This design comes from an exercise in tuning for small area on the open sky130 flow, not from production work.
The RTL was checked by simulation tests, not by an equivalence proof against the original design.
The series may have gaps, and a smaller design here may also do less where the tests do not look.
No activity file was given, so power comes from the tool's default toggle rates.

$ cat design/flow/run.sh
#!/bin/bash
# synth_recipe.tcl (not shown) runs the flow's synth.tcl, then flattens the netlist and writes it again
# the make line also repeats each setting of config.mk as NAME=value (left out here)
make -C /OpenROAD-flow-scripts/flow DESIGN_CONFIG=/design/flow/config.mk WORK_HOME=/design/flow/orfs CLKGATE_MAP_FILE= SYNTH_SCRIPT=/design/flow/synth_recipe.tcl finish
$ cat design/flow/config.mk
export PLATFORM = sky130hd
export DESIGN_NAME = ADSR_envelope
export DESIGN_NICKNAME = ADSR_envelope
export VERILOG_FILES = /design/flow/design.v
export SDC_FILE = /design/flow/constraint.sdc
export NUM_CORES = 4
export LEC_CHECK = 0
export CAP_MARGIN = 20
export CORE_MARGIN = 2
export CORE_UTILIZATION = 40
export SLEW_MARGIN = 20
$ cat design/flow/constraint.sdc
create_clock -name core_clock -period 10.0 [get_ports {clk}]
set_input_delay 2.0000 -clock core_clock [delete_from_list [all_inputs] [get_ports {clk}]]
set_output_delay 2.0000 -clock core_clock [all_outputs]
set_load 0.01 [all_outputs]
$ cat design/flow/design.v
 module eight_bit_exponential_decay_lookup (
   input wire [7:0] din,
   output wire [7:0] dout
 );
    assign dout = (
        (din == 8'b00000000) ? 8'hFF : (
        (din == 8'b00000001) ? 8'hF9 : (
        (din == 8'b00000010) ? 8'hF4 : (
        (din == 8'b00000011) ? 8'hEE : (
        (din == 8'b00000100) ? 8'hE9 : (
        (din == 8'b00000101) ? 8'hE4 : (
        (din == 8'b00000110) ? 8'hDF : (
        (din == 8'b00000111) ? 8'hDA : (
        (din == 8'b00001000) ? 8'hD6 : (
        (din == 8'b00001001) ? 8'hD1 : (
        (din == 8'b00001010) ? 8'hCD : (
        (din == 8'b00001011) ? 8'hC8 : (
        (din == 8'b00001100) ? 8'hC4 : (
        (din == 8'b00001101) ? 8'hC0 : (
        (din == 8'b00001110) ? 8'hBB : (
        (din == 8'b00001111) ? 8'hB7 : (
        (din == 8'b00010000) ? 8'hB3 : (
        (din == 8'b00010001) ? 8'hB0 : (
        (din == 8'b00010010) ? 8'hAC : (
        (din == 8'b00010011) ? 8'hA8 : (
        (din == 8'b00010100) ? 8'hA4 : (
        (din == 8'b00010101) ? 8'hA1 : (
        (din == 8'b00010110) ? 8'h9D : (
        (din == 8'b00010111) ? 8'h9A : (
        (din == 8'b00011000) ? 8'h97 : (
        (din == 8'b00011001) ? 8'h93 : (
        (din == 8'b00011010) ? 8'h90 : (
        (din == 8'b00011011) ? 8'h8D : (
        (din == 8'b00011100) ? 8'h8A : (
        (din == 8'b00011101) ? 8'h87 : (
        (din == 8'b00011110) ? 8'h84 : (
        (din == 8'b00011111) ? 8'h81 : (
        (din == 8'b00100000) ? 8'h7E : (
        (din == 8'b00100001) ? 8'h7C : (
        (din == 8'b00100010) ? 8'h79 : (
        (din == 8'b00100011) ? 8'h76 : (
        (din == 8'b00100100) ? 8'h74 : (
        (din == 8'b00100101) ? 8'h71 : (
        (din == 8'b00100110) ? 8'h6F : (
        (din == 8'b00100111) ? 8'h6D : (
        (din == 8'b00101000) ? 8'h6A : (
        (din == 8'b00101001) ? 8'h68 : (
        (din == 8'b00101010) ? 8'h66 : (
        (din == 8'b00101011) ? 8'h63 : (
        (din == 8'b00101100) ? 8'h61 : (
        (din == 8'b00101101) ? 8'h5F : (
        (din == 8'b00101110) ? 8'h5D : (
        (din == 8'b00101111) ? 8'h5B : (
        (din == 8'b00110000) ? 8'h59 : (
        (din == 8'b00110001) ? 8'h57 : (
        (din == 8'b00110010) ? 8'h55 : (
        (din == 8'b00110011) ? 8'h53 : (
        (din == 8'b00110100) ? 8'h52 : (
        (din == 8'b00110101) ? 8'h50 : (
        (din == 8'b00110110) ? 8'h4E : (
        (din == 8'b00110111) ? 8'h4C : (
        (din == 8'b00111000) ? 8'h4B : (
        (din == 8'b00111001) ? 8'h49 : (
        (din == 8'b00111010) ? 8'h48 : (
        (din == 8'b00111011) ? 8'h46 : (
        (din == 8'b00111100) ? 8'h44 : (
        (din == 8'b00111101) ? 8'h43 : (
        (din == 8'b00111110) ? 8'h42 : (
        (din == 8'b00111111) ? 8'h40 : (
        (din == 8'b01000000) ? 8'h3F : (
        (din == 8'b01000001) ? 8'h3D : (
        (din == 8'b01000010) ? 8'h3C : (
        (din == 8'b01000011) ? 8'h3B : (
        (din == 8'b01000100) ? 8'h39 : (
        (din == 8'b01000101) ? 8'h38 : (
        (din == 8'b01000110) ? 8'h37 : (
        (din == 8'b01000111) ? 8'h36 : (
        (din == 8'b01001000) ? 8'h35 : (
        (din == 8'b01001001) ? 8'h33 : (
        (din == 8'b01001010) ? 8'h32 : (
        (din == 8'b01001011) ? 8'h31 : (
        (din == 8'b01001100) ? 8'h30 : (
        (din == 8'b01001101) ? 8'h2F : (
        (din == 8'b01001110) ? 8'h2E : (
        (din == 8'b01001111) ? 8'h2D : (
        (din == 8'b01010000) ? 8'h2C : (
        (din == 8'b01010001) ? 8'h2B : (
        (din == 8'b01010010) ? 8'h2A : (
        (din == 8'b01010011) ? 8'h29 : (
        (din == 8'b01010100) ? 8'h28 : (
        (din == 8'b01010101) ? 8'h28 : (
        (din == 8'b01010110) ? 8'h27 : (
        (din == 8'b01010111) ? 8'h26 : (
        (din == 8'b01011000) ? 8'h25 : (
        (din == 8'b01011001) ? 8'h24 : (
        (din == 8'b01011010) ? 8'h23 : (
        (din == 8'b01011011) ? 8'h23 : (
        (din == 8'b01011100) ? 8'h22 : (
        (din == 8'b01011101) ? 8'h21 : (
        (din == 8'b01011110) ? 8'h20 : (
        (din == 8'b01011111) ? 8'h20 : (
        (din == 8'b01100000) ? 8'h1F : (
        (din == 8'b01100001) ? 8'h1E : (
        (din == 8'b01100010) ? 8'h1E : (
        (din == 8'b01100011) ? 8'h1D : (
        (din == 8'b01100100) ? 8'h1C : (
        (din == 8'b01100101) ? 8'h1C : (
        (din == 8'b01100110) ? 8'h1B : (
        (din == 8'b01100111) ? 8'h1B : (
        (din == 8'b01101000) ? 8'h1A : (
        (din == 8'b01101001) ? 8'h19 : (
        (din == 8'b01101010) ? 8'h19 : (
        (din == 8'b01101011) ? 8'h18 : (
        (din == 8'b01101100) ? 8'h18 : (
        (din == 8'b01101101) ? 8'h17 : (
        (din == 8'b01101110) ? 8'h17 : (
        (din == 8'b01101111) ? 8'h16 : (
        (din == 8'b01110000) ? 8'h16 : (
        (din == 8'b01110001) ? 8'h15 : (
        (din == 8'b01110010) ? 8'h15 : (
        (din == 8'b01110011) ? 8'h14 : (
        (din == 8'b01110100) ? 8'h14 : (
        (din == 8'b01110101) ? 8'h13 : (
        (din == 8'b01110110) ? 8'h13 : (
        (din == 8'b01110111) ? 8'h13 : (
        (din == 8'b01111000) ? 8'h12 : (
        (din == 8'b01111001) ? 8'h12 : (
        (din == 8'b01111010) ? 8'h11 : (
        (din == 8'b01111011) ? 8'h11 : (
        (din == 8'b01111100) ? 8'h11 : (
        (din == 8'b01111101) ? 8'h10 : (
        (din == 8'b01111110) ? 8'h10 : (
        (din == 8'b01111111) ? 8'h10 : (
        (din == 8'b10000000) ? 8'h0F : (
        (din == 8'b10000001) ? 8'h0F : (
        (din == 8'b10000010) ? 8'h0F : (
        (din == 8'b10000011) ? 8'h0E : (
        (din == 8'b10000100) ? 8'h0E : (
        (din == 8'b10000101) ? 8'h0E : (
        (din == 8'b10000110) ? 8'h0D : (
        (din == 8'b10000111) ? 8'h0D : (
        (din == 8'b10001000) ? 8'h0D : (
        (din == 8'b10001001) ? 8'h0C : (
        (din == 8'b10001010) ? 8'h0C : (
        (din == 8'b10001011) ? 8'h0C : (
        (din == 8'b10001100) ? 8'h0C : (
        (din == 8'b10001101) ? 8'h0B : (
        (din == 8'b10001110) ? 8'h0B : (
        (din == 8'b10001111) ? 8'h0B : (
        (din == 8'b10010000) ? 8'h0B : (
        (din == 8'b10010001) ? 8'h0A : (
        (din == 8'b10010010) ? 8'h0A : (
        (din == 8'b10010011) ? 8'h0A : (
        (din == 8'b10010100) ? 8'h0A : (
        (din == 8'b10010101) ? 8'h09 : (
        (din == 8'b10010110) ? 8'h09 : (
        (din == 8'b10010111) ? 8'h09 : (
        (din == 8'b10011000) ? 8'h09 : (
        (din == 8'b10011001) ? 8'h09 : (
        (din == 8'b10011010) ? 8'h08 : (
        (din == 8'b10011011) ? 8'h08 : (
        (din == 8'b10011100) ? 8'h08 : (
        (din == 8'b10011101) ? 8'h08 : (
        (din == 8'b10011110) ? 8'h08 : (
        (din == 8'b10011111) ? 8'h07 : (
        (din == 8'b10100000) ? 8'h07 : (
        (din == 8'b10100001) ? 8'h07 : (
        (din == 8'b10100010) ? 8'h07 : (
        (din == 8'b10100011) ? 8'h07 : (
        (din == 8'b10100100) ? 8'h07 : (
        (din == 8'b10100101) ? 8'h07 : (
        (din == 8'b10100110) ? 8'h06 : (
        (din == 8'b10100111) ? 8'h06 : (
        (din == 8'b10101000) ? 8'h06 : (
        (din == 8'b10101001) ? 8'h06 : (
        (din == 8'b10101010) ? 8'h06 : (
        (din == 8'b10101011) ? 8'h06 : (
        (din == 8'b10101100) ? 8'h06 : (
        (din == 8'b10101101) ? 8'h05 : (
        (din == 8'b10101110) ? 8'h05 : (
        (din == 8'b10101111) ? 8'h05 : (
        (din == 8'b10110000) ? 8'h05 : (
        (din == 8'b10110001) ? 8'h05 : (
        (din == 8'b10110010) ? 8'h05 : (
        (din == 8'b10110011) ? 8'h05 : (
        (din == 8'b10110100) ? 8'h05 : (
        (din == 8'b10110101) ? 8'h04 : (
        (din == 8'b10110110) ? 8'h04 : (
        (din == 8'b10110111) ? 8'h04 : (
        (din == 8'b10111000) ? 8'h04 : (
        (din == 8'b10111001) ? 8'h04 : (
        (din == 8'b10111010) ? 8'h04 : (
        (din == 8'b10111011) ? 8'h04 : (
        (din == 8'b10111100) ? 8'h04 : (
        (din == 8'b10111101) ? 8'h04 : (
        (din == 8'b10111110) ? 8'h04 : (
        (din == 8'b10111111) ? 8'h03 : (
        (din == 8'b11000000) ? 8'h03 : (
        (din == 8'b11000001) ? 8'h03 : (
        (din == 8'b11000010) ? 8'h03 : (
        (din == 8'b11000011) ? 8'h03 : (
        (din == 8'b11000100) ? 8'h03 : (
        (din == 8'b11000101) ? 8'h03 : (
        (din == 8'b11000110) ? 8'h03 : (
        (din == 8'b11000111) ? 8'h03 : (
        (din == 8'b11001000) ? 8'h03 : (
        (din == 8'b11001001) ? 8'h03 : (
        (din == 8'b11001010) ? 8'h03 : (
        (din == 8'b11001011) ? 8'h03 : (
        (din == 8'b11001100) ? 8'h02 : (
        (din == 8'b11001101) ? 8'h02 : (
        (din == 8'b11001110) ? 8'h02 : (
        (din == 8'b11001111) ? 8'h02 : (
        (din == 8'b11010000) ? 8'h02 : (
        (din == 8'b11010001) ? 8'h02 : (
        (din == 8'b11010010) ? 8'h02 : (
        (din == 8'b11010011) ? 8'h02 : (
        (din == 8'b11010100) ? 8'h02 : (
        (din == 8'b11010101) ? 8'h02 : (
        (din == 8'b11010110) ? 8'h02 : (
        (din == 8'b11010111) ? 8'h02 : (
        (din == 8'b11011000) ? 8'h02 : (
        (din == 8'b11011001) ? 8'h02 : (
        (din == 8'b11011010) ? 8'h02 : (
        (din == 8'b11011011) ? 8'h02 : (
        (din == 8'b11011100) ? 8'h02 : (
        (din == 8'b11011101) ? 8'h02 : (
        (din == 8'b11011110) ? 8'h02 : (
        (din == 8'b11011111) ? 8'h01 : (
        (din == 8'b11100000) ? 8'h01 : (
        (din == 8'b11100001) ? 8'h01 : (
        (din == 8'b11100010) ? 8'h01 : (
        (din == 8'b11100011) ? 8'h01 : (
        (din == 8'b11100100) ? 8'h01 : (
        (din == 8'b11100101) ? 8'h01 : (
        (din == 8'b11100110) ? 8'h01 : (
        (din == 8'b11100111) ? 8'h01 : (
        (din == 8'b11101000) ? 8'h01 : (
        (din == 8'b11101001) ? 8'h01 : (
        (din == 8'b11101010) ? 8'h01 : (
        (din == 8'b11101011) ? 8'h01 : (
        (din == 8'b11101100) ? 8'h01 : (
        (din == 8'b11101101) ? 8'h01 : (
        (din == 8'b11101110) ? 8'h01 : (
        (din == 8'b11101111) ? 8'h01 : (
        (din == 8'b11110000) ? 8'h01 : (
        (din == 8'b11110001) ? 8'h01 : (
        (din == 8'b11110010) ? 8'h01 : (
        (din == 8'b11110011) ? 8'h01 : (
        (din == 8'b11110100) ? 8'h01 : (
        (din == 8'b11110101) ? 8'h01 : (
        (din == 8'b11110110) ? 8'h01 : (
        (din == 8'b11110111) ? 8'h01 : (
        (din == 8'b11111000) ? 8'h01 : (
        (din == 8'b11111001) ? 8'h01 : (
        (din == 8'b11111010) ? 8'h01 : (
        (din == 8'b11111011) ? 8'h01 : (
        (din == 8'b11111100) ? 8'h01 : (
        (din == 8'b11111101) ? 8'h01 : (
        (din == 8'b11111110) ? 8'h01 : (
        (din == 8'b11111111) ? 8'h00 : 0
        ))))))))))))))))))))))))))))))))))))))))))))))))))))))))))))))))))))))))))))))))))))))))))))))))))))))))))))))))))))))))))))))))))))))))))))))))))))))))))))))))))))))))))))))))))))))))))))))))))))))))))))))))))))))))))))))))))))))))))))))))))))))))))))))));
endmodule
module ADSR_envelope #(
  parameter SAMPLE_CLK_FREQ = 48000,
  parameter ACCUMULATOR_BITS = 26
)
(
  input clk,
  input rst,
  input gate,
  input [3:0] a,
  input [3:0] d,
  input [3:0] s,
  input [3:0] r,
  output active,
  output reg [7:0] amplitude);
  localparam  ACCUMULATOR_SIZE = 2**ACCUMULATOR_BITS;
  localparam  ACCUMULATOR_MAX  = ACCUMULATOR_SIZE-1;
  reg [ACCUMULATOR_BITS:0] accumulator;
  reg [16:0] accumulator_inc;   
  function [16:0] attack_table;
    input [3:0] param;
    begin
      case(param)
        4'b0000: attack_table = 699050;
        4'b0001: attack_table = 174762;
        4'b0010: attack_table = 87381;
        4'b0011: attack_table = 58254;
        4'b0100: attack_table = 36792;
        4'b0101: attack_table = 24966;
        4'b0110: attack_table = 20560;
        4'b0111: attack_table = 17476;
        4'b1000: attack_table = 13981;
        4'b1001: attack_table = 5592;
        4'b1010: attack_table = 2796;
        4'b1011: attack_table = 1747;
        4'b1100: attack_table = 1398;
        4'b1101: attack_table = 466;
        4'b1110: attack_table = 279;
        4'b1111: attack_table = 174;
        default: attack_table = 65535;
      endcase
    end
  endfunction
  function [16:0] decay_release_table;
    input [3:0] param;
    begin
      case(param)
        4'b0000: decay_release_table = 233016;
        4'b0001: decay_release_table = 58254;
        4'b0010: decay_release_table = 29127;
        4'b0011: decay_release_table = 19418;
        4'b0100: decay_release_table = 12264;
        4'b0101: decay_release_table = 8322;
        4'b0110: decay_release_table = 6853;
        4'b0111: decay_release_table = 5825;
        4'b1000: decay_release_table = 4660;
        4'b1001: decay_release_table = 1864;
        4'b1010: decay_release_table = 932;
        4'b1011: decay_release_table = 582;
        4'b1100: decay_release_table = 466;
        4'b1101: decay_release_table = 155;
        4'b1110: decay_release_table = 93;
        4'b1111: decay_release_table = 58;
        default: decay_release_table = 65535;
      endcase
    end
  endfunction
  localparam OFF     = 3'd0;
  localparam ATTACK  = 3'd1;
  localparam DECAY   = 3'd2;
  localparam SUSTAIN = 3'd3;
  localparam RELEASE = 3'd4;
  reg[2:0] state;
  assign active = (state == OFF) ? 0 : 1;
  reg [16:0] attack_inc;
  always @(*) begin
    attack_inc <= attack_table(a);  
  end
  reg [16:0] decay_inc;
  always @(*) begin
      decay_inc <= decay_release_table(d);  
  end
  wire [7:0] sustain_volume;   
  wire [7:0] sustain_gap;      
  assign sustain_volume = { s, 4'b0000 };
  assign sustain_gap = 255 - sustain_volume;
  reg [16:0] release_inc;
  always @(*) begin
      release_inc <= decay_release_table(r);  
  end
  reg [16:0] dectmp;   
  reg [16:0] reltmp;   
  wire [7:0] exp_out;   
  eight_bit_exponential_decay_lookup exp_lookup(
      .din(accumulator[ACCUMULATOR_BITS-1 -: 8]),
      .dout(exp_out)
    );
  function [2:0] next_state;
    input [2:0] s;
    input g;
    begin
      case ({ s, g })
        { ATTACK,  1'b0 }: next_state = RELEASE;   
        { ATTACK,  1'b1 }: next_state = DECAY;     
        { DECAY,   1'b0 }: next_state = RELEASE;   
        { DECAY,   1'b1 }: next_state = SUSTAIN;   
        { SUSTAIN, 1'b0 }: next_state = RELEASE;   
        { SUSTAIN, 1'b1 }: next_state = SUSTAIN;   
        { RELEASE, 1'b0 }: next_state = OFF;       
        { RELEASE, 1'b1 }: next_state = ATTACK;    
        { OFF,     1'b0 }: next_state = OFF;       
        { OFF,     1'b1 }: next_state = ATTACK;    
        default: next_state = OFF;   
      endcase
    end
  endfunction
  wire overflow;
  assign overflow = accumulator[ACCUMULATOR_BITS];
  reg prev_gate;
  always @(posedge clk)
    if (rst)
      begin
        state <= OFF;
        amplitude <= 0;
        accumulator <= 0;
        prev_gate <= 0;
        dectmp <= 0;
        reltmp <= 0;
      end
    else
    begin
      prev_gate <= gate;
      if (gate && !prev_gate)
        begin
          accumulator <= 0;
          state <= ATTACK;
        end
      if (overflow)
        begin
          accumulator <= 0;
          dectmp <= 8'd255;
          state <= next_state(state, gate);
        end
      else begin
        case (state)
          ATTACK:
            begin
              accumulator <= accumulator + attack_inc;
              amplitude <= accumulator[ACCUMULATOR_BITS-1 -: 8];
            end
          DECAY:
            begin
              accumulator <= accumulator + decay_inc;
              dectmp <= ((exp_out * sustain_gap) >> 8) + sustain_volume;
              amplitude <= dectmp;
            end
          SUSTAIN:
          begin
            amplitude <= sustain_volume;
            state <= next_state(state, gate);
          end
          RELEASE:
            begin
              accumulator <= accumulator + release_inc;
              reltmp <= ((exp_out * sustain_volume) >> 8);
              amplitude <= reltmp;
              if (gate) begin
                amplitude <= 0;
                accumulator <= 0;
                state <= next_state(state, gate);
              end
            end
          default:
            begin
              amplitude <= 0;
              accumulator <= 0;
              state <= next_state(state, gate);
            end
        endcase
    end
  end
endmodule
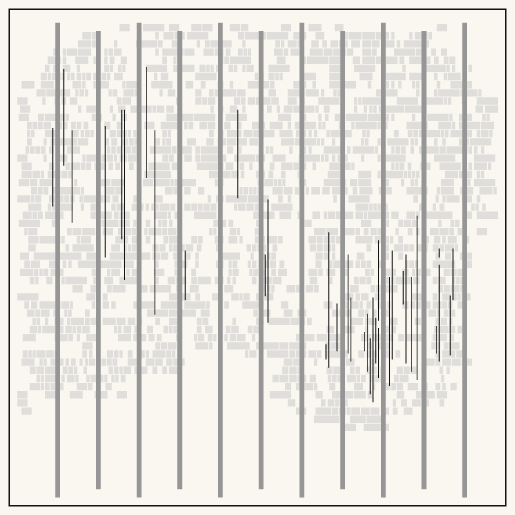
*The metal 4 layer, run 1*
Scale: 3 px per um. Supply wires on this layer in grey.
wire length on this layer = 969 um
share of all routed wire = 3.2%
nets with wire on the layer = 34
DR vias: 10300
final WL: 30.5 mm

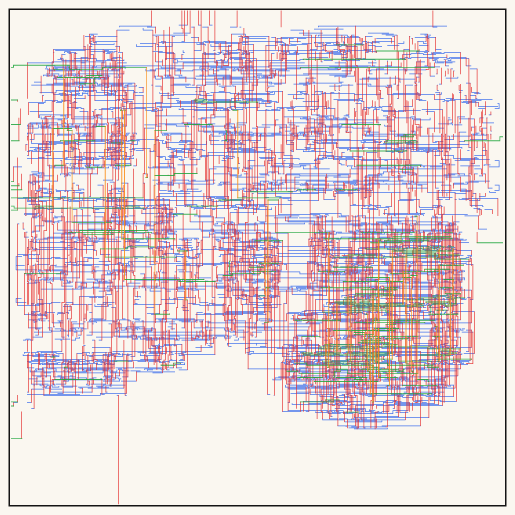
*Signal wires by layer, run 1*
Scale: 3 px per um.
met4 -> orange  # wire length 969 um
met2 -> red  # wire length 14000 um
met3 -> green  # wire length 2040 um
met1 -> blue  # wire length 13500 um
WL/cell: 17.9 um
GR Util All Layers: 0.225

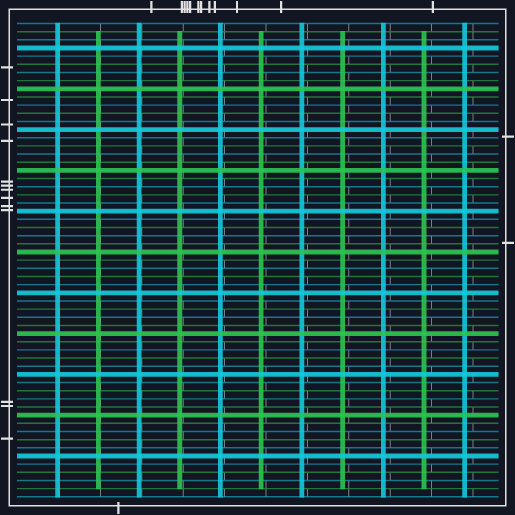
*PDN straps and rails, run 1*
Scale: 3 px per um. Pins as bars on the die edge. Tap cells in grey.
VSS -> cyan
VDD -> green
tap cells = 330
signal pins = 28
met1 rails = 59
core area: 25300 sq um
DIE WIDTH: 165 um
Max VDD drop: 0.119 mV

==> run 1: power by group through the flow <==
stage	sequential [mW]	clock [mW]	combinational, mW
final	0.228	0.180	0.551
after global placement	0.233	0	0.546
after CTS	0.228	0.185	0.556
after detailed placement	0.234	0	0.548
after global routing	0.229	0.193	0.636
after floorplan	0.230	0	0.433
==> run 1: area by class of cell <==
class / count / area (sq um) / area share
Tap cell: 330 / 413 / 0.0383
Sequential cell: 55 / 1100 / 0.103
Clock buffer: 5 / 125 / 0.0116
Clock inverter: 3 / 23.8 / 0.00221
Timing Repair Buffer: 45 / 405 / 0.0376
Multi-Input combinational cell: 1153 / 8260 / 0.767
Inverter: 118 / 443 / 0.0411
==> run 1: routing by layer <==
layer  up-vias  share of wire  global-route usage
li1       5017              -                   -
met1      4806           0.44               0.301
met2       403           0.46               0.375
met3        76          0.067              0.0254
met4         0          0.032              0.0806
met5         -              0                   0
==> run 1: Yosys cell counts (11+ instances only) <==
library cell,number,area [sq um]
a211oi_1,21,158
a21oi_1,122,611
a22oi_1,19,143
a31oi_1,19,119
and2_1,12,75.1
and3_1,13,81.3
buf_2,14,70.1
clkbuf_1,58,218
dfxtp_1,55,1100
fa_1,49,981
ha_1,106,1330
inv_1,110,413
nand2_1,142,533
nand2b_1,22,138
nand3_1,30,150
nor2_1,148,556
nor2b_1,21,131
nor3_1,32,160
o21a_1,11,82.6
o21ai_0,101,505
o22ai_1,13,81.3
xnor2_1,29,254
xor2_1,14,123
==> run 1: kinds of logic after synthesis <==
family / count (synthesis) / share of synthesized area
buf+inv: 217 / 0.0976
fa+ha+maj: 156 / 0.224
xor+xnor: 43 / 0.0363
mux: 9 / 0.00893
compound gates: 439 / 0.278
simple gates: 506 / 0.249
flops: 55 / 0.106
==> run 1: stage by stage <==
stage	worst slack, ns	hold slack [ns]
3_3_place_gp	1.65	0.441
5_1_grt	0.717	0.476
3_5_place_dp	1.43	0.451
2_1_floorplan	2.55	0.432
4_1_cts	1.46	0.463
6_report	1.45	0.461
==> run 1: critical path: cells and delay by family (launching register included) <==
kind,cells,cell delay [ns]
buf+inv,6,0.77
flops,1,0.86
compound gates,16,3.17
fa+ha+maj,6,2.06
xor+xnor,2,0.38
simple gates,6,1.16
==> run 1: state kept, by name, indices dropped and copies added, names as in the netlist <==
name,count
accumulator,27
amplitude,8
prev_gate,1
reltmp,8
dectmp,8
state,3
==> summary.txt, run 1 <==
Tmin final: 8.55 ns
r2r setup slk: 1.45 ns
PD cells: 89.0 nW/um^2
max-slew violation count: 0
Seq pwr share: 0.238
Leakage: 4.48 nW
Routed Antenna Nets: 0
unique cell type count in the Yosys netlist: 105
ratio of cells with drive above 1 in the final layout: 0.0544
vias in the first global route: 9645
slowest stage delay, CP: 0.86 ns
buffer depth of the longest clock path: 2
CP Launch Type: register
Layout area overhead: 3.96%
CP required: 10.19 ns
DRC viols: 0
CP Capture Type: register
placed insts: 1701
Total Power: 960 uW
Synth Register Bits: 55
H-tree Lvls: 2
RSZ-0062 raised after global routing: no
port bufs: 27
pin count of the biggest net entering global routing: 50
post-synthesis cell area: 10400 sq um
final cell count without fillers: 1709
CTS tree: built
Hold Vio Cnt, Final: 0
antenna cell count: 0
net switching component of the power: 398 uW
hpwl dp: 22.9 mm
RR Startpoint: accumulator[24]
vias per cell: 6.03
clk sinks: 55
Slew @ Worst Pin: 0.960 ns
Main synth FF type: dfxtp_1
die area: 27200 sq um
sw frac: 0.415
Setup Skew: 0.00771 ns
critical path capture point: dectmp[7]
DRT iter0 DRCs: 994
first-pass GRT wire length: 49.8 mm
setup_tns: 0 ns
status: no timing/DRC/antenna violations
cell count after synthesis: 1425
Worst-Skew Late Latency: 0.30 ns
Initial Utilization: 0.409
Worst Path Arrival: 8.74 ns
yosys warns: 1
beginning of the worst hold path: reltmp[0]
Int Pwr: 562 uW
clock buffer count from CTS: 5
Max-Cap Viols: 0
worst hold path stage count: 2
Post-CTS Resized: 0
initial antenna violation count: 0
clk slew on worst S/H paths: 0.08 ns
Final nets: 1552
Slew headroom: 0.360
Gate power share: 0.574
First-pass DRT Iterations: 5
Max stage delay cell, worst path: dfxtp_1
f_max: 117 MHz
crit-path max FO: 21
Worst Hold Class: register to register
commonest non-fill, non-tap cell in the layout: nor2_1
CTS root buf: clkbuf_16
R2R depth: 36
Congestion Overflow GR: 0
Post-synth EDFFs: 0
hold endpoint: reltmp[0]
Finished Cell Area: 10800 sq um
crit share post-route: 0.855
post-CTS setup repair buffer count: 0
register area share after synthesis: 0.106
WS Path Type: register to register
placed cell areas: 10600 sq um
most frequent cells in the layout: nor2_1, nand2_1, a21oi_1
Finished Core Util: 0.426
setup violators final: 0
FP Rows: 58
syn nets: 1599
fillers: 2584
clock share of power: 0.188
share of synthesized registers carrying an async set or reset: 0
--- run 2 (changed files replaced; the others as in run 1) ---
==> design/flow/design.v <==
module eight_bit_exponential_decay_lookup (
  input wire [7:0] din,
  output wire [7:0] dout
);
  assign dout[0] = (din[7] ? (din[6] ? (din[5] ? (din[4] ? (din[3] ? (din[2] ? (din[1] ? (din[0] ? 1'b0 : 1'b1) : 1'b1) : 1'b1) : 1'b1) : 1'b1) : (din[4] ? (din[3] ? (din[2] ? (din[1] ? (din[0] ? 1'b1 : 1'b0) : 1'b0) : 1'b0) : 1'b0) : (din[3] ? (din[2] ? 1'b0 : 1'b1) : 1'b1))) : (din[5] ? (din[4] ? (din[3] ? (din[2] ? (din[1] ? (din[0] ? 1'b1 : 1'b0) : 1'b0) : 1'b0) : (din[2] ? (din[1] ? 1'b0 : (din[0] ? 1'b0 : 1'b1)) : 1'b1)) : (din[3] ? (din[2] ? (din[1] ? 1'b1 : (din[0] ? 1'b1 : 1'b0)) : 1'b0) : (din[2] ? (din[1] ? 1'b0 : 1'b1) : 1'b1))) : (din[4] ? (din[3] ? (din[2] ? (din[1] ? (din[0] ? 1'b1 : 1'b0) : 1'b0) : (din[1] ? 1'b0 : 1'b1)) : (din[2] ? (din[1] ? 1'b1 : (din[0] ? 1'b1 : 1'b0)) : (din[1] ? 1'b0 : (din[0] ? 1'b0 : 1'b1)))) : (din[3] ? (din[2] ? (din[1] ? 1'b1 : (din[0] ? 1'b1 : 1'b0)) : (din[1] ? 1'b0 : (din[0] ? 1'b0 : 1'b1))) : (din[2] ? (din[1] ? 1'b1 : 1'b0) : (din[1] ? (din[0] ? 1'b0 : 1'b1) : 1'b1)))))) : (din[6] ? (din[5] ? (din[4] ? (din[3] ? (din[2] ? (din[1] ? 1'b0 : (din[0] ? 1'b0 : 1'b1)) : (din[1] ? 1'b1 : 1'b0)) : (din[2] ? (din[1] ? 1'b1 : (din[0] ? 1'b1 : 1'b0)) : (din[1] ? (din[0] ? 1'b0 : 1'b1) : (din[0] ? 1'b1 : 1'b0)))) : (din[3] ? (din[2] ? (din[1] ? (din[0] ? 1'b0 : 1'b1) : (din[0] ? 1'b1 : 1'b0)) : (din[1] ? (din[0] ? 1'b0 : 1'b1) : (din[0] ? 1'b1 : 1'b0))) : (din[2] ? (din[1] ? 1'b1 : 1'b0) : (din[1] ? (din[0] ? 1'b1 : 1'b0) : (din[0] ? 1'b0 : 1'b1))))) : (din[4] ? (din[3] ? (din[2] ? (din[1] ? 1'b0 : (din[0] ? 1'b1 : 1'b0)) : (din[1] ? 1'b1 : (din[0] ? 1'b0 : 1'b1))) : (din[2] ? (din[1] ? (din[0] ? 1'b0 : 1'b1) : 1'b0) : (din[1] ? (din[0] ? 1'b1 : 1'b0) : (din[0] ? 1'b1 : 1'b0)))) : (din[3] ? (din[2] ? (din[1] ? (din[0] ? 1'b1 : 1'b0) : (din[0] ? 1'b1 : 1'b0)) : (din[1] ? (din[0] ? 1'b1 : 1'b0) : 1'b1)) : (din[2] ? (din[1] ? (din[0] ? 1'b0 : 1'b1) : (din[0] ? 1'b0 : 1'b1)) : (din[1] ? (din[0] ? 1'b1 : 1'b0) : 1'b1))))) : (din[5] ? (din[4] ? (din[3] ? (din[2] ? (din[1] ? 1'b0 : (din[0] ? 1'b1 : 1'b0)) : (din[1] ? 1'b0 : 1'b1)) : (din[2] ? 1'b0 : 1'b1)) : (din[3] ? (din[2] ? 1'b1 : (din[1] ? (din[0] ? 1'b1 : 1'b0) : 1'b0)) : (din[2] ? (din[1] ? 1'b1 : (din[0] ? 1'b1 : 1'b0)) : (din[1] ? (din[0] ? 1'b0 : 1'b1) : 1'b0)))) : (din[4] ? (din[3] ? (din[2] ? (din[1] ? (din[0] ? 1'b1 : 1'b0) : (din[0] ? 1'b1 : 1'b0)) : (din[1] ? (din[0] ? 1'b1 : 1'b0) : 1'b1)) : (din[2] ? (din[1] ? (din[0] ? 1'b0 : 1'b1) : (din[0] ? 1'b1 : 1'b0)) : (din[1] ? 1'b0 : (din[0] ? 1'b0 : 1'b1)))) : (din[3] ? (din[2] ? (din[1] ? 1'b1 : 1'b0) : (din[1] ? (din[0] ? 1'b0 : 1'b1) : (din[0] ? 1'b1 : 1'b0))) : (din[2] ? (din[1] ? (din[0] ? 1'b0 : 1'b1) : (din[0] ? 1'b0 : 1'b1)) : (din[1] ? 1'b0 : 1'b1)))))));
  assign dout[1] = (din[7] ? (din[6] ? (din[5] ? 1'b0 : (din[4] ? (din[3] ? (din[2] ? (din[1] ? (din[0] ? 1'b0 : 1'b1) : 1'b1) : 1'b1) : 1'b1) : 1'b1)) : (din[5] ? (din[4] ? (din[3] ? (din[2] ? (din[1] ? (din[0] ? 1'b1 : 1'b0) : 1'b0) : 1'b0) : 1'b0) : (din[3] ? (din[2] ? (din[1] ? 1'b0 : (din[0] ? 1'b0 : 1'b1)) : 1'b1) : 1'b1)) : (din[4] ? (din[3] ? (din[2] ? (din[1] ? (din[0] ? 1'b1 : 1'b0) : 1'b0) : 1'b0) : (din[2] ? (din[1] ? 1'b0 : (din[0] ? 1'b0 : 1'b1)) : 1'b1)) : (din[3] ? (din[2] ? (din[1] ? 1'b1 : (din[0] ? 1'b1 : 1'b0)) : 1'b0) : (din[2] ? (din[1] ? 1'b0 : 1'b1) : 1'b1))))) : (din[6] ? (din[5] ? (din[4] ? (din[3] ? (din[2] ? 1'b0 : (din[1] ? 1'b0 : 1'b1)) : (din[2] ? (din[1] ? 1'b1 : (din[0] ? 1'b1 : 1'b0)) : (din[1] ? 1'b0 : (din[0] ? 1'b0 : 1'b1)))) : (din[3] ? (din[2] ? (din[1] ? 1'b1 : (din[0] ? 1'b1 : 1'b0)) : (din[1] ? 1'b0 : (din[0] ? 1'b0 : 1'b1))) : (din[2] ? (din[1] ? 1'b1 : 1'b0) : (din[1] ? (din[0] ? 1'b0 : 1'b1) : 1'b1)))) : (din[4] ? (din[3] ? (din[2] ? (din[1] ? 1'b0 : (din[0] ? 1'b0 : 1'b1)) : (din[1] ? 1'b1 : 1'b0)) : (din[2] ? (din[1] ? 1'b1 : 1'b0) : (din[1] ? (din[0] ? 1'b0 : 1'b1) : (din[0] ? 1'b1 : 1'b0)))) : (din[3] ? (din[2] ? (din[1] ? (din[0] ? 1'b0 : 1'b1) : (din[0] ? 1'b1 : 1'b0)) : (din[1] ? (din[0] ? 1'b0 : 1'b1) : (din[0] ? 1'b1 : 1'b0))) : (din[2] ? (din[1] ? 1'b1 : 1'b0) : (din[1] ? (din[0] ? 1'b1 : 1'b0) : (din[0] ? 1'b0 : 1'b1)))))) : (din[5] ? (din[4] ? (din[3] ? (din[2] ? (din[1] ? (din[0] ? 1'b0 : 1'b1) : (din[0] ? 1'b1 : 1'b0)) : (din[1] ? (din[0] ? 1'b1 : 1'b0) : (din[0] ? 1'b0 : 1'b1))) : (din[2] ? (din[1] ? (din[0] ? 1'b0 : 1'b1) : (din[0] ? 1'b0 : 1'b1)) : (din[1] ? (din[0] ? 1'b1 : 1'b0) : (din[0] ? 1'b1 : 1'b0)))) : (din[3] ? (din[2] ? (din[1] ? (din[0] ? 1'b1 : 1'b0) : (din[0] ? 1'b1 : 1'b0)) : (din[1] ? 1'b1 : (din[0] ? 1'b0 : 1'b1))) : (din[2] ? (din[1] ? (din[0] ? 1'b0 : 1'b1) : 1'b0) : (din[1] ? (din[0] ? 1'b1 : 1'b0) : (din[0] ? 1'b0 : 1'b1))))) : (din[4] ? (din[3] ? (din[2] ? (din[1] ? 1'b0 : 1'b1) : (din[1] ? 1'b0 : 1'b1)) : (din[2] ? (din[1] ? (din[0] ? 1'b1 : 1'b0) : 1'b0) : (din[1] ? 1'b0 : (din[0] ? 1'b0 : 1'b1)))) : (din[3] ? (din[2] ? (din[1] ? 1'b1 : 1'b0) : (din[1] ? 1'b0 : (din[0] ? 1'b0 : 1'b1))) : (din[2] ? (din[1] ? 1'b1 : 1'b0) : (din[1] ? (din[0] ? 1'b1 : 1'b0) : (din[0] ? 1'b0 : 1'b1))))))));
  assign dout[2] = (din[7] ? (din[6] ? 1'b0 : (din[5] ? (din[4] ? (din[3] ? (din[2] ? (din[1] ? (din[0] ? 1'b0 : 1'b1) : 1'b1) : 1'b1) : 1'b1) : 1'b1) : (din[4] ? (din[3] ? (din[2] ? (din[1] ? (din[0] ? 1'b1 : 1'b0) : 1'b0) : 1'b0) : 1'b0) : (din[3] ? (din[2] ? (din[1] ? 1'b0 : (din[0] ? 1'b0 : 1'b1)) : 1'b1) : 1'b1)))) : (din[6] ? (din[5] ? (din[4] ? (din[3] ? 1'b0 : (din[2] ? (din[1] ? 1'b0 : (din[0] ? 1'b0 : 1'b1)) : 1'b1)) : (din[3] ? (din[2] ? (din[1] ? 1'b1 : (din[0] ? 1'b1 : 1'b0)) : 1'b0) : (din[2] ? (din[1] ? 1'b0 : 1'b1) : 1'b1))) : (din[4] ? (din[3] ? (din[2] ? 1'b0 : (din[1] ? 1'b0 : 1'b1)) : (din[2] ? (din[1] ? 1'b1 : 1'b0) : (din[1] ? 1'b0 : (din[0] ? 1'b0 : 1'b1)))) : (din[3] ? (din[2] ? (din[1] ? 1'b1 : (din[0] ? 1'b1 : 1'b0)) : (din[1] ? 1'b0 : (din[0] ? 1'b0 : 1'b1))) : (din[2] ? (din[1] ? 1'b1 : 1'b0) : (din[1] ? (din[0] ? 1'b0 : 1'b1) : 1'b1))))) : (din[5] ? (din[4] ? (din[3] ? (din[2] ? (din[1] ? 1'b0 : (din[0] ? 1'b0 : 1'b1)) : (din[1] ? (din[0] ? 1'b1 : 1'b0) : 1'b0)) : (din[2] ? (din[1] ? 1'b1 : 1'b0) : (din[1] ? (din[0] ? 1'b0 : 1'b1) : (din[0] ? 1'b1 : 1'b0)))) : (din[3] ? (din[2] ? (din[1] ? (din[0] ? 1'b0 : 1'b1) : (din[0] ? 1'b1 : 1'b0)) : (din[1] ? (din[0] ? 1'b0 : 1'b1) : 1'b0)) : (din[2] ? (din[1] ? 1'b1 : (din[0] ? 1'b0 : 1'b1)) : (din[1] ? (din[0] ? 1'b1 : 1'b0) : 1'b1)))) : (din[4] ? (din[3] ? (din[2] ? (din[1] ? (din[0] ? 1'b0 : 1'b1) : (din[0] ? 1'b1 : 1'b0)) : (din[1] ? (din[0] ? 1'b1 : 1'b0) : (din[0] ? 1'b0 : 1'b1))) : (din[2] ? (din[1] ? (din[0] ? 1'b0 : 1'b1) : (din[0] ? 1'b0 : 1'b1)) : (din[1] ? (din[0] ? 1'b0 : 1'b1) : 1'b0))) : (din[3] ? (din[2] ? (din[1] ? (din[0] ? 1'b1 : 1'b0) : (din[0] ? 1'b0 : 1'b1)) : (din[1] ? (din[0] ? 1'b0 : 1'b1) : (din[0] ? 1'b0 : 1'b1))) : (din[2] ? (din[1] ? (din[0] ? 1'b0 : 1'b1) : (din[0] ? 1'b1 : 1'b0)) : (din[1] ? 1'b1 : (din[0] ? 1'b0 : 1'b1))))))));
  assign dout[3] = (din[7] ? (din[6] ? 1'b0 : (din[5] ? 1'b0 : (din[4] ? (din[3] ? (din[2] ? (din[1] ? (din[0] ? 1'b0 : 1'b1) : 1'b1) : 1'b1) : 1'b1) : 1'b1))) : (din[6] ? (din[5] ? (din[4] ? 1'b0 : (din[3] ? (din[2] ? (din[1] ? 1'b0 : (din[0] ? 1'b0 : 1'b1)) : 1'b1) : 1'b1)) : (din[4] ? (din[3] ? 1'b0 : (din[2] ? (din[1] ? 1'b0 : 1'b1) : 1'b1)) : (din[3] ? (din[2] ? (din[1] ? 1'b1 : (din[0] ? 1'b1 : 1'b0)) : 1'b0) : (din[2] ? (din[1] ? 1'b0 : 1'b1) : 1'b1)))) : (din[5] ? (din[4] ? (din[3] ? (din[2] ? 1'b0 : (din[1] ? (din[0] ? 1'b0 : 1'b1) : 1'b1)) : (din[2] ? (din[1] ? 1'b1 : 1'b0) : (din[1] ? 1'b0 : (din[0] ? 1'b0 : 1'b1)))) : (din[3] ? (din[2] ? (din[1] ? 1'b1 : (din[0] ? 1'b1 : 1'b0)) : (din[1] ? 1'b0 : 1'b1)) : (din[2] ? (din[1] ? 1'b1 : 1'b0) : (din[1] ? (din[0] ? 1'b0 : 1'b1) : 1'b1)))) : (din[4] ? (din[3] ? (din[2] ? (din[1] ? 1'b0 : (din[0] ? 1'b0 : 1'b1)) : (din[1] ? (din[0] ? 1'b1 : 1'b0) : 1'b0)) : (din[2] ? (din[1] ? 1'b1 : 1'b0) : (din[1] ? 1'b1 : 1'b0))) : (din[3] ? (din[2] ? (din[1] ? (din[0] ? 1'b0 : 1'b1) : 1'b0) : (din[1] ? 1'b1 : 1'b0)) : (din[2] ? (din[1] ? 1'b1 : (din[0] ? 1'b0 : 1'b1)) : (din[1] ? (din[0] ? 1'b1 : 1'b0) : 1'b1)))))));
  assign dout[4] = (din[7] ? 1'b0 : (din[6] ? (din[5] ? 1'b1 : (din[4] ? 1'b0 : (din[3] ? (din[2] ? (din[1] ? 1'b0 : (din[0] ? 1'b0 : 1'b1)) : 1'b1) : 1'b1))) : (din[5] ? (din[4] ? (din[3] ? 1'b0 : (din[2] ? (din[1] ? 1'b0 : 1'b1) : 1'b1)) : (din[3] ? (din[2] ? (din[1] ? 1'b1 : (din[0] ? 1'b1 : 1'b0)) : 1'b0) : (din[2] ? (din[1] ? 1'b0 : 1'b1) : 1'b1))) : (din[4] ? (din[3] ? (din[2] ? 1'b0 : (din[1] ? (din[0] ? 1'b0 : 1'b1) : 1'b1)) : (din[2] ? (din[1] ? 1'b1 : 1'b0) : (din[1] ? 1'b0 : 1'b1))) : (din[3] ? (din[2] ? (din[1] ? 1'b1 : 1'b0) : (din[1] ? 1'b0 : 1'b1)) : (din[2] ? (din[1] ? 1'b1 : 1'b0) : (din[1] ? (din[0] ? 1'b0 : 1'b1) : 1'b1)))))));
  assign dout[5] = (din[7] ? 1'b0 : (din[6] ? (din[5] ? 1'b0 : 1'b1) : (din[5] ? (din[4] ? 1'b0 : (din[3] ? (din[2] ? (din[1] ? 1'b0 : (din[0] ? 1'b0 : 1'b1)) : 1'b1) : 1'b1)) : (din[4] ? (din[3] ? 1'b0 : (din[2] ? (din[1] ? 1'b0 : 1'b1) : 1'b1)) : (din[3] ? (din[2] ? (din[1] ? 1'b1 : 1'b0) : 1'b0) : (din[2] ? (din[1] ? 1'b0 : 1'b1) : 1'b1))))));
  assign dout[6] = (din[7] ? 1'b0 : (din[6] ? 1'b0 : (din[5] ? 1'b1 : (din[4] ? 1'b0 : (din[3] ? (din[2] ? (din[1] ? 1'b0 : 1'b1) : 1'b1) : 1'b1)))));
  assign dout[7] = (din[7] ? 1'b0 : (din[6] ? 1'b0 : (din[5] ? 1'b0 : 1'b1)));
endmodule
module ADSR_envelope (
  input clk,
  input rst,
  input gate,
  input [3:0] a,
  input [3:0] d,
  input [3:0] s,
  input [3:0] r,
  output active,
  output reg [7:0] amplitude);
  localparam OFF     = 3'd0;
  localparam ATTACK  = 3'd1;
  localparam DECAY   = 3'd2;
  localparam SUSTAIN = 3'd3;
  localparam RELEASE = 3'd4;
  reg [2:0]  state;
  reg [26:0] accumulator;
  reg        prev_gate;
  reg [7:0]  dectmp;
  reg [7:0]  reltmp;
  function [16:0] attack_table;
    input [3:0] p;
    case (p)
      4'd0:  attack_table = 17'd43690;
      4'd1:  attack_table = 17'd43690;
      4'd2:  attack_table = 17'd87381;
      4'd3:  attack_table = 17'd58254;
      4'd4:  attack_table = 17'd36792;
      4'd5:  attack_table = 17'd24966;
      4'd6:  attack_table = 17'd20560;
      4'd7:  attack_table = 17'd17476;
      4'd8:  attack_table = 17'd13981;
      4'd9:  attack_table = 17'd5592;
      4'd10: attack_table = 17'd2796;
      4'd11: attack_table = 17'd1747;
      4'd12: attack_table = 17'd1398;
      4'd13: attack_table = 17'd466;
      4'd14: attack_table = 17'd279;
      default: attack_table = 17'd174;
    endcase
  endfunction
  function [16:0] decay_release_table;
    input [3:0] p;
    case (p)
      4'd0:  decay_release_table = 17'd101944;
      4'd1:  decay_release_table = 17'd58254;
      4'd2:  decay_release_table = 17'd29127;
      4'd3:  decay_release_table = 17'd19418;
      4'd4:  decay_release_table = 17'd12264;
      4'd5:  decay_release_table = 17'd8322;
      4'd6:  decay_release_table = 17'd6853;
      4'd7:  decay_release_table = 17'd5825;
      4'd8:  decay_release_table = 17'd4660;
      4'd9:  decay_release_table = 17'd1864;
      4'd10: decay_release_table = 17'd932;
      4'd11: decay_release_table = 17'd582;
      4'd12: decay_release_table = 17'd466;
      4'd13: decay_release_table = 17'd155;
      4'd14: decay_release_table = 17'd93;
      default: decay_release_table = 17'd58;
    endcase
  endfunction
  wire st_off = (state == OFF);
  wire st_a   = (state == ATTACK);
  wire st_d   = (state == DECAY);
  wire st_r   = (state == RELEASE);
  assign active = !st_off;
  wire overflow = accumulator[26];
  wire rise = gate & ~prev_gate;
  wire [16:0] inc = st_a ? attack_table(a) : decay_release_table(st_d ? d : r);
  wire acc_add = (st_a | st_d | (st_r & ~gate)) & ~overflow;
  wire [17:0] acc_lo;    
  wire [9:0] ones;
  assign ones[0] = 1'b1;
  genvar gk;
  generate for (gk = 0; gk < 9; gk = gk + 1) begin : g_ones
    assign ones[gk+1] = ones[gk] & accumulator[17+gk];
  end endgenerate
  wire [9:0] cy = {10{acc_lo[17]}} & ones;
  wire [26:0] acc_sum = {cy[9], accumulator[25:17] ^ cy[8:0], acc_lo[16:0]};
  wire [7:0] e;
  eight_bit_exponential_decay_lookup exp_lookup(.din(accumulator[25:18]), .dout(e));
  wire [3:0]  u   = s ^ {4{st_d}};
  wire [31:0] pp;
  genvar gi, gj;
  generate for (gi = 0; gi < 8; gi = gi + 1) begin : g_pp
    for (gj = 0; gj < 4; gj = gj + 1) begin : g_ppj
      assign pp[gi*4+gj] = e[gi] & u[gj];
    end
  end endgenerate
  wire [7:0] de  = e & {8{st_d}};
  wire       dnz = st_d & (|e[3:0]);
  wire [3:0] ds  = s & {4{st_d}};
  wire [7:0] g;
  wire ac_1;
  wire ac_2;
  wire ac_3;
  wire ac_4;
  wire ac_5;
  wire ac_6;
  wire ac_7;
  wire ac_8;
  wire ac_9;
  wire ac_10;
  wire ac_11;
  wire ac_12;
  wire ac_13;
  wire ac_14;
  wire ac_15;
  wire ac_16;
  wire ac_17;
  wire ac_18;
  wire ac_19;
  wire ac_20;
  wire ac_21;
  wire ac_22;
  wire ac_23;
  wire ac_24;
  wire ac_25;
  wire ac_26;
  wire ac_27;
  wire ac_28;
  wire ac_29;
  wire ac_30;
  wire ac_31;
  wire ac_32;
  wire ac_33;
  wire ac_34;
  assign ac_1 = accumulator[0] ^ inc[0];
  assign ac_2 = accumulator[0] & inc[0];
  assign ac_3 = accumulator[1] ^ inc[1] ^ ac_2;
  assign ac_4 = (accumulator[1] & inc[1]) | (accumulator[1] & ac_2) | (inc[1] & ac_2);
  assign ac_5 = accumulator[2] ^ inc[2] ^ ac_4;
  assign ac_6 = (accumulator[2] & inc[2]) | (accumulator[2] & ac_4) | (inc[2] & ac_4);
  assign ac_7 = accumulator[3] ^ inc[3] ^ ac_6;
  assign ac_8 = (accumulator[3] & inc[3]) | (accumulator[3] & ac_6) | (inc[3] & ac_6);
  assign ac_9 = accumulator[4] ^ inc[4] ^ ac_8;
  assign ac_10 = (accumulator[4] & inc[4]) | (accumulator[4] & ac_8) | (inc[4] & ac_8);
  assign ac_11 = accumulator[5] ^ inc[5] ^ ac_10;
  assign ac_12 = (accumulator[5] & inc[5]) | (accumulator[5] & ac_10) | (inc[5] & ac_10);
  assign ac_13 = accumulator[6] ^ inc[6] ^ ac_12;
  assign ac_14 = (accumulator[6] & inc[6]) | (accumulator[6] & ac_12) | (inc[6] & ac_12);
  assign ac_15 = accumulator[7] ^ inc[7] ^ ac_14;
  assign ac_16 = (accumulator[7] & inc[7]) | (accumulator[7] & ac_14) | (inc[7] & ac_14);
  assign ac_17 = accumulator[8] ^ inc[8] ^ ac_16;
  assign ac_18 = (accumulator[8] & inc[8]) | (accumulator[8] & ac_16) | (inc[8] & ac_16);
  assign ac_19 = accumulator[9] ^ inc[9] ^ ac_18;
  assign ac_20 = (accumulator[9] & inc[9]) | (accumulator[9] & ac_18) | (inc[9] & ac_18);
  assign ac_21 = accumulator[10] ^ inc[10] ^ ac_20;
  assign ac_22 = (accumulator[10] & inc[10]) | (accumulator[10] & ac_20) | (inc[10] & ac_20);
  assign ac_23 = accumulator[11] ^ inc[11] ^ ac_22;
  assign ac_24 = (accumulator[11] & inc[11]) | (accumulator[11] & ac_22) | (inc[11] & ac_22);
  assign ac_25 = accumulator[12] ^ inc[12] ^ ac_24;
  assign ac_26 = (accumulator[12] & inc[12]) | (accumulator[12] & ac_24) | (inc[12] & ac_24);
  assign ac_27 = accumulator[13] ^ inc[13] ^ ac_26;
  assign ac_28 = (accumulator[13] & inc[13]) | (accumulator[13] & ac_26) | (inc[13] & ac_26);
  assign ac_29 = accumulator[14] ^ inc[14] ^ ac_28;
  assign ac_30 = (accumulator[14] & inc[14]) | (accumulator[14] & ac_28) | (inc[14] & ac_28);
  assign ac_31 = accumulator[15] ^ inc[15] ^ ac_30;
  assign ac_32 = (accumulator[15] & inc[15]) | (accumulator[15] & ac_30) | (inc[15] & ac_30);
  assign ac_33 = accumulator[16] ^ inc[16] ^ ac_32;
  assign ac_34 = (accumulator[16] & inc[16]) | (accumulator[16] & ac_32) | (inc[16] & ac_32);
  assign acc_lo = {ac_34, ac_33, ac_31, ac_29, ac_27, ac_25, ac_23, ac_21, ac_19, ac_17, ac_15, ac_13, ac_11, ac_9, ac_7, ac_5, ac_3, ac_1};
  wire mu_1;
  wire mu_2;
  wire mu_3;
  wire mu_4;
  wire mu_5;
  wire mu_6;
  wire mu_7;
  wire mu_8;
  wire mu_9;
  wire mu_10;
  wire mu_11;
  wire mu_12;
  wire mu_13;
  wire mu_14;
  wire mu_15;
  wire mu_16;
  wire mu_17;
  wire mu_18;
  wire mu_19;
  wire mu_20;
  wire mu_21;
  wire mu_22;
  wire mu_23;
  wire mu_24;
  wire mu_25;
  wire mu_26;
  wire mu_27;
  wire mu_28;
  wire mu_29;
  wire mu_30;
  wire mu_31;
  wire mu_32;
  wire mu_33;
  wire mu_34;
  wire mu_35;
  wire mu_36;
  wire mu_37;
  wire mu_38;
  wire mu_39;
  wire mu_40;
  wire mu_41;
  wire mu_42;
  wire mu_43;
  wire mu_44;
  wire mu_45;
  wire mu_46;
  wire mu_47;
  wire mu_48;
  wire mu_49;
  wire mu_50;
  wire mu_51;
  wire mu_52;
  wire mu_53;
  wire mu_54;
  wire mu_55;
  wire mu_56;
  wire mu_57;
  wire mu_58;
  wire mu_59;
  wire mu_60;
  wire mu_61;
  wire mu_62;
  wire mu_63;
  wire mu_64;
  wire mu_65;
  wire mu_66;
  wire mu_67;
  wire mu_68;
  wire mu_69;
  wire mu_70;
  wire mu_71;
  wire mu_72;
  wire mu_73;
  wire mu_74;
  wire mu_75;
  wire mu_76;
  wire mu_77;
  wire mu_78;
  wire mu_79;
  wire mu_80;
  wire mu_81;
  wire mu_82;
  wire mu_83;
  wire mu_84;
  wire mu_85;
  wire mu_86;
  wire mu_87;
  wire mu_88;
  wire mu_89;
  wire mu_90;
  wire mu_91;
  wire mu_92;
  wire mu_93;
  wire mu_94;
  wire mu_95;
  wire mu_96;
  assign mu_1 = pp[0] ^ de[0] ^ ~de[4];
  assign mu_2 = (pp[0] & de[0]) | (pp[0] & ~de[4]) | (de[0] & ~de[4]);
  assign mu_3 = pp[1] ^ pp[4] ^ de[1];
  assign mu_4 = (pp[1] & pp[4]) | (pp[1] & de[1]) | (pp[4] & de[1]);
  assign mu_5 = pp[2] ^ pp[5] ^ pp[8];
  assign mu_6 = (pp[2] & pp[5]) | (pp[2] & pp[8]) | (pp[5] & pp[8]);
  assign mu_7 = pp[3] ^ pp[6] ^ pp[9];
  assign mu_8 = (pp[3] & pp[6]) | (pp[3] & pp[9]) | (pp[6] & pp[9]);
  assign mu_9 = pp[12] ^ de[3] ^ ~de[7];
  assign mu_10 = (pp[12] & de[3]) | (pp[12] & ~de[7]) | (de[3] & ~de[7]);
  assign mu_11 = pp[7] ^ pp[10] ^ pp[13];
  assign mu_12 = (pp[7] & pp[10]) | (pp[7] & pp[13]) | (pp[10] & pp[13]);
  assign mu_13 = ~(pp[16] ^ de[4]);
  assign mu_14 = pp[16] | de[4];
  assign mu_15 = pp[11] ^ pp[14] ^ pp[17];
  assign mu_16 = (pp[11] & pp[14]) | (pp[11] & pp[17]) | (pp[14] & pp[17]);
  assign mu_17 = ~(pp[20] ^ de[5]);
  assign mu_18 = pp[20] | de[5];
  assign mu_19 = pp[15] ^ pp[18] ^ pp[21];
  assign mu_20 = (pp[15] & pp[18]) | (pp[15] & pp[21]) | (pp[18] & pp[21]);
  assign mu_21 = ~(pp[24] ^ de[6]);
  assign mu_22 = pp[24] | de[6];
  assign mu_23 = pp[19] ^ pp[22] ^ pp[25];
  assign mu_24 = (pp[19] & pp[22]) | (pp[19] & pp[25]) | (pp[22] & pp[25]);
  assign mu_25 = ~(pp[28] ^ de[7]);
  assign mu_26 = pp[28] | de[7];
  assign mu_27 = pp[23] ^ pp[26] ^ pp[29];
  assign mu_28 = (pp[23] & pp[26]) | (pp[23] & pp[29]) | (pp[26] & pp[29]);
  assign mu_29 = pp[27] ^ pp[30] ^ ds[1];
  assign mu_30 = (pp[27] & pp[30]) | (pp[27] & ds[1]) | (pp[30] & ds[1]);
  assign mu_31 = ~(pp[31] ^ ds[2]);
  assign mu_32 = pp[31] | ds[2];
  assign mu_33 = ~de[5] ^ mu_2 ^ mu_3;
  assign mu_34 = (~de[5] & mu_2) | (~de[5] & mu_3) | (mu_2 & mu_3);
  assign mu_35 = de[2] ^ ~de[6] ^ mu_4;
  assign mu_36 = (de[2] & ~de[6]) | (de[2] & mu_4) | (~de[6] & mu_4);
  assign mu_37 = mu_6 ^ mu_7 ^ mu_9;
  assign mu_38 = (mu_6 & mu_7) | (mu_6 & mu_9) | (mu_7 & mu_9);
  assign mu_39 = mu_8 ^ mu_10 ^ mu_11;
  assign mu_40 = (mu_8 & mu_10) | (mu_8 & mu_11) | (mu_10 & mu_11);
  assign mu_41 = mu_12 ^ mu_14 ^ mu_15;
  assign mu_42 = (mu_12 & mu_14) | (mu_12 & mu_15) | (mu_14 & mu_15);
  assign mu_43 = mu_16 ^ mu_18 ^ mu_19;
  assign mu_44 = (mu_16 & mu_18) | (mu_16 & mu_19) | (mu_18 & mu_19);
  assign mu_45 = mu_20 ^ mu_22 ^ mu_23;
  assign mu_46 = (mu_20 & mu_22) | (mu_20 & mu_23) | (mu_22 & mu_23);
  assign mu_47 = ~(ds[0] ^ mu_24);
  assign mu_48 = ds[0] | mu_24;
  assign mu_49 = ~(mu_29 ^ mu_28);
  assign mu_50 = mu_29 | mu_28;
  assign mu_51 = ~(ds[3] ^ mu_32);
  assign mu_52 = ds[3] | mu_32;
  assign mu_53 = mu_5 ^ mu_34 ^ mu_35;
  assign mu_54 = (mu_5 & mu_34) | (mu_5 & mu_35) | (mu_34 & mu_35);
  assign mu_55 = mu_13 ^ mu_38 ^ mu_39;
  assign mu_56 = (mu_13 & mu_38) | (mu_13 & mu_39) | (mu_38 & mu_39);
  assign mu_57 = mu_17 ^ mu_40 ^ mu_41;
  assign mu_58 = (mu_17 & mu_40) | (mu_17 & mu_41) | (mu_40 & mu_41);
  assign mu_59 = mu_21 ^ mu_42 ^ mu_43;
  assign mu_60 = (mu_21 & mu_42) | (mu_21 & mu_43) | (mu_42 & mu_43);
  assign mu_61 = mu_25 ^ mu_44 ^ mu_45;
  assign mu_62 = (mu_25 & mu_44) | (mu_25 & mu_45) | (mu_44 & mu_45);
  assign mu_63 = mu_26 ^ mu_27 ^ mu_46;
  assign mu_64 = (mu_26 & mu_27) | (mu_26 & mu_46) | (mu_27 & mu_46);
  assign mu_65 = mu_30 ^ mu_31 ^ mu_50;
  assign mu_66 = (mu_30 & mu_31) | (mu_30 & mu_50) | (mu_31 & mu_50);
  assign mu_67 = mu_36 ^ mu_37 ^ mu_54;
  assign mu_68 = (mu_36 & mu_37) | (mu_36 & mu_54) | (mu_37 & mu_54);
  assign mu_69 = mu_47 ^ mu_62 ^ mu_63;
  assign mu_70 = (mu_47 & mu_62) | (mu_47 & mu_63) | (mu_62 & mu_63);
  assign mu_71 = mu_48 ^ mu_49 ^ mu_64;
  assign mu_72 = (mu_48 & mu_49) | (mu_48 & mu_64) | (mu_49 & mu_64);
  assign mu_73 = ~dnz ^ mu_1;
  assign mu_74 = ~dnz & mu_1;
  assign mu_75 = mu_33 ^ mu_74;
  assign mu_76 = mu_33 & mu_74;
  assign mu_77 = mu_53 ^ mu_76;
  assign mu_78 = mu_53 & mu_76;
  assign mu_79 = mu_67 ^ mu_78;
  assign mu_80 = mu_67 & mu_78;
  assign mu_81 = mu_55 ^ mu_68 ^ mu_80;
  assign mu_82 = (mu_55 & mu_68) | (mu_55 & mu_80) | (mu_68 & mu_80);
  assign mu_83 = mu_56 ^ mu_57 ^ mu_82;
  assign mu_84 = (mu_56 & mu_57) | (mu_56 & mu_82) | (mu_57 & mu_82);
  assign mu_85 = mu_58 ^ mu_59 ^ mu_84;
  assign mu_86 = (mu_58 & mu_59) | (mu_58 & mu_84) | (mu_59 & mu_84);
  assign mu_87 = mu_60 ^ mu_61 ^ mu_86;
  assign mu_88 = (mu_60 & mu_61) | (mu_60 & mu_86) | (mu_61 & mu_86);
  assign mu_89 = mu_69 ^ mu_88;
  assign mu_90 = mu_69 & mu_88;
  assign mu_91 = mu_70 ^ mu_71 ^ mu_90;
  assign mu_92 = (mu_70 & mu_71) | (mu_70 & mu_90) | (mu_71 & mu_90);
  assign mu_93 = mu_65 ^ mu_72 ^ mu_92;
  assign mu_94 = (mu_65 & mu_72) | (mu_65 & mu_92) | (mu_72 & mu_92);
  assign mu_95 = mu_51 ^ mu_66 ^ mu_94;
  assign mu_96 = (mu_51 & mu_66) | (mu_51 & mu_94) | (mu_66 & mu_94);
  assign g = {mu_95, mu_93, mu_91, mu_89, mu_87, mu_85, mu_83, mu_81};
  always @(posedge clk) begin
    prev_gate <= gate;
    if (rst) begin
      state <= OFF;
      amplitude <= 8'd0;
      accumulator <= 27'd0;
      dectmp <= 8'd0;
      reltmp <= 8'd0;
    end else begin
      accumulator <= acc_add ? acc_sum : 27'd0;
      dectmp <= (st_d & ~overflow) ? g : 8'd255;
      if (st_r & ~overflow) reltmp <= g;
      if (overflow) begin
        case (state)
          ATTACK:  state <= gate ? DECAY : RELEASE;
          DECAY:   state <= gate ? SUSTAIN : RELEASE;
          default: state <= gate ? ATTACK : OFF;
        endcase
      end else begin
        case (state)
          ATTACK:  amplitude <= accumulator[25:18];
          DECAY:   begin amplitude <= dectmp; if (rise) state <= ATTACK; end
          SUSTAIN: begin amplitude <= {s, 4'b0000}; if (!gate) state <= RELEASE; end
          RELEASE: begin amplitude <= gate ? 8'd0 : reltmp; if (gate) state <= ATTACK; end
          default: begin amplitude <= 8'd0; if (gate) state <= ATTACK; end
        endcase
      end
    end
  end
endmodule
==> design/flow/config.mk <==
export PLATFORM = sky130hd
export DESIGN_NAME = ADSR_envelope
export DESIGN_NICKNAME = ADSR_envelope
export VERILOG_FILES = /design/flow/design.v
export SDC_FILE = /design/flow/constraint.sdc
export NUM_CORES = 4
export LEC_CHECK = 0
export ABC_AREA = 1
export CAP_MARGIN = 20
export CORE_MARGIN = 2
export CORE_UTILIZATION = 40
export GPL_TIMING_DRIVEN = 0
export SLEW_MARGIN = 20
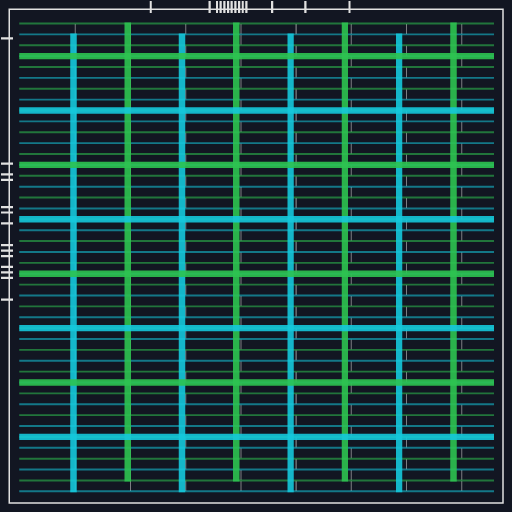
*PDN straps and rails, run 2*
Scale: 4 px per um. Pins as bars on the die edge. Tap cells in grey.
VDD -> green
VSS -> cyan
met1 rails = 44
rows = 43
signal pins = 28
met4 straps = 8
met5 straps = 8
Max VDD drop: 0.0921 mV
DIE WIDTH: 123 um
DIE HEIGHT: 123 um

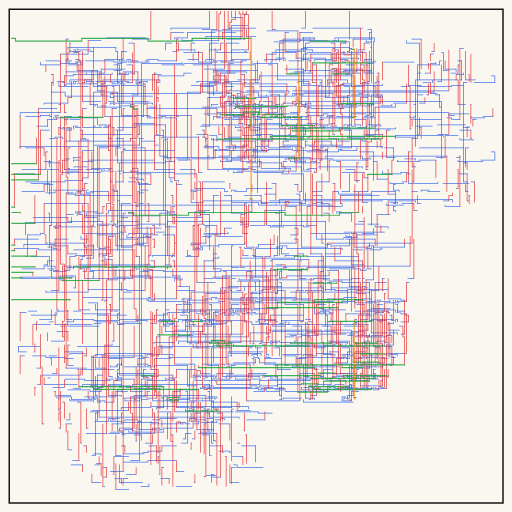
*Signal wires by layer, run 2*
Scale: 4 px per um.
met1 -> blue  # wire length 6930 um
met3 -> green  # wire length 834 um
met2 -> red  # wire length 6720 um
met4 -> orange  # wire length 96.6 um
DR vias: 5317
WL/cell: 13.8 um
GR Util All Layers: 0.200
final WL: 14.6 mm

==> run 2 against run 1 <==
Cell area fell by 40%. Clock power grew 16%. Total power fell by 27%. Count of clock-buffer cells in the layout stayed put. Global-route usage shrank 2.5 points. Maximum frequency fell by 12%. Critical path depth rose by 2. Register-to-register slack gained 0.18 ns. Combinational power is 54% lower. Sequential share of layout area rose by 6.7 points. Via count is 48% lower. Sequential cell count unchanged. Highest routed layer unchanged.
==> summary.txt, run 2 <==
crit share post-route: 0.968 (was 0.855)
Post-synth EDFFs: 0 (unchanged)
most common cell in the netlist: nand2_1 (was nor2_1)
area leader, netlist: dfxtp_1 (was ha_1)
beginning of the worst hold path: reltmp[4] (was reltmp[0])
synth top area cells: dfxtp_1, fa_1, nand2_1 (was ha_1, dfxtp_1, fa_1)
Critical Path Stages: 38 (was 36)
Final nets: 981 (was 1552)
Main synth FF type: dfxtp_1 (unchanged)
area of the multi-input gates: 3950 sq um (was 8260 sq um)
syn nets: 939 (was 1599)
initial antenna violation count: 0 (unchanged)
Largest Register: accumulator (unchanged)
post-synthesis cell area: 5670 sq um (was 10400 sq um)
Worst-Skew Late Latency: 0.30 ns (about the same)
clk sinks: 55 (unchanged)
Synth Register Bits: 55 (unchanged)
core area: 13900 sq um (was 25300 sq um)
max-slew violation count: 0 (unchanged)
share of synthesized registers carrying an async set or reset: 0 (unchanged)
Setup Skew: 0.00904 ns (was 0.00771 ns)
port bufs: 26 (was 27)
WS Path Type: input pin to register (was register to register)
worst hold path stage count: 2 (unchanged)
R2R depth: 41 (was 36)
Slew headroom: 0.554 (was 0.360)
crit-path max FO: 4 (was 21)
top-area cell type share of the netlist area: 0.194 (was 0.128)
FP Rows: 43 (was 58)
H-tree Lvls: 2 (unchanged)
CTS tree: built (unchanged)
RR Startpoint: state[1] (was accumulator[24])
Seq pwr share: 0.335 (was 0.238)
Initial Utilization: 0.408 (was 0.409)
DP Worst Slack: -0.850 ns (was 1.43 ns)
first-pass GRT wire length: 24.2 mm (was 49.8 mm)
CP required: 10.18 ns (was 10.19 ns)
Max-Cap Viols: 0 (unchanged)
Leakage: 3.01 nW (was 4.48 nW)
First-pass DRT Iterations: 5 (unchanged)
top post-synthesis cells by count: nand2_1, inv_1, nand3_1, nor2_1, dfxtp_1 (was nor2_1, nand2_1, a21oi_1)
clk slew on worst S/H paths: 0.08 ns (about the same)
Worst Hold Class: register to register (unchanged)
PD cells: 107 nW/um^2 (was 89.0 nW/um^2)
commonest non-fill, non-tap cell in the layout: nand2_1 (was nor2_1)
register area share after synthesis: 0.194 (was 0.106)
pin count of the biggest net entering global routing: 20 (was 50)
Layout area overhead: 14.6% (was 3.96%)
status: no timing/DRC/antenna violations (unchanged)
DRC viols: 0 (unchanged)
Hold Vio Cnt, Final: 0 (unchanged)
Total Power: 698 uW (was 960 uW)
most frequent cells in the layout: nand2_1, inv_1, nand3_1 (was nor2_1, nand2_1, a21oi_1)
Worst Path Arrival: 9.86 ns (was 8.74 ns)
CP Capture Type: register (unchanged)
CTS root buf: clkbuf_16 (unchanged)
sw frac: 0.350 (was 0.415)
clock share of power: 0.298 (was 0.188)
setup slack after layout: 0.318 ns (was 1.45 ns)
cell count after synthesis: 832 (was 1425)
vias per cell: 5.04 (was 6.03)
max reg flops: 27 (unchanged)
CP Launch Type: input pin (was register)
ratio of cells with drive above 1 in the final layout: 0.0983 (was 0.0544)
setup violators final: 0 (unchanged)
fillers: 1456 (was 2584)
buffer depth of the longest clock path: 2 (unchanged)
Congestion Overflow GR: 0 (unchanged)
f_max: 103 MHz (was 117 MHz)
slowest stage delay, CP: 0.40 ns (was 0.86 ns)
delay-heaviest family, CP: adder cells (was compound AO/OA/AOI/OAI gates)
Critical path buffers and inverters: 8 (was 6)
Max stage delay cell, worst path: clkdlybuf4s50_1 (was dfxtp_1)
die area: 15100 sq um (was 27200 sq um)
unique cell type count in the Yosys netlist: 42 (was 105)
Routed Antenna Nets: 0 (unchanged)
Slew @ Worst Pin: 0.664 ns (was 0.960 ns)
net switching component of the power: 244 uW (was 398 uW)
sequential cell area: 1100 sq um (about the same)
DRT iter0 DRCs: 354 (was 994)
Int Pwr: 454 uW (was 562 uW)
antenna cell count: 0 (unchanged)
yosys warns: 1 (unchanged)
Gate power share: 0.367 (was 0.574)
clock buffer count from CTS: 5 (unchanged)
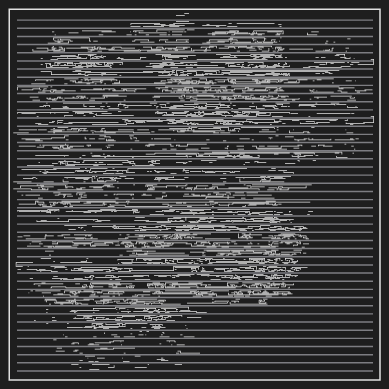
*The metal 1 layer, run 2*
Scale: 3 px per um. Supply wires on this layer in grey.
share of all routed wire = 48%
main direction = horizontal
wire length on this layer = 6930 um
met1 Use GR: 0.294

## run 2: timing repair
action | in CTS | in global routing
buffers inserted | 3 | 6
endpoints found under the setup margin | 7 | 6
resized for setup | 13 | 21
gates cloned | 0 | 0
pin swaps | 3 | 6
hold endpoints to repair | 0 | 0
## run 2: metal layers
layer | vias up | GRT usage | routed length, um | share of wire
met4 | 0 | 0.0305 | 96 | 0.0066
li1 | 2692 | - | - | -
met2 | 151 | 0.311 | 6720 | 0.46
met3 | 8 | 0.0374 | 833 | 0.057
met5 | - | 0 | 0 | 0
met1 | 2466 | 0.294 | 6930 | 0.48
## run 2: final timing paths
kind,to,slack (ns)
hold reg to reg,reltmp[4],0.45
setup / recovery,accumulator[25],0.32
hold / removal,reltmp[4],0.45
setup reg to reg,accumulator[25],1.63
## run 2: kinds of logic after synthesis
kind of cell             after synthesis  share of synthesized area
AND/OR/NAND/NOR                      394                      0.294
buffers and inverters                177                      0.125
flip-flops                            55                      0.194
adder cells (fa/ha/maj)               88                      0.260
XOR/XNOR                               4                    0.00618
AO/OA/AOI/OAI                        114                      0.120
## run 2: area by class of cell
class                   count  area share
multi-input cells         600       0.607
flip-flops and latches     55       0.169
inverters                 146      0.0845
repair buffers             35      0.0526
well taps                 180      0.0347
plain buffers              31      0.0248
clock buffers               5      0.0193
clock inverters             3     0.00770
## run 2: worst reg2reg max path, delay by kind of cell (launching register included)
family	cells	cell delay, ns
simple gates	10	1.01
flops	1	0.45
fa+ha+maj	18	5.54
compound gates	4	0.44
buf+inv	9	0.81
## run 2: stage by stage
step	instances	hold WS, ns	setup TNS [ns]	util	instance area [sq um]
3_5_place_dp	1038	0.436	-5.00	0.443	6150
3_3_place_gp	1038	0.433	-4.42	0.443	6150
6_report	1055	0.449	0	0.468	6500
5_1_grt	1055	0.465	-0.00469	0.468	6500
4_1_cts	1049	0.448	0	0.460	6390
2_1_floorplan	832	0.424	0	-	5670
## run 2: power by group through the flow
stage	clock [mW]	sequential, mW	combinational [mW]
final	0.208	0.234	0.256
after global routing	0.220	0.235	0.297
after CTS	0.213	0.234	0.258
after detailed placement	0	0.239	0.253
after global placement	0	0.239	0.251
after floorplan	0	0.238	0.165
--- run 3 (diff from run 2) ---
--- a/design/flow/config.mk
+++ b/design/flow/config.mk
@@ -9,5 +9,4 @@
 export CAP_MARGIN = 20
 export CORE_MARGIN = 2
 export CORE_UTILIZATION = 40
-export GPL_TIMING_DRIVEN = 0
 export SLEW_MARGIN = 20
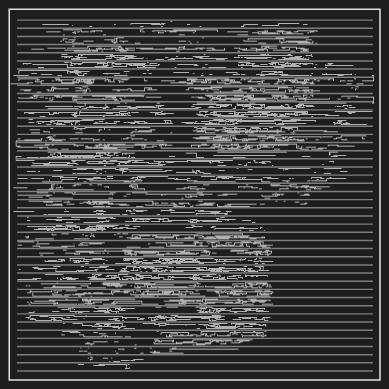
*The metal 1 layer, run 3*
Scale: 3 px per um. Supply wires on this layer in grey.
nets with wire on the layer = 896
longest straight run = 37.3 um
main direction = horizontal
wire length on this layer = 6790 um
final WL: 14.3 mm
met1 Use GR: 0.271
DR vias: 5201

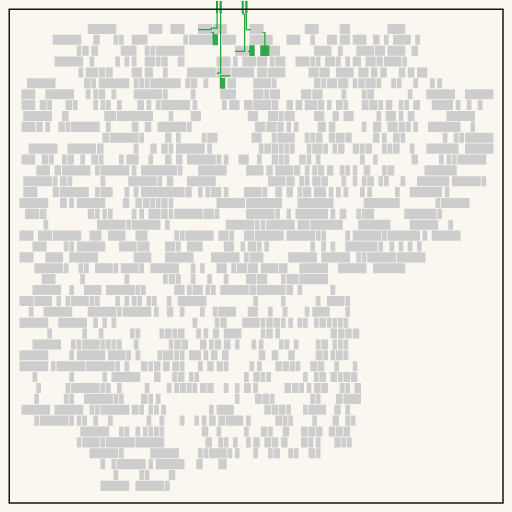
*I/O nets highlighted, run 3*
Scale: 4 px per um.
r -> green  # direction input, edge top, end cells 4, buffers 4, wire 55.7 um
Boundary Pins: 28
port bufs: 27

==> run 3 against run 2 <==
Still clean on timing, DRC and antenna. Maximum frequency rose by 0.27%. Cell area rose by 0.65%. Hold slack improved by 0.0018 ns. Critical endpoint unchanged.
==> summary.txt, run 3 <==
status: no timing/DRC/antenna violations (unchanged)
PD cells: 105 nW/um^2 (was 107 nW/um^2)
unique cell type count in the Yosys netlist: 42 (unchanged)
crit-path max FO: 3 (was 4)
Largest Register: accumulator (unchanged)
Setup Skew: 0.00876 ns (was 0.00904 ns)
placed insts: 1044 (was 1038)
max reg flops: 27 (unchanged)
CP Launch Type: input pin (unchanged)
Hold Buf Count CTS: 0 (unchanged)
crit share post-route: 0.966 (was 0.968)
die area: 15100 sq um (unchanged)
Tmin final: 9.66 ns (was 9.68 ns)
register area share after synthesis: 0.194 (unchanged)
clock buffer count from CTS: 5 (unchanged)
pin count of the biggest net entering global routing: 28 (was 20)
DRT iter0 DRCs: 335 (was 354)
topmost layer with routed signal wires: met4 (unchanged)
CTS tree: built (unchanged)
Layout area overhead: 15.4% (was 14.6%)
FP Rows: 43 (unchanged)
Mean Syn Cell Area: 6.81 sq um (unchanged)
most common cell in the netlist: nand2_1 (unchanged)
Max VDD drop: 0.0893 mV (was 0.0921 mV)
DIE HEIGHT: 123 um (unchanged)
setup violators final: 0 (unchanged)
vias in the first global route: 4865 (was 4884)
commonest non-fill, non-tap cell in the layout: nand2_1 (unchanged)
Main synth FF type: dfxtp_1 (unchanged)
Max-Cap Viols: 0 (unchanged)
synth top area cells: dfxtp_1, fa_1, nand2_1 (unchanged)
Critical path buffers and inverters: 8 (unchanged)
Slew @ Worst Pin: 0.758 ns (was 0.664 ns)
vias per cell: 4.92 (was 5.04)
Hold Vio Cnt, Final: 0 (unchanged)
max-slew violation count: 0 (unchanged)
clk sinks: 55 (unchanged)
delay-heaviest family, CP: adder cells (unchanged)
fillers: 1457 (was 1456)
core area: 13900 sq um (unchanged)
Finished Core Util: 0.471 (was 0.468)
post-synthesis cell area: 5670 sq um (unchanged)
H-tree Lvls: 2 (unchanged)
share of synthesized registers carrying an async set or reset: 0 (unchanged)
DIE WIDTH: 123 um (unchanged)
placed cell areas: 6270 sq um (was 6150 sq um)
final cell count without fillers: 1058 (was 1055)
top-area cell type share of the netlist area: 0.194 (unchanged)
clk slew on worst S/H paths: 0.07 ns (was 0.08 ns)
Post-synth EDFFs: 0 (unchanged)
Congestion Overflow GR: 0 (unchanged)
Finished Cell Area: 6540 sq um (was 6500 sq um)
top post-synthesis cells by count: nand2_1, inv_1, nand3_1, nor2_1, dfxtp_1 (unchanged)
Critical Path Most Common Cell: fa_2 (unchanged)
Synth Register Bits: 55 (unchanged)
Worst-Skew Late Latency: 0.30 ns (about the same)
First-pass DRT Iterations: 5 (unchanged)
met2 WL: 6.80 mm (was 6.72 mm)
Worst Hold Class: register to register (unchanged)
yosys warns: 1 (unchanged)
area leader, netlist: dfxtp_1 (unchanged)
antenna cell count: 0 (unchanged)
met3 WL: 552 um (was 833 um)
Routed Antenna Nets: 0 (unchanged)
syn nets: 939 (unchanged)
Leakage: 3.06 nW (was 3.01 nW)
Initial Utilization: 0.408 (unchanged)
slowest stage delay, CP: 0.39 ns (was 0.40 ns)
cell count after synthesis: 832 (unchanged)
ratio of cells with drive above 1 in the final layout: 0.105 (was 0.0983)
CP required: 10.15 ns (was 10.18 ns)
buffer depth of the longest clock path: 2 (unchanged)
Final nets: 984 (was 981)
placer congestion estimate: 0.967 (was 0.933)
initial antenna violation count: 0 (unchanged)
hpwl dp: 11.1 mm (was 11.6 mm)
Max stage delay cell, worst path: clkdlybuf4s50_1 (unchanged)
f_max: 104 MHz (was 103 MHz)
DRC viols: 0 (unchanged)
worst hold margin: 0.451 ns (was 0.449 ns)
first-pass GRT wire length: 23.6 mm (was 24.2 mm)
Worst Path Arrival: 9.81 ns (was 9.86 ns)
Slew headroom: 0.492 (was 0.554)
Total Power: 686 uW (was 698 uW)
CTS root buf: clkbuf_16 (unchanged)
CP Capture Type: register (unchanged)
WS Path Type: input pin to register (unchanged)
met1 WL: 6.79 mm (was 6.93 mm)
most frequent cells in the layout: nand2_1, inv_1, nand3_1, nor2_1, dfxtp_1 (was nand2_1, inv_1, nand3_1)
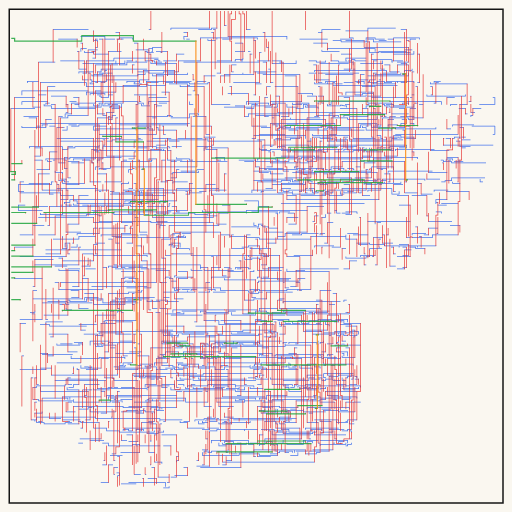
*Signal wires by layer, run 3*
Scale: 4 px per um.
met3 -> green  # wire length 552 um
met4 -> orange  # wire length 156 um
met2 -> red  # wire length 6800 um
met1 -> blue  # wire length 6790 um
GR Util All Layers: 0.195
WL/cell: 13.5 um

[run 3: changes by cell type in the layout (fill, tap and decap cells not counted), sizes merged]
cell	before	now
clkdlybuf4s50	24	27
clkbuf	16	5
clkinv	1	2
buf	29	42
dlygate4sd2	2	0
inv	147	146
[run 3: through the flow]
stage	worst slack (ns)	setup TNS, ns
after global placement	-0.364	-1.47
after CTS	0.000148	0
after detailed placement	-0.466	-2.19
final	0.344	0
after floorplan	0.222	0
after global routing	-0.00431	-0.00675
[run 3: logic make-up after synthesis]
family | share of synthesized area
DFF | 0.194
adders and majority gates | 0.260
and+or+nand+nor | 0.294
buffers and inverters | 0.125
xor gates and xnor gates | 0.00618
AOI/OAI and AO/OA | 0.120
[run 3: worst paths after layout]
kind	slack, ns	start	depth (start not counted)	end
min reg2reg	0.45	reltmp[3]	2	reltmp[3]
max	0.34	r[0]	38	accumulator[25]
max reg2reg	1.26	state[0]	40	accumulator[25]
min	0.45	reltmp[3]	2	reltmp[3]
[run 3: final cells by class]
class	instances	area [sq um]	share of cell area
flip-flops and latches	55	1100	0.168
inverters	146	549	0.0840
multi-input cells	600	3910	0.597
clock inverters	3	47.5	0.00727
well taps	180	225	0.0344
clock buffers	5	125	0.0191
repair buffers	69	586	0.0895
[run 3: routing by layer]
| layer | vias to the layer above | global-route usage |
|---|---|---|
| met5 | - | 0 |
| met4 | 0 | 0.0320 |
| met3 | 10 | 0.0277 |
| met2 | 118 | 0.328 |
| met1 | 2377 | 0.271 |
| li1 | 2696 | - |
[run 3: what timing repair did]
action | CTS | global route
pin swaps | 2 | 3
gates resized for setup | 4 | 16
endpoints found under the hold margin | 0 | 0
buffers inserted | 4 | 2
gates cloned | 0 | 0
endpoints found under the setup margin | 5 | 7
[run 3: report_power, final]
part / internal (mW) / switching (mW) / leakage (nW) / total [mW]
clock network: 0.120 / 0.0827 / 0.0844 / 0.202
logic: 0.103 / 0.147 / 2.53 / 0.250
registers: 0.230 / 0.00446 / 0.449 / 0.234
[run 3: worst register-to-register path, delay by kind of cell (launching register included)]
kind	cells	cell delay, ns
buf+inv	9	0.86
fa+ha+maj	18	5.56
simple gates	9	1.32
compound gates	4	0.45
flops	1	0.42
--- run 4 (diff from run 3) ---
==> design/flow/flow/run.sh (new file) <==
#!/bin/bash
# Own layout flow: the standard synthesis, then an area-oriented re-mapping
# of the combinational logic (flip-flops, their names and cell types untouched;
# full adders kept), checked for equivalence with the standard netlist, then
# the standard ORFS flow from floorplan to finish.
set -uo pipefail
W=$(pwd)
R=$W/orfs/results/${FLOW_PLATFORM}/ADSR_envelope/base
YOSYS=yosys
[ -x "$FLOW_HOME/../tools/install/yosys/bin/yosys" ] && YOSYS=$FLOW_HOME/../tools/install/yosys/bin/yosys
export LIB=$FLOW_HOME/platforms/${FLOW_PLATFORM}/lib/sky130_fd_sc_hd__tt_025C_1v80.lib
export TOP=$FLOW_TOP
export DONTUSE="$(cat $W/flow/dontuse.txt)"

bash standard.sh synth > synth.log 2>&1 || { echo "standard synth failed"; exit 1; }
cp $R/1_2_yosys.v $W/std_netlist.v

use_post=0
for S in "$(cat $W/flow/abc1.script)" "$(cat $W/flow/abc2.script)"; do
  IN=$W/std_netlist.v OUT=$W/post_netlist.v KEEP="sky130_fd_sc_hd__fa_1" SCRIPT="$S" \
    $YOSYS -c $W/flow/post.tcl > post.log 2>&1 || continue
  A=$W/std_netlist.v B=$W/post_netlist.v $YOSYS -c $W/flow/equiv.tcl > equiv.log 2>&1 || continue
  use_post=1; break
done
if [ $use_post = 1 ]; then
  echo "using re-mapped netlist"
  cp $W/post_netlist.v $R/1_2_yosys.v
  rm -f $R/1_synth.odb $R/1_synth.sdc
else
  echo "re-mapping failed or not proven equivalent; using the standard netlist"
fi
bash standard.sh finish > finish.log 2>&1 || { echo "finish failed"; tail -30 finish.log; exit 1; }
echo done
==> design/flow/flow/abc1.script (new file) <==
strash;&get -n;&deepsyn -T 60;&put;dch -f;map -a;topo
==> design/flow/flow/abc2.script (new file) <==
strash;dch -f;amap;topo
==> design/flow/flow/dontuse.txt (new file) <==
-dont_use sky130_fd_sc_hd__lpflow_bleeder_1 -dont_use sky130_fd_sc_hd__lpflow_clkbufkapwr_1 -dont_use sky130_fd_sc_hd__lpflow_clkbufkapwr_16 -dont_use sky130_fd_sc_hd__lpflow_clkbufkapwr_2 -dont_use sky130_fd_sc_hd__lpflow_clkbufkapwr_4 -dont_use sky130_fd_sc_hd__lpflow_clkbufkapwr_8 -dont_use sky130_fd_sc_hd__lpflow_clkinvkapwr_1 -dont_use sky130_fd_sc_hd__lpflow_clkinvkapwr_16 -dont_use sky130_fd_sc_hd__lpflow_clkinvkapwr_2 -dont_use sky130_fd_sc_hd__lpflow_clkinvkapwr_4 -dont_use sky130_fd_sc_hd__lpflow_clkinvkapwr_8 -dont_use sky130_fd_sc_hd__lpflow_decapkapwr_12 -dont_use sky130_fd_sc_hd__lpflow_decapkapwr_3 -dont_use sky130_fd_sc_hd__lpflow_decapkapwr_4 -dont_use sky130_fd_sc_hd__lpflow_decapkapwr_6 -dont_use sky130_fd_sc_hd__lpflow_decapkapwr_8 -dont_use sky130_fd_sc_hd__lpflow_inputiso0n_1 -dont_use sky130_fd_sc_hd__lpflow_inputiso0p_1 -dont_use sky130_fd_sc_hd__lpflow_inputiso1n_1 -dont_use sky130_fd_sc_hd__lpflow_inputiso1p_1 -dont_use sky130_fd_sc_hd__lpflow_inputisolatch_1 -dont_use sky130_fd_sc_hd__lpflow_isobufsrc_1 -dont_use sky130_fd_sc_hd__lpflow_isobufsrc_16 -dont_use sky130_fd_sc_hd__lpflow_isobufsrc_2 -dont_use sky130_fd_sc_hd__lpflow_isobufsrc_4 -dont_use sky130_fd_sc_hd__lpflow_isobufsrc_8 -dont_use sky130_fd_sc_hd__lpflow_isobufsrckapwr_16 -dont_use sky130_fd_sc_hd__lpflow_lsbuf_lh_hl_isowell_tap_1 -dont_use sky130_fd_sc_hd__lpflow_lsbuf_lh_hl_isowell_tap_2 -dont_use sky130_fd_sc_hd__lpflow_lsbuf_lh_hl_isowell_tap_4 -dont_use sky130_fd_sc_hd__lpflow_lsbuf_lh_isowell_4 -dont_use sky130_fd_sc_hd__lpflow_lsbuf_lh_isowell_tap_1 -dont_use sky130_fd_sc_hd__lpflow_lsbuf_lh_isowell_tap_2 -dont_use sky130_fd_sc_hd__lpflow_lsbuf_lh_isowell_tap_4 -dont_use sky130_fd_sc_hd__probe_p_8 -dont_use sky130_fd_sc_hd__probec_p_8 
==> design/flow/flow/equiv.tcl (new file) <==
# env: A, B (netlists), TOP
yosys -import
set lib $::env(LIB)
read_liberty -ignore_miss_func $lib
read_verilog $::env(A)
yosys rename $::env(TOP) gold
read_verilog $::env(B)
yosys rename $::env(TOP) gate
flatten
opt_clean
equiv_make gold gate eq
hierarchy -top eq
equiv_simple -seq 1
equiv_induct
equiv_status -assert
==> design/flow/flow/post.tcl (new file) <==
# post-synthesis re-mapping of the combinational logic; flip-flops untouched
# env: IN, OUT, SCRIPT, KEEP (cells kept as boxes besides flip-flops), DONTUSE
yosys -import
set lib $::env(LIB)
read_liberty -ignore_miss_func $lib
read_verilog $::env(IN)
hierarchy -top $::env(TOP)
set keep [concat $::env(KEEP)]
foreach m [concat sky130_fd_sc_hd__dfxtp_1 sky130_fd_sc_hd__dfxtp_2 sky130_fd_sc_hd__dfxtp_4 sky130_fd_sc_hd__conb_1 $keep] {
  catch { setattr -mod -set keep_hierarchy 1 $m }
}
flatten
opt_clean -purge
abc -liberty $lib {*}$::env(DONTUSE) -script "+$::env(SCRIPT)"
opt_clean -purge
hilomap -singleton -hicell sky130_fd_sc_hd__conb_1 HI -locell sky130_fd_sc_hd__conb_1 LO
setattr -mod -unset keep_hierarchy
splitnets
opt_clean -purge
select $::env(TOP)
write_verilog -noattr -nohex -nodec -selected $::env(OUT)
==> design/flow/standard.sh (new file) <==
#!/bin/bash
# synth_recipe.tcl (not shown) runs the flow's synth.tcl, then flattens the netlist and writes it again
# the make line also repeats each setting of config.mk as NAME=value (left out here)
make -C /OpenROAD-flow-scripts/flow DESIGN_CONFIG=/design/flow/config.mk WORK_HOME=/design/flow/orfs CLKGATE_MAP_FILE= SYNTH_SCRIPT=/design/flow/synth_recipe.tcl "${@:-finish}"
removed: design/flow/run.sh
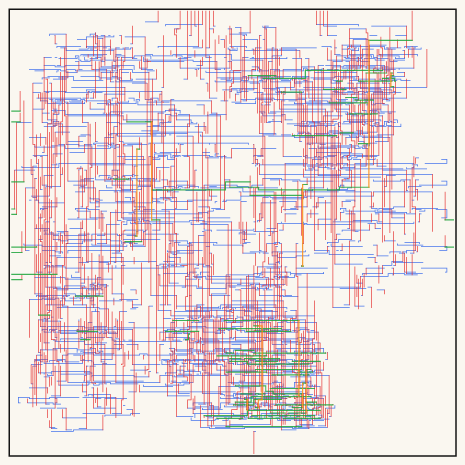
*Signal wires by layer, run 4*
Scale: 4 px per um.
met2 -> red  # wire length 6730 um
met1 -> blue  # wire length 5930 um
met4 -> orange  # wire length 168 um
met3 -> green  # wire length 635 um
GR Util All Layers: 0.222
final WL: 13.5 mm
WL/cell: 15.1 um

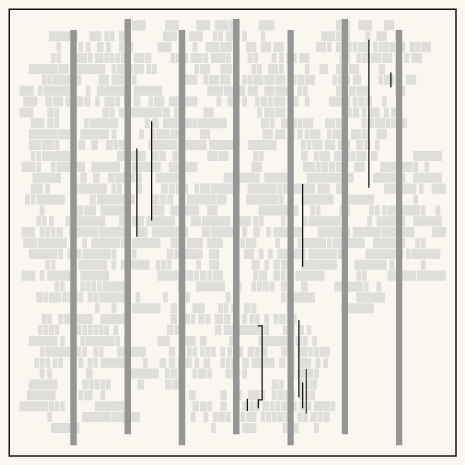
*The metal 4 layer, run 4*
Scale: 4 px per um. Supply wires on this layer in grey.
main direction = vertical
longest straight run = 36.7 um
share of all routed wire = 1.3%
nets with wire on the layer = 9
DR vias: 4720

==> run 4 against run 3 <==
Sequential power fell by 3%. Total power fell by 6.7%. Synthesized cell count fell by 21%. Cell area fell by 12%. Global-route usage rose by 2.7 points.
==> summary.txt, run 4 <==
status: no timing/DRC/antenna violations (unchanged)
hpwl dp: 10.9 mm (was 11.1 mm)
CTS root buf: clkbuf_16 (unchanged)
syn nets: 725 (was 939)
first-pass GRT wire length: 22.6 mm (was 23.6 mm)
pin count of the biggest net entering global routing: 28 (unchanged)
vias per cell: 5.30 (was 4.92)
Slew @ Worst Pin: 0.671 ns (was 0.758 ns)
CP required: 10.18 ns (was 10.15 ns)
Max stage delay cell, worst path: fa_2 (was clkdlybuf4s50_1)
Worst-Skew Late Latency: 0.30 ns (about the same)
post-synthesis cell area: 4600 sq um (was 5670 sq um)
Hold Vio Cnt, Final: 0 (unchanged)
Layout area overhead: 24.9% (was 15.4%)
placer congestion estimate: 0.942 (was 0.967)
vias in the first global route: 4661 (was 4865)
clk sinks: 55 (unchanged)
First-pass DRT Iterations: 11 (was 5)
Leakage: 2.20 nW (was 3.06 nW)
f_max: 104 MHz (about the same)
Max-Cap Viols: 0 (unchanged)
FP Rows: 39 (was 43)
Initial Utilization: 0.407 (was 0.408)
placed insts: 877 (was 1044)
DP Worst Slack: -0.735 ns (was -0.466 ns)
setup violators final: 0 (unchanged)
r2r endpoint: reltmp[7] (was accumulator[25])
Tmin final: 9.62 ns (was 9.66 ns)
Final nets: 816 (was 984)
slowest stage delay, CP: 0.41 ns (was 0.39 ns)
Total Power: 640 uW (was 686 uW)
Worst setup startpoint: d[1] (was r[0])
R2R depth: 39 (was 40)
commonest non-fill, non-tap cell in the layout: nor2_1 (was nand2_1)
Critical Path Stages: 44 (was 38)
Critical Path Most Common Cell: fa_2 (unchanged)
r2r setup slk: 1.28 ns (was 1.26 ns)
cell count after synthesis: 656 (was 832)
Congestion Overflow GR: 0 (unchanged)
Hold Buf Count CTS: 0 (unchanged)
initial antenna violation count: 0 (unchanged)
DRC viols: 0 (unchanged)
port bufs: 27 (unchanged)
die area: 12400 sq um (was 15100 sq um)
H-tree Lvls: 2 (unchanged)
ratio of cells with drive above 1 in the final layout: 0.144 (was 0.105)
crit-path max FO: 3 (unchanged)
PD cells: 111 nW/um^2 (was 105 nW/um^2)
RR Startpoint: accumulator[21] (was state[0])
delay-heaviest family, CP: adder cells (unchanged)
max reg flops: 27 (unchanged)
Setup Skew: 0.00564 ns (was 0.00876 ns)
Mean Syn Cell Area: 7.02 sq um (was 6.81 sq um)
Largest Register: accumulator (unchanged)
CP Launch Type: input pin (unchanged)
Worst Hold Class: register to register (unchanged)
max-slew violation count: 0 (unchanged)
WS Path Type: input pin to register (unchanged)
yosys warns: 1 (unchanged)
crit share post-route: 0.962 (was 0.966)
clock buffer count from CTS: 5 (unchanged)
Routed Antenna Nets: 0 (unchanged)
Worst Path Arrival: 9.79 ns (was 9.81 ns)
final cell count without fillers: 891 (was 1058)
clk slew on worst S/H paths: 0.07 ns (about the same)
Slew headroom: 0.551 (was 0.492)
setup slack after layout: 0.382 ns (was 0.344 ns)
critical path capture point: accumulator[25] (unchanged)
most frequent cells in the layout: nor2_1, clkinv_1, nand2_1 (was nand2_1, inv_1, nand3_1, nor2_1, dfxtp_1)
Boundary Pins: 28 (unchanged)
CTS tree: built (unchanged)
CP Capture Type: register (unchanged)
DRT iter0 DRCs: 333 (was 335)
Critical path buffers and inverters: 7 (was 8)
buffer depth of the longest clock path: 2 (unchanged)
antenna cell count: 0 (unchanged)
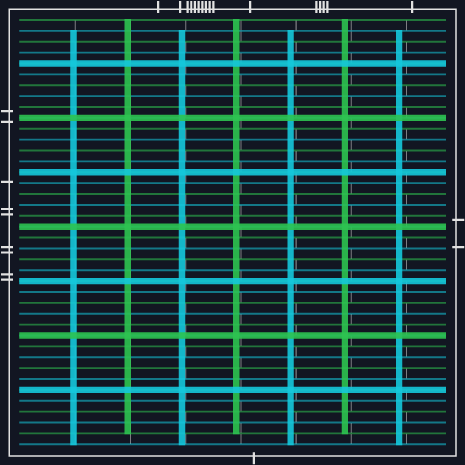
*PDN straps and rails, run 4*
Scale: 4 px per um. Pins as bars on the die edge. Tap cells in grey.
VDD -> green
VSS -> cyan
signal pins = 28
rows = 39
tap cells = 143
met1 rails = 40
DIE WIDTH: 111 um
core area: 11300 sq um
Max VDD drop: 0.0750 mV
DIE HEIGHT: 111 um

==> run 4: repair_timing <==
item / 4_1_cts / 5_1_grt
pin swaps: 4 / 13
gates cloned: 0 / 0
setup endpoints to repair: 10 / 10
gates resized for setup: 11 / 29
setup buffers: 2 / 4
==> run 4: final cells by class <==
type / count / area, sq um
inverter: 122 / 459
clock buffer: 5 / 125
timing repair buffer: 84 / 698
multi-input combinational: 479 / 3170
tap: 143 / 179
fill: 1151 / 5570
sequential: 55 / 1100
clock inverter: 3 / 22.5
==> run 4: stage by stage <==
| stage | utilization | hold WS, ns | cell area [sq um] | TNS (ns) |
|---|---|---|---|---|
| 6_report | 0.508 | 0.445 | 5750 | 0 |
| 5_1_grt | 0.508 | 0.472 | 5750 | -0.0159 |
| 4_1_cts | 0.499 | 0.444 | 5650 | 0 |
| 3_5_place_dp | 0.482 | 0.433 | 5460 | -5.75 |
| 3_3_place_gp | 0.482 | 0.425 | 5460 | -3.37 |
| 2_1_floorplan | - | 0.414 | 4620 | 0 |
==> run 4: report_power, final <==
group	switching, mW	internal [mW]	total [mW]
Combinational	0.130	0.104	0.234
Sequential	0.00246	0.225	0.228
Clock	0.0849	0.0940	0.179
Total	0.217	0.423	0.640
==> run 4: worst min-delay path by stage <==
stage / from / endpoint / slack (ns) / depth (start not counted)
after detailed placement: prev_gate / state[0] / 0.43 / 1
after floorplan: prev_gate / state[0] / 0.41 / 1
after CTS: prev_gate / state[0] / 0.44 / 1
final: prev_gate / state[0] / 0.44 / 1
after global routing: dectmp[4] / amplitude[4] / 0.47 / 2
after global placement: dectmp[6] / amplitude[6] / 0.43 / 2
==> run 4: per-layer routing <==
metal,part of all wire,track usage
met1,0.44,0.299
met5,0,0
met2,0.50,0.387
met3,0.047,0.0252
met4,0.012,0.0477
--- run 5 (diff from run 4) ---
--- a/design/flow/design.v
+++ b/design/flow/design.v
@@ -82,14 +82,20 @@
   wire rise = gate & ~prev_gate;
   wire [16:0] inc = st_a ? attack_table(a) : decay_release_table(st_d ? d : r);
   wire acc_add = (st_a | st_d | (st_r & ~gate)) & ~overflow;
-  wire [17:0] acc_lo;    
+  wire [16:0] acc_lo;    
+  wire        c9;        
+  wire [7:0] gg = accumulator[16:9] & inc[16:9];
+  wire [7:0] tt = accumulator[16:9] | inc[16:9];
+  wire       g9_16 = gg[7] | tt[7] & (gg[6] | tt[6] & (gg[5] | tt[5] & (gg[4] |
+                     tt[4] & (gg[3] | tt[3] & (gg[2] | tt[2] & (gg[1] | tt[1] & gg[0]))))));
+  wire       c17 = g9_16 | (&tt) & c9;
   wire [9:0] ones;
   assign ones[0] = 1'b1;
   genvar gk;
   generate for (gk = 0; gk < 9; gk = gk + 1) begin : g_ones
     assign ones[gk+1] = ones[gk] & accumulator[17+gk];
   end endgenerate
-  wire [9:0] cy = {10{acc_lo[17]}} & ones;
+  wire [9:0] cy = {10{c17}} & ones;
   wire [26:0] acc_sum = {cy[9], accumulator[25:17] ^ cy[8:0], acc_lo[16:0]};
   wire [7:0] e;
   eight_bit_exponential_decay_lookup exp_lookup(.din(accumulator[25:18]), .dout(e));
@@ -157,8 +163,8 @@
   assign ac_16 = (accumulator[7] & inc[7]) | (accumulator[7] & ac_14) | (inc[7] & ac_14);
   assign ac_17 = accumulator[8] ^ inc[8] ^ ac_16;
   assign ac_18 = (accumulator[8] & inc[8]) | (accumulator[8] & ac_16) | (inc[8] & ac_16);
-  assign ac_19 = accumulator[9] ^ inc[9] ^ ac_18;
-  assign ac_20 = (accumulator[9] & inc[9]) | (accumulator[9] & ac_18) | (inc[9] & ac_18);
+  assign ac_19 = accumulator[9] ^ inc[9] ^ c9;
+  assign ac_20 = (accumulator[9] & inc[9]) | (accumulator[9] & c9) | (inc[9] & c9);
   assign ac_21 = accumulator[10] ^ inc[10] ^ ac_20;
   assign ac_22 = (accumulator[10] & inc[10]) | (accumulator[10] & ac_20) | (inc[10] & ac_20);
   assign ac_23 = accumulator[11] ^ inc[11] ^ ac_22;
@@ -173,7 +179,8 @@
   assign ac_32 = (accumulator[15] & inc[15]) | (accumulator[15] & ac_30) | (inc[15] & ac_30);
   assign ac_33 = accumulator[16] ^ inc[16] ^ ac_32;
   assign ac_34 = (accumulator[16] & inc[16]) | (accumulator[16] & ac_32) | (inc[16] & ac_32);
-  assign acc_lo = {ac_34, ac_33, ac_31, ac_29, ac_27, ac_25, ac_23, ac_21, ac_19, ac_17, ac_15, ac_13, ac_11, ac_9, ac_7, ac_5, ac_3, ac_1};
+  assign c9 = ac_18;
+  assign acc_lo = {ac_33, ac_31, ac_29, ac_27, ac_25, ac_23, ac_21, ac_19, ac_17, ac_15, ac_13, ac_11, ac_9, ac_7, ac_5, ac_3, ac_1};
   wire mu_1;
   wire mu_2;
   wire mu_3;
--- a/design/flow/flow/run.sh
+++ b/design/flow/flow/run.sh
@@ -29,5 +29,5 @@
 else
   echo "re-mapping failed or not proven equivalent; using the standard netlist"
 fi
-bash standard.sh finish > finish.log 2>&1 || { echo "finish failed"; tail -30 finish.log; exit 1; }
+bash standard.sh BUFFER_PORTS_ARGS="-buffer_cell sky130_fd_sc_hd__buf_1" finish > finish.log 2>&1 || { echo "finish failed"; tail -30 finish.log; exit 1; }
 echo done
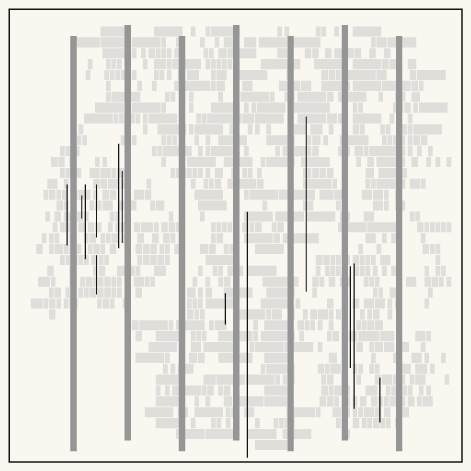
*The metal 4 layer, run 5*
Scale: 4 px per um. Supply wires on this layer in grey.
longest straight run = 61.2 um
nets with wire on the layer = 12
main direction = vertical
share of all routed wire = 2.2%
wire length on this layer = 289 um
DR vias: 4863
final WL: 13.2 mm

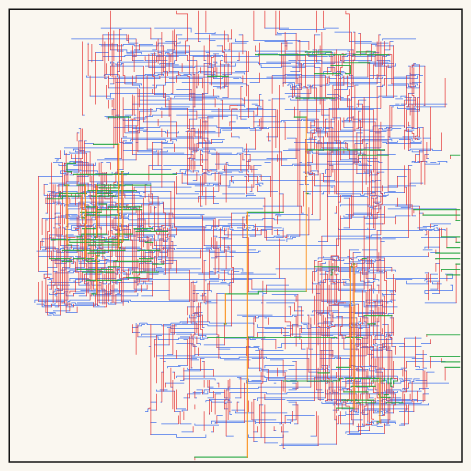
*Signal wires by layer, run 5*
Scale: 4 px per um.
met3 -> green  # wire length 668 um
met1 -> blue  # wire length 6390 um
met2 -> red  # wire length 5880 um
met4 -> orange  # wire length 289 um
GR Util All Layers: 0.213
WL/cell: 14.9 um

==> run 5 against run 4 <==
Still clean. Clock power hardly changed. First-iteration DRC count rose by 17%. Register-to-register slack gained 0.32 ns. Critical path depth is 5 lower. Hold slack improved by 0.0024 ns. Area after synthesis increased by 2.9%. Clock skew increased by 0.0048 ns. Sequential cell count is the same. Highest routed layer unchanged.
==> summary.txt, run 5 <==
status: no timing/DRC/antenna violations (unchanged)
First-pass DRT Iterations: 5 (was 11)
delay-heaviest family, CP: adder cells (unchanged)
fillers: 1188 (was 1151)
Finished Cell Area: 5320 sq um (was 5750 sq um)
ratio of cells with drive above 1 in the final layout: 0.0471 (was 0.144)
crit share post-route: 0.951 (was 0.962)
met3 WL: 667 um (was 634 um)
Max stage delay cell, worst path: fa_1 (was fa_2)
setup_tns: 0 ns (unchanged)
FP Rows: 39 (unchanged)
max-slew violation count: 0 (unchanged)
commonest non-fill, non-tap cell in the layout: nor2_1 (unchanged)
buffer depth of the longest clock path: 2 (unchanged)
met2 WL: 5.88 mm (was 6.73 mm)
Initial Utilization: 0.413 (was 0.407)
CTS tree: built (unchanged)
Tmin final: 9.51 ns (was 9.62 ns)
placer congestion estimate: 0.942 (about the same)
vias in the first global route: 4661 (unchanged)
global routing usage on met2: 0.340 (was 0.387)
vias per cell: 5.49 (was 5.30)
max reg flops: 27 (unchanged)
Setup Skew: 0.0105 ns (was 0.00564 ns)
CP Capture Type: register (unchanged)
busiest layer in global routing: met2 (unchanged)
Slew headroom: 0.412 (was 0.551)
Routed Antenna Nets: 0 (unchanged)
H-tree Lvls: 2 (unchanged)
clock buffer count from CTS: 5 (unchanged)
antenna cell count: 0 (unchanged)
Max VDD drop: 0.118 mV (was 0.0750 mV)
Worst Hold Class: register to register (unchanged)
met1 WL: 6.39 mm (was 5.93 mm)
Final nets: 810 (was 816)
Critical Path Most Common Cell: fa_1 (was fa_2)
Boundary Pins: 28 (unchanged)
topmost layer with routed signal wires: met4 (unchanged)
CP required: 10.18 ns (about the same)
Layout area overhead: 12.3% (was 24.9%)
Congestion Overflow GR: 0 (unchanged)
setup violators final: 0 (unchanged)
CTS root buf: clkbuf_16 (unchanged)
PD cells: 122 nW/um^2 (was 111 nW/um^2)
clk sinks: 55 (unchanged)
slowest stage delay, CP: 0.42 ns (was 0.41 ns)
Hold Buf Count CTS: 0 (unchanged)
most frequent cells in the layout: nor2_1, clkinv_1, nand2_1 (unchanged)
WS Path Type: input pin to register (unchanged)
Worst-Skew Late Latency: 0.30 ns (about the same)
DRT iter0 DRCs: 389 (was 333)
Post-CTS Resized: 0 (was 11)
pin count of the biggest net entering global routing: 25 (was 28)
DIE HEIGHT: 113 um (was 111 um)
post-synthesis cell area: 4740 sq um (was 4600 sq um)
Max-Cap Viols: 0 (unchanged)
first-pass GRT wire length: 22.3 mm (was 22.6 mm)
Hold Vio Cnt, Final: 0 (unchanged)
DRC viols: 0 (unchanged)
Leakage: 1.90 nW (was 2.20 nW)
RSZ-0062 raised after global routing: no
Critical path buffers and inverters: 8 (was 7)
syn nets: 759 (was 725)
placed cell areas: 5140 sq um (was 5460 sq um)
port bufs: 27 (unchanged)
Worst Path Arrival: 9.69 ns (was 9.79 ns)
core area: 11500 sq um (was 11300 sq um)
crit-path max FO: 3 (unchanged)
Global Route met3 Usage: 0.0193 (was 0.0252)
CP Launch Type: input pin (unchanged)
DIE WIDTH: 113 um (was 111 um)
die area: 12700 sq um (was 12400 sq um)
initial antenna violation count: 0 (unchanged)
post-CTS setup repair buffer count: 0 (was 2)
Largest Register: accumulator (unchanged)
yosys warns: 1 (unchanged)
hpwl dp: 10.6 mm (was 10.9 mm)
cell count after synthesis: 691 (was 656)
clk slew on worst S/H paths: 0.07 ns (about the same)
Mean Syn Cell Area: 6.85 sq um (was 7.02 sq um)
Slew @ Worst Pin: 0.873 ns (was 0.671 ns)
met1 Use GR: 0.310 (was 0.299)
f_max: 105 MHz (was 104 MHz)
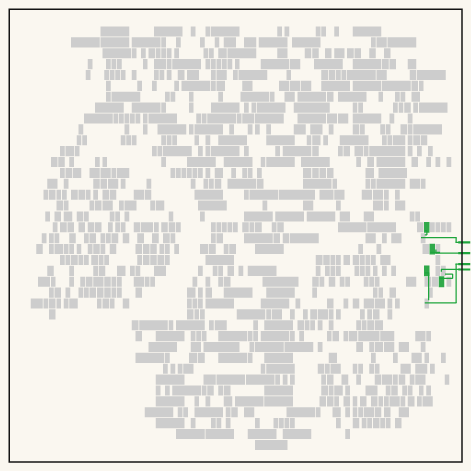
*I/O nets highlighted, run 5*
Scale: 4 px per um.
r -> green  # direction input, edge right, end cells 4, buffers 4, wire 59.0 um

run 5: changes by cell type in the layout (fill, tap and decap cells not counted), moves of 7 or more:
| cell | previous run | this run |
|---|---|---|
| buf_4 | 57 | 17 |
| buf_1 | 0 | 27 |
| clkdlybuf4s50_1 | 27 | 0 |
| clkinv_1 | 117 | 137 |
| a21oi_1 | 27 | 46 |
| fa_2 | 16 | 1 |
| fa_1 | 34 | 48 |
| o22ai_1 | 2 | 14 |
| o21ai_0 | 35 | 45 |
| nand3_1 | 28 | 19 |
| nor2_1 | 139 | 146 |
run 5: final cells by class:
| class | count | area (sq um) | share of cell area |
|---|---|---|---|
| multi-input cells | 498 | 3140 | 0.591 |
| flip-flops and latches | 55 | 1100 | 0.207 |
| inverters | 138 | 518 | 0.0974 |
| repair buffers | 44 | 229 | 0.0430 |
| well taps | 143 | 179 | 0.0336 |
| clock buffers | 5 | 125 | 0.0235 |
| clock inverters | 3 | 25.0 | 0.00470 |
run 5: worst reg2reg max path, delay by kind of cell (launching register included):
family	cells	cell delay, ns
adder cells (fa/ha/maj)	15	5.26
buffers and inverters	8	0.96
AO/OA/AOI/OAI	2	0.85
AND/OR/NAND/NOR	7	0.82
flip-flops	1	0.40
run 5: final timing paths:
kind | startpoint | to | slack [ns] | cells after the start
hold / removal | accumulator[0] | accumulator[0] | 0.45 | 2
setup reg to reg | state[0] | accumulator[15] | 1.60 | 32
hold reg to reg | accumulator[0] | accumulator[0] | 0.45 | 2
setup / recovery | a[1] | accumulator[15] | 0.49 | 39
run 5: power breakdown:
group,switching [mW],internal (mW),total [mW],leakage (nW)
registers,0.00355,0.227,0.230,0.448
logic,0.144,0.0967,0.241,1.38
clock network,0.0829,0.0938,0.177,0.0700
total,0.231,0.417,0.648,1.90
run 5: per-stage QoR:
| stage | setup slack, ns | hold WS [ns] | utilization | power [mW] | cells |
|---|---|---|---|---|---|
| 2_1_floorplan | 0.471 | 0.416 | - | 0.405 | 691 |
| 5_1_grt | 0.0222 | 0.480 | 0.464 | 0.694 | 886 |
| 6_report | 0.495 | 0.447 | 0.464 | 0.648 | 886 |
| 4_1_cts | 0.202 | 0.454 | 0.461 | 0.648 | 885 |
| 3_3_place_gp | 0.168 | 0.423 | 0.448 | 0.473 | 877 |
| 3_5_place_dp | -0.0799 | 0.443 | 0.448 | 0.471 | 877 |
--- run 6 (diff from run 5) ---
--- a/design/flow/config.mk
+++ b/design/flow/config.mk
@@ -9,4 +9,5 @@
 export CAP_MARGIN = 20
 export CORE_MARGIN = 2
 export CORE_UTILIZATION = 40
+export CTS_BUF_LIST = sky130_fd_sc_hd__clkbuf_4 sky130_fd_sc_hd__clkbuf_8
 export SLEW_MARGIN = 20
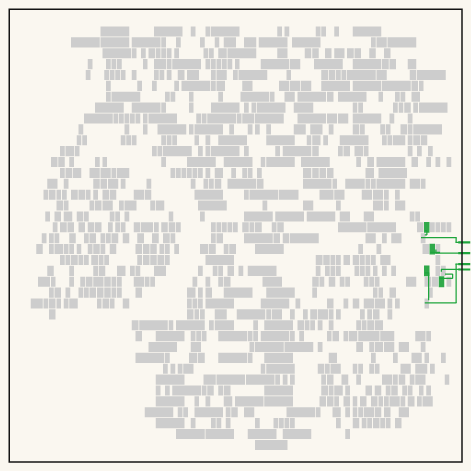
*I/O nets highlighted, run 6*
Scale: 4 px per um.
r -> green  # direction input, edge right, end cells 4, buffers 4, wire 59.0 um

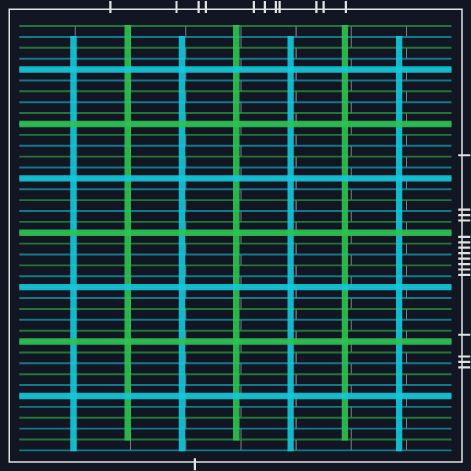
*PDN straps and rails, run 6*
Scale: 4 px per um. Pins as bars on the die edge. Tap cells in grey.
VDD -> green
VSS -> cyan
signal pins = 28
tap cells = 143
DIE WIDTH: 113 um
core area: 11500 sq um

==> run 6 against run 5 <==
Still clean on timing, DRC and antenna. Sequential share of layout area grew 0.24 points. First-iteration DRC count grew 13%. Clock skew grew 0.0033 ns. Sequential power is essentially flat. Area after synthesis is the same. Cell area shrank 1.1%. Sequential cell count is the same. Via count grew 0.12%. Die area is the same. Worst setup slack lost 0.044 ns. Count of clock-buffer cells in the layout is the same. Total power shrank 7.7%. Critical path type unchanged. Highest routed layer unchanged.
==> summary.txt, run 6 <==
status: no timing/DRC/antenna violations (unchanged)
CP Capture Type: register (unchanged)
Worst-Skew Late Latency: 0.32 ns (was 0.30 ns)
CP required: 10.20 ns (was 10.18 ns)
placed cell areas: 5140 sq um (unchanged)
pin count of the biggest net entering global routing: 25 (unchanged)
Hold Buf Count CTS: 0 (unchanged)
FP Rows: 39 (unchanged)
placer congestion estimate: 0.942 (unchanged)
Boundary Pins: 28 (unchanged)
crit share post-route: 0.955 (was 0.951)
placed insts: 877 (unchanged)
initial antenna violation count: 0 (unchanged)
DP Worst Slack: -0.0799 ns (unchanged)
Finished Cell Area: 5260 sq um (was 5320 sq um)
post-synthesis cell area: 4740 sq um (unchanged)
Critical path buffers and inverters: 8 (unchanged)
DRC viols: 0 (unchanged)
antenna cell count: 0 (unchanged)
ratio of cells with drive above 1 in the final layout: 0.0458 (was 0.0471)
Tmin final: 9.55 ns (was 9.51 ns)
Hold Vio Cnt, Final: 0 (unchanged)
yosys warns: 1 (unchanged)
CTS tree: built (unchanged)
first-pass GRT wire length: 22.3 mm (about the same)
vias per cell: 5.50 (was 5.49)
RSZ-0062 raised after global routing: no (unchanged)
syn nets: 759 (unchanged)
cell count after synthesis: 691 (unchanged)
Congestion Overflow GR: 0 (unchanged)
slowest stage delay, CP: 0.42 ns (about the same)
hpwl dp: 10.6 mm (unchanged)
Setup Skew: 0.0138 ns (was 0.0105 ns)
setup violators final: 0 (unchanged)
Final nets: 810 (unchanged)
H-tree Lvls: 2 (unchanged)
max reg flops: 27 (unchanged)
Slew @ Worst Pin: 0.841 ns (was 0.873 ns)
most frequent cells in the layout: nor2_1, clkinv_1, nand2_1 (unchanged)
setup slack after layout: 0.450 ns (was 0.495 ns)
Max-Cap Viols: 0 (unchanged)
CTS root buf: clkbuf_8 (was clkbuf_16)
Layout area overhead: 11.1% (was 12.3%)
final cell count without fillers: 886 (unchanged)
Max stage delay cell, worst path: fa_1 (unchanged)
Slew headroom: 0.434 (was 0.412)
Mean Syn Cell Area: 6.85 sq um (unchanged)
crit-path max FO: 3 (unchanged)
CP Launch Type: input pin (unchanged)
WS Path Type: input pin to register (unchanged)
clk sinks: 55 (unchanged)
commonest non-fill, non-tap cell in the layout: nor2_1 (unchanged)
clock buffer count from CTS: 5 (unchanged)
Max VDD drop: 0.0713 mV (was 0.118 mV)
Critical Path Most Common Cell: fa_1 (unchanged)
port bufs: 27 (unchanged)
Total Power: 598 uW (was 648 uW)
delay-heaviest family, CP: adder cells (unchanged)
Worst Hold Class: register to register (unchanged)
Initial Utilization: 0.413 (unchanged)
Critical Path Stages: 39 (unchanged)
fillers: 1193 (was 1188)
max-slew violation count: 0 (unchanged)
f_max: 105 MHz (about the same)
worst hold path stage count: 2 (unchanged)
buffer depth of the longest clock path: 2 (unchanged)
Largest Register: accumulator (unchanged)
clk slew on worst S/H paths: 0.10 ns (was 0.07 ns)
Routed Antenna Nets: 0 (unchanged)
Worst Path Arrival: 9.75 ns (was 9.69 ns)
First-pass DRT Iterations: 5 (unchanged)
R2R depth: 32 (unchanged)
die area: 12700 sq um (unchanged)
DRT iter0 DRCs: 439 (was 389)
vias in the first global route: 4655 (was 4661)
PD cells: 114 nW/um^2 (was 122 nW/um^2)
Leakage: 1.87 nW (was 1.90 nW)
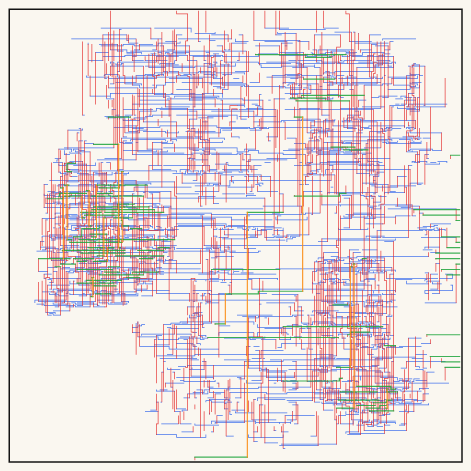
*Signal wires by layer, run 6*
Scale: 4 px per um.
met2 -> red  # wire length 5890 um
met3 -> green  # wire length 732 um
met4 -> orange  # wire length 298 um
met1 -> blue  # wire length 6310 um
WL/cell: 14.9 um
GR Util All Layers: 0.213
final WL: 13.2 mm
DR vias: 4869

run 6: through the flow:
stage | setup TNS (ns) | utilization | hold slack [ns]
final | 0 | 0.459 | 0.451
after global routing | 0 | 0.459 | 0.485
after CTS | 0 | 0.457 | 0.458
after detailed placement | -0.0799 | 0.448 | 0.443
after global placement | 0 | 0.448 | 0.423
after floorplan | 0 | - | 0.416
run 6: what timing repair did:
item	4_1_cts	5_1_grt
endpoints found under the setup margin	0	6
setup buffers	0	1
gates resized for setup	0	8
run 6: per-layer routing:
metal	routed length [um]	vias up	track usage
li1	-	2360	-
met1	6310	2282	0.309
met2	5890	194	0.341
met3	732	33	0.0177
met4	297	0	0.0593
met5	0	-	0
run 6: final cells by class:
| cell class | instances | area [sq um] | area share |
|---|---|---|---|
| Multi-Input combinational cell | 498 | 3140 | 0.597 |
| Inverter | 138 | 518 | 0.0985 |
| Clock buffer | 5 | 68.8 | 0.0131 |
| Timing Repair Buffer | 44 | 229 | 0.0435 |
| Clock inverter | 3 | 25.0 | 0.00476 |
| Tap cell | 143 | 179 | 0.0340 |
| Sequential cell | 55 | 1100 | 0.209 |
run 6: power breakdown:
group | total (mW) | switching (mW) | internal (mW)
sequential | 0.230 | 0.00359 | 0.227
clock | 0.127 | 0.0764 | 0.0503
combinational | 0.241 | 0.144 | 0.0966
run 6: tightest hold or removal path, stage by stage, from the launching register on:
cell	delay [ns]
dfxtp_1	0.31
clkinv_1	0.05
a21oi_1	0.06
run 6: final timing paths:
check,from,end,slack (ns)
setup / recovery,a[1],accumulator[15],0.45
hold / removal,accumulator[0],accumulator[0],0.45
setup reg to reg,state[0],accumulator[15],1.59
hold reg to reg,accumulator[0],accumulator[0],0.45
--- run 7 (diff from run 6) ---
==> design/flow/flow/run.sh (replaced) <==
#!/bin/bash
# Own layout flow: the standard synthesis, then an area-oriented re-mapping
# of the combinational logic with ABC (flip-flops, their names and cell types
# untouched; full-adder cells kept). Each candidate netlist must be proven
# equivalent to the standard netlist (yosys equiv_*); the smallest proven one
# is used, else the standard netlist. Then the standard ORFS flow to finish,
# with ports buffered by buf_1 cells.
set -uo pipefail
W=$(pwd)
R=$W/orfs/results/${FLOW_PLATFORM}/ADSR_envelope/base
YOSYS=yosys
[ -x "$FLOW_HOME/../tools/install/yosys/bin/yosys" ] && YOSYS=$FLOW_HOME/../tools/install/yosys/bin/yosys
export LIB=$FLOW_HOME/platforms/${FLOW_PLATFORM}/lib/sky130_fd_sc_hd__tt_025C_1v80.lib
export TOP=$FLOW_TOP
export DONTUSE="$(cat $W/flow/dontuse.txt)"

bash standard.sh synth > synth.log 2>&1 || { echo "standard synth failed"; exit 1; }
cp $R/1_2_yosys.v $W/std_netlist.v

mkdir -p $W/post
n=0
while read -r S; do
  [ -z "$S" ] && continue
  n=$((n+1))
  (
    IN=$W/std_netlist.v OUT=$W/post/cand$n.v KEEP="sky130_fd_sc_hd__fa_1" SCRIPT="$S" \
      timeout 600 $YOSYS -c $W/flow/post.tcl > post$n.log 2>&1 &&
    A=$W/std_netlist.v B=$W/post/cand$n.v timeout 900 $YOSYS -c $W/flow/equiv.tcl > equiv$n.log 2>&1 &&
    echo "$(python3 $W/flow/area.py $W/post/cand$n.v | awk '{print $2}') $n" > $W/post/ok$n
  ) &
done < $W/flow/abc.scripts
wait
best=$(cat $W/post/ok* 2>/dev/null | sort -g | head -1 | awk '{print $2}')
if [ -n "$best" ]; then
  echo "using re-mapped netlist $best: $(cat $W/post/ok$best)"
  cp $W/post/cand$best.v $R/1_2_yosys.v
  rm -f $R/1_synth.odb $R/1_synth.sdc
else
  echo "no re-mapped netlist proven equivalent; using the standard netlist"
fi
bash standard.sh BUFFER_PORTS_ARGS="-buffer_cell sky130_fd_sc_hd__buf_1" finish > finish.log 2>&1 || { echo "finish failed"; tail -30 finish.log; exit 1; }
echo done
==> design/flow/flow/abc.scripts (new file) <==
strash;&get -n;&deepsyn -S 1 -T 60;&put;dch -f;map -a;topo
strash;&get -n;&deepsyn -S 2 -T 60;&put;dch -f;map -a;topo
strash;&get -n;&deepsyn -S 3 -T 60;&put;dch -f;map -a;topo
strash;dch -f;amap;topo
==> design/flow/flow/area.py (new file) <==
import re,sys
import os
lib=open(os.environ['LIB']).read()
A={}
for m in re.finditer(r'cell\s*\(\s*"?(\w+)"?\s*\)\s*\{(.*?)area\s*:\s*([\d.]+)',lib,re.S):
    A[m.group(1)]=float(m.group(3))
from collections import Counter
c=Counter(re.findall(r'^\s*(sky130_fd_sc_hd__\w+)\s',open(sys.argv[1]).read(),re.M))
tot=sum(A[k]*v for k,v in c.items())
print("total %.1f  cells %d"%(tot,sum(c.values())))
if len(sys.argv)>2:
    for k,v in sorted(c.items(),key=lambda kv:-A[kv[0]]*kv[1])[:15]: print("  %-32s %4d %8.1f"%(k,v,A[k]*v))
--- a/design/flow/config.mk
+++ b/design/flow/config.mk
@@ -8,6 +8,7 @@
 export ABC_AREA = 1
 export CAP_MARGIN = 20
 export CORE_MARGIN = 2
-export CORE_UTILIZATION = 40
+export CORE_UTILIZATION = 60
 export CTS_BUF_LIST = sky130_fd_sc_hd__clkbuf_4 sky130_fd_sc_hd__clkbuf_8
+export GPL_TIMING_DRIVEN = 0
 export SLEW_MARGIN = 20
removed: design/flow/flow/abc1.script
removed: design/flow/flow/abc2.script
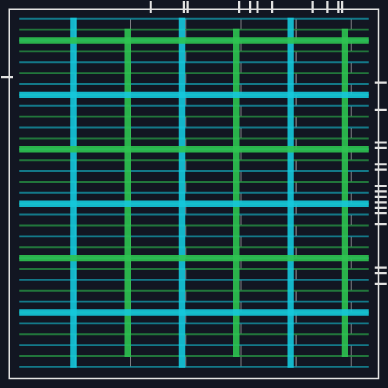
*PDN straps and rails, run 7*
Scale: 4 px per um. Pins as bars on the die edge. Tap cells in grey.
VDD -> green
VSS -> cyan
signal pins = 28
met1 rails = 33
rows = 32
met5 straps = 6
Max VDD drop: 0.0761 mV
core area: 7610 sq um
DIE HEIGHT: 91.9 um
DIE WIDTH: 91.9 um

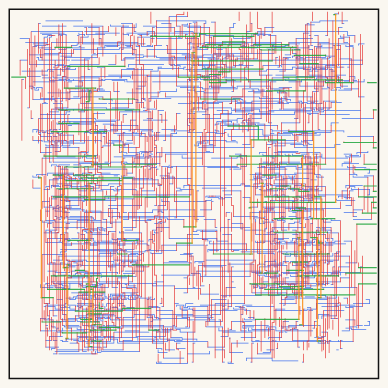
*Signal wires by layer, run 7*
Scale: 4 px per um.
met2 -> red  # wire length 5670 um
met3 -> green  # wire length 890 um
met4 -> orange  # wire length 488 um
met1 -> blue  # wire length 5310 um
WL/cell: 15.2 um
DR vias: 4720
final WL: 12.4 mm
GR Util All Layers: 0.306

==> run 7 against run 6 <==
Maximum frequency increased by 0.77%. Sequential power about the same. Hold slack improved by 0.0036 ns. Critical endpoint unchanged. Cell area decreased by 5.0%. Global-route usage increased by 9.3 points. Final cell count decreased by 8.5%. Routed wire length decreased by 6.6%.
==> summary.txt, run 7 <==
status: no timing/DRC/antenna violations (unchanged)
post-CTS setup repair buffer count: 0 (unchanged)
CTS tree: built (unchanged)
buffer depth of the longest clock path: 2 (unchanged)
setup slack after layout: 0.524 ns (was 0.450 ns)
cell count after synthesis: 672 (was 691)
vias in the first global route: 4557 (was 4655)
setup_tns: 0 ns (unchanged)
commonest non-fill, non-tap cell in the layout: nor2_1 (unchanged)
post-synthesis cell area: 4640 sq um (was 4740 sq um)
H-tree Lvls: 2 (unchanged)
Seq pwr share: 0.397 (was 0.385)
sequential cell area: 1100 sq um (unchanged)
r2r setup slk: 0.71 ns (was 1.59 ns)
Final nets: 776 (was 810)
Tmin final: 9.48 ns (was 9.55 ns)
DP Worst Slack: 0.182 ns (was -0.0799 ns)
First-pass DRT Iterations: 5 (unchanged)
Worst-Skew Late Latency: 0.30 ns (was 0.32 ns)
f_max: 106 MHz (was 105 MHz)
die area: 8450 sq um (was 12700 sq um)
CTS root buf: clkbuf_8 (unchanged)
max-slew violation count: 0 (unchanged)
Int Pwr: 364 uW (was 374 uW)
r2r endpoint: accumulator[15] (unchanged)
sw frac: 0.363 (was 0.375)
initial antenna violation count: 0 (unchanged)
setup violators final: 0 (unchanged)
Gate power share: 0.381 (was 0.403)
Worst Hold Class: register to register (unchanged)
Slew headroom: 0.434 (about the same)
Max-Cap Viols: 0 (unchanged)
beginning of the worst hold path: accumulator[0] (unchanged)
clk sinks: 55 (unchanged)
RSZ-0062 raised after global routing: no (unchanged)
Worst Path Arrival: 9.68 ns (was 9.75 ns)
port bufs: 27 (unchanged)
first-pass GRT wire length: 20.9 mm (was 22.3 mm)
RR Startpoint: state[1] (was state[0])
final cell count without fillers: 811 (was 886)
PD cells: 114 nW/um^2 (about the same)
Initial Utilization: 0.610 (was 0.413)
ratio of cells with drive above 1 in the final layout: 0.0226 (was 0.0458)
WS Path Type: input pin to register (unchanged)
Mean Syn Cell Area: 6.91 sq um (was 6.85 sq um)
Hold Vio Cnt, Final: 0 (unchanged)
Boundary Pins: 28 (unchanged)
placed insts: 803 (was 877)
Max stage delay cell, worst path: fa_1 (unchanged)
FP Rows: 32 (was 39)
placer congestion estimate: 0.960 (was 0.942)
Routed Antenna Nets: 0 (unchanged)
net switching component of the power: 207 uW (was 224 uW)
Critical Path Most Common Cell: fa_1 (unchanged)
Slew @ Worst Pin: 0.841 ns (about the same)
crit share post-route: 0.948 (was 0.955)
hpwl dp: 9.91 mm (was 10.6 mm)
CP required: 10.21 ns (was 10.20 ns)
crit-path max FO: 7 (was 3)
yosys warns: 1 (unchanged)
worst hold path stage count: 1 (was 2)
max reg flops: 27 (unchanged)
clk slew on worst S/H paths: 0.09 ns (was 0.10 ns)
R2R depth: 36 (was 32)
syn nets: 740 (was 759)
vias per cell: 5.82 (was 5.50)
antenna cell count: 0 (unchanged)
Setup Skew: 0.00405 ns (was 0.0138 ns)
DRT iter0 DRCs: 378 (was 439)
area of the multi-input gates: 3040 sq um (was 3140 sq um)
clock share of power: 0.223 (was 0.212)
CP Launch Type: input pin (unchanged)
worst hold margin: 0.455 ns (was 0.451 ns)
CP Capture Type: register (unchanged)
pin count of the biggest net entering global routing: 19 (was 25)
Layout area overhead: 7.63% (was 11.1%)
DRC viols: 0 (unchanged)
fillers: 704 (was 1193)
most frequent cells in the layout: nor2_1, clkinv_1, nand2_1 (unchanged)
hold endpoint: accumulator[0] (unchanged)
slowest stage delay, CP: 0.48 ns (was 0.42 ns)
Congestion Overflow GR: 0 (unchanged)
Largest Register: accumulator (unchanged)
Leakage: 1.82 nW (was 1.87 nW)
clock buffer count from CTS: 5 (unchanged)
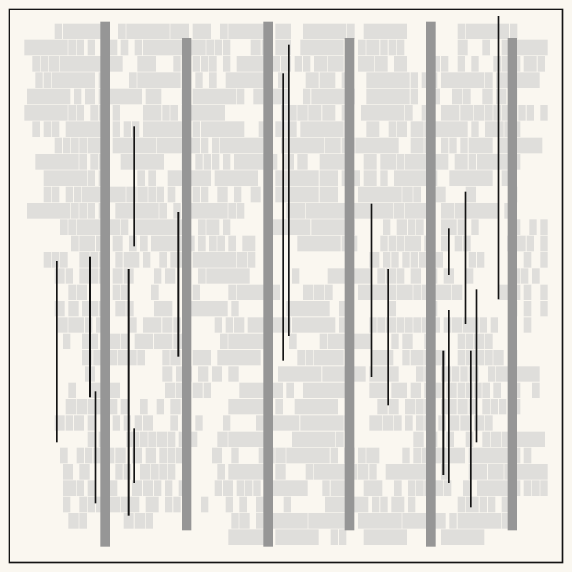
*The metal 4 layer, run 7*
Scale: 6 px per um. Supply wires on this layer in grey.
share of all routed wire = 3.9%
nets with wire on the layer = 18
longest straight run = 48.3 um

[run 7: area by class of cell]
cell class / count / area share
clock inverter: 1 / 0.00175
timing repair buffer: 29 / 0.0256
sequential: 55 / 0.220
tap: 102 / 0.0256
inverter: 136 / 0.102
multi-input combinational: 481 / 0.608
clock buffer: 7 / 0.0168
[run 7: power by group through the flow]
| stage | logic, mW | clock network [mW] | registers [mW] |
|---|---|---|---|
| after floorplan | 0.158 | 0 | 0.231 |
| after CTS | 0.217 | 0.129 | 0.227 |
| after global routing | 0.247 | 0.137 | 0.227 |
| after global placement | 0.209 | 0 | 0.232 |
| after detailed placement | 0.215 | 0 | 0.232 |
| final | 0.217 | 0.127 | 0.227 |
[run 7: what timing repair did]
action | 4_1_cts | 5_1_grt
endpoints found under the setup margin | 0 | 1
hold buffers | 0 | 0
gates resized for setup | 0 | 1
[run 7: worst max path at each step]
| stage | start | endpoint | slack [ns] | cells after the start |
|---|---|---|---|---|
| final | d[3] | accumulator[15] | 0.52 | 33 |
| after global routing | d[3] | accumulator[15] | 0.1 | 33 |
| after CTS | r[0] | accumulator[15] | 0.48 | 32 |
| after detailed placement | r[0] | accumulator[15] | 0.18 | 32 |
| after global placement | state[1] | accumulator[15] | -0.10 | 35 |
| after floorplan | r[0] | accumulator[15] | 0.95 | 31 |
[run 7: critical path: cells and delay by family]
kind	cells	cell delay, ns
AOI/OAI and AO/OA	3	0.65
adders and majority gates	15	5.41
buffers and inverters	8	0.88
and+or+nand+nor	7	0.71
[run 7: metal layers]
metal	global-route usage	vias to the layer above	part of all wire
met5	0	-	0
met4	0.132	0	0.039
met3	0.0230	38	0.072
met2	0.503	232	0.46
met1	0.417	2199	0.43
li1	-	2251	-
[run 7: stage by stage]
stage | total power [mW] | utilization | instance area (sq um)
2_1_floorplan | 0.389 | - | 4640
3_3_place_gp | 0.441 | 0.640 | 4870
3_5_place_dp | 0.447 | 0.644 | 4900
4_1_cts | 0.572 | 0.657 | 4990
5_1_grt | 0.611 | 0.657 | 4990
6_report | 0.571 | 0.657 | 4990

## port drivers added, routing unchanged
The results above use ideal ports. As a check the final layouts listed here were re-extracted and re-timed, cells and wires unchanged.
Step 1 sets driving cells, clkbuf_16 on the clock port and buf_2 on the other inputs (assumed; they add their load-dependent delay and slew).
Step 2, shift: input delay + t, output delay - t, t = (earliest + latest rising clock arrival at the registers) / 2. This alone moves slack from input paths to output paths.
a / b / c = no drivers / after step 1 / after step 2; a / b = the first two.
run	t (ns)	setup slack, ns	clock arrival spread, ns	pins driven straight from the clock port
run 1	0.335	1.450 / 1.450 / 1.450	0.009 / 0.009	1
run 2	0.336	0.318 / 0.335 / -0.001	0.011 / 0.012	1
run 3	0.330	0.344 / 0.361 / 0.031	0.009 / 0.009	1
run 4	0.336	0.382 / 0.398 / 0.062	0.006 / 0.006	1
run 5	0.333	0.495 / 0.507 / 0.174	0.011 / 0.011	1
run 6	0.345	0.450 / 0.458 / 0.113	0.014 / 0.014	1
run 7	0.333	0.524 / 0.533 / 0.200	0.004 / 0.005	1
With both steps, setup timing fails in run 2, where it was met with ideal ports. The setup slack of run 6, which loses most, moves by +0.008 ns with the drivers and by -0.337 ns with both steps.
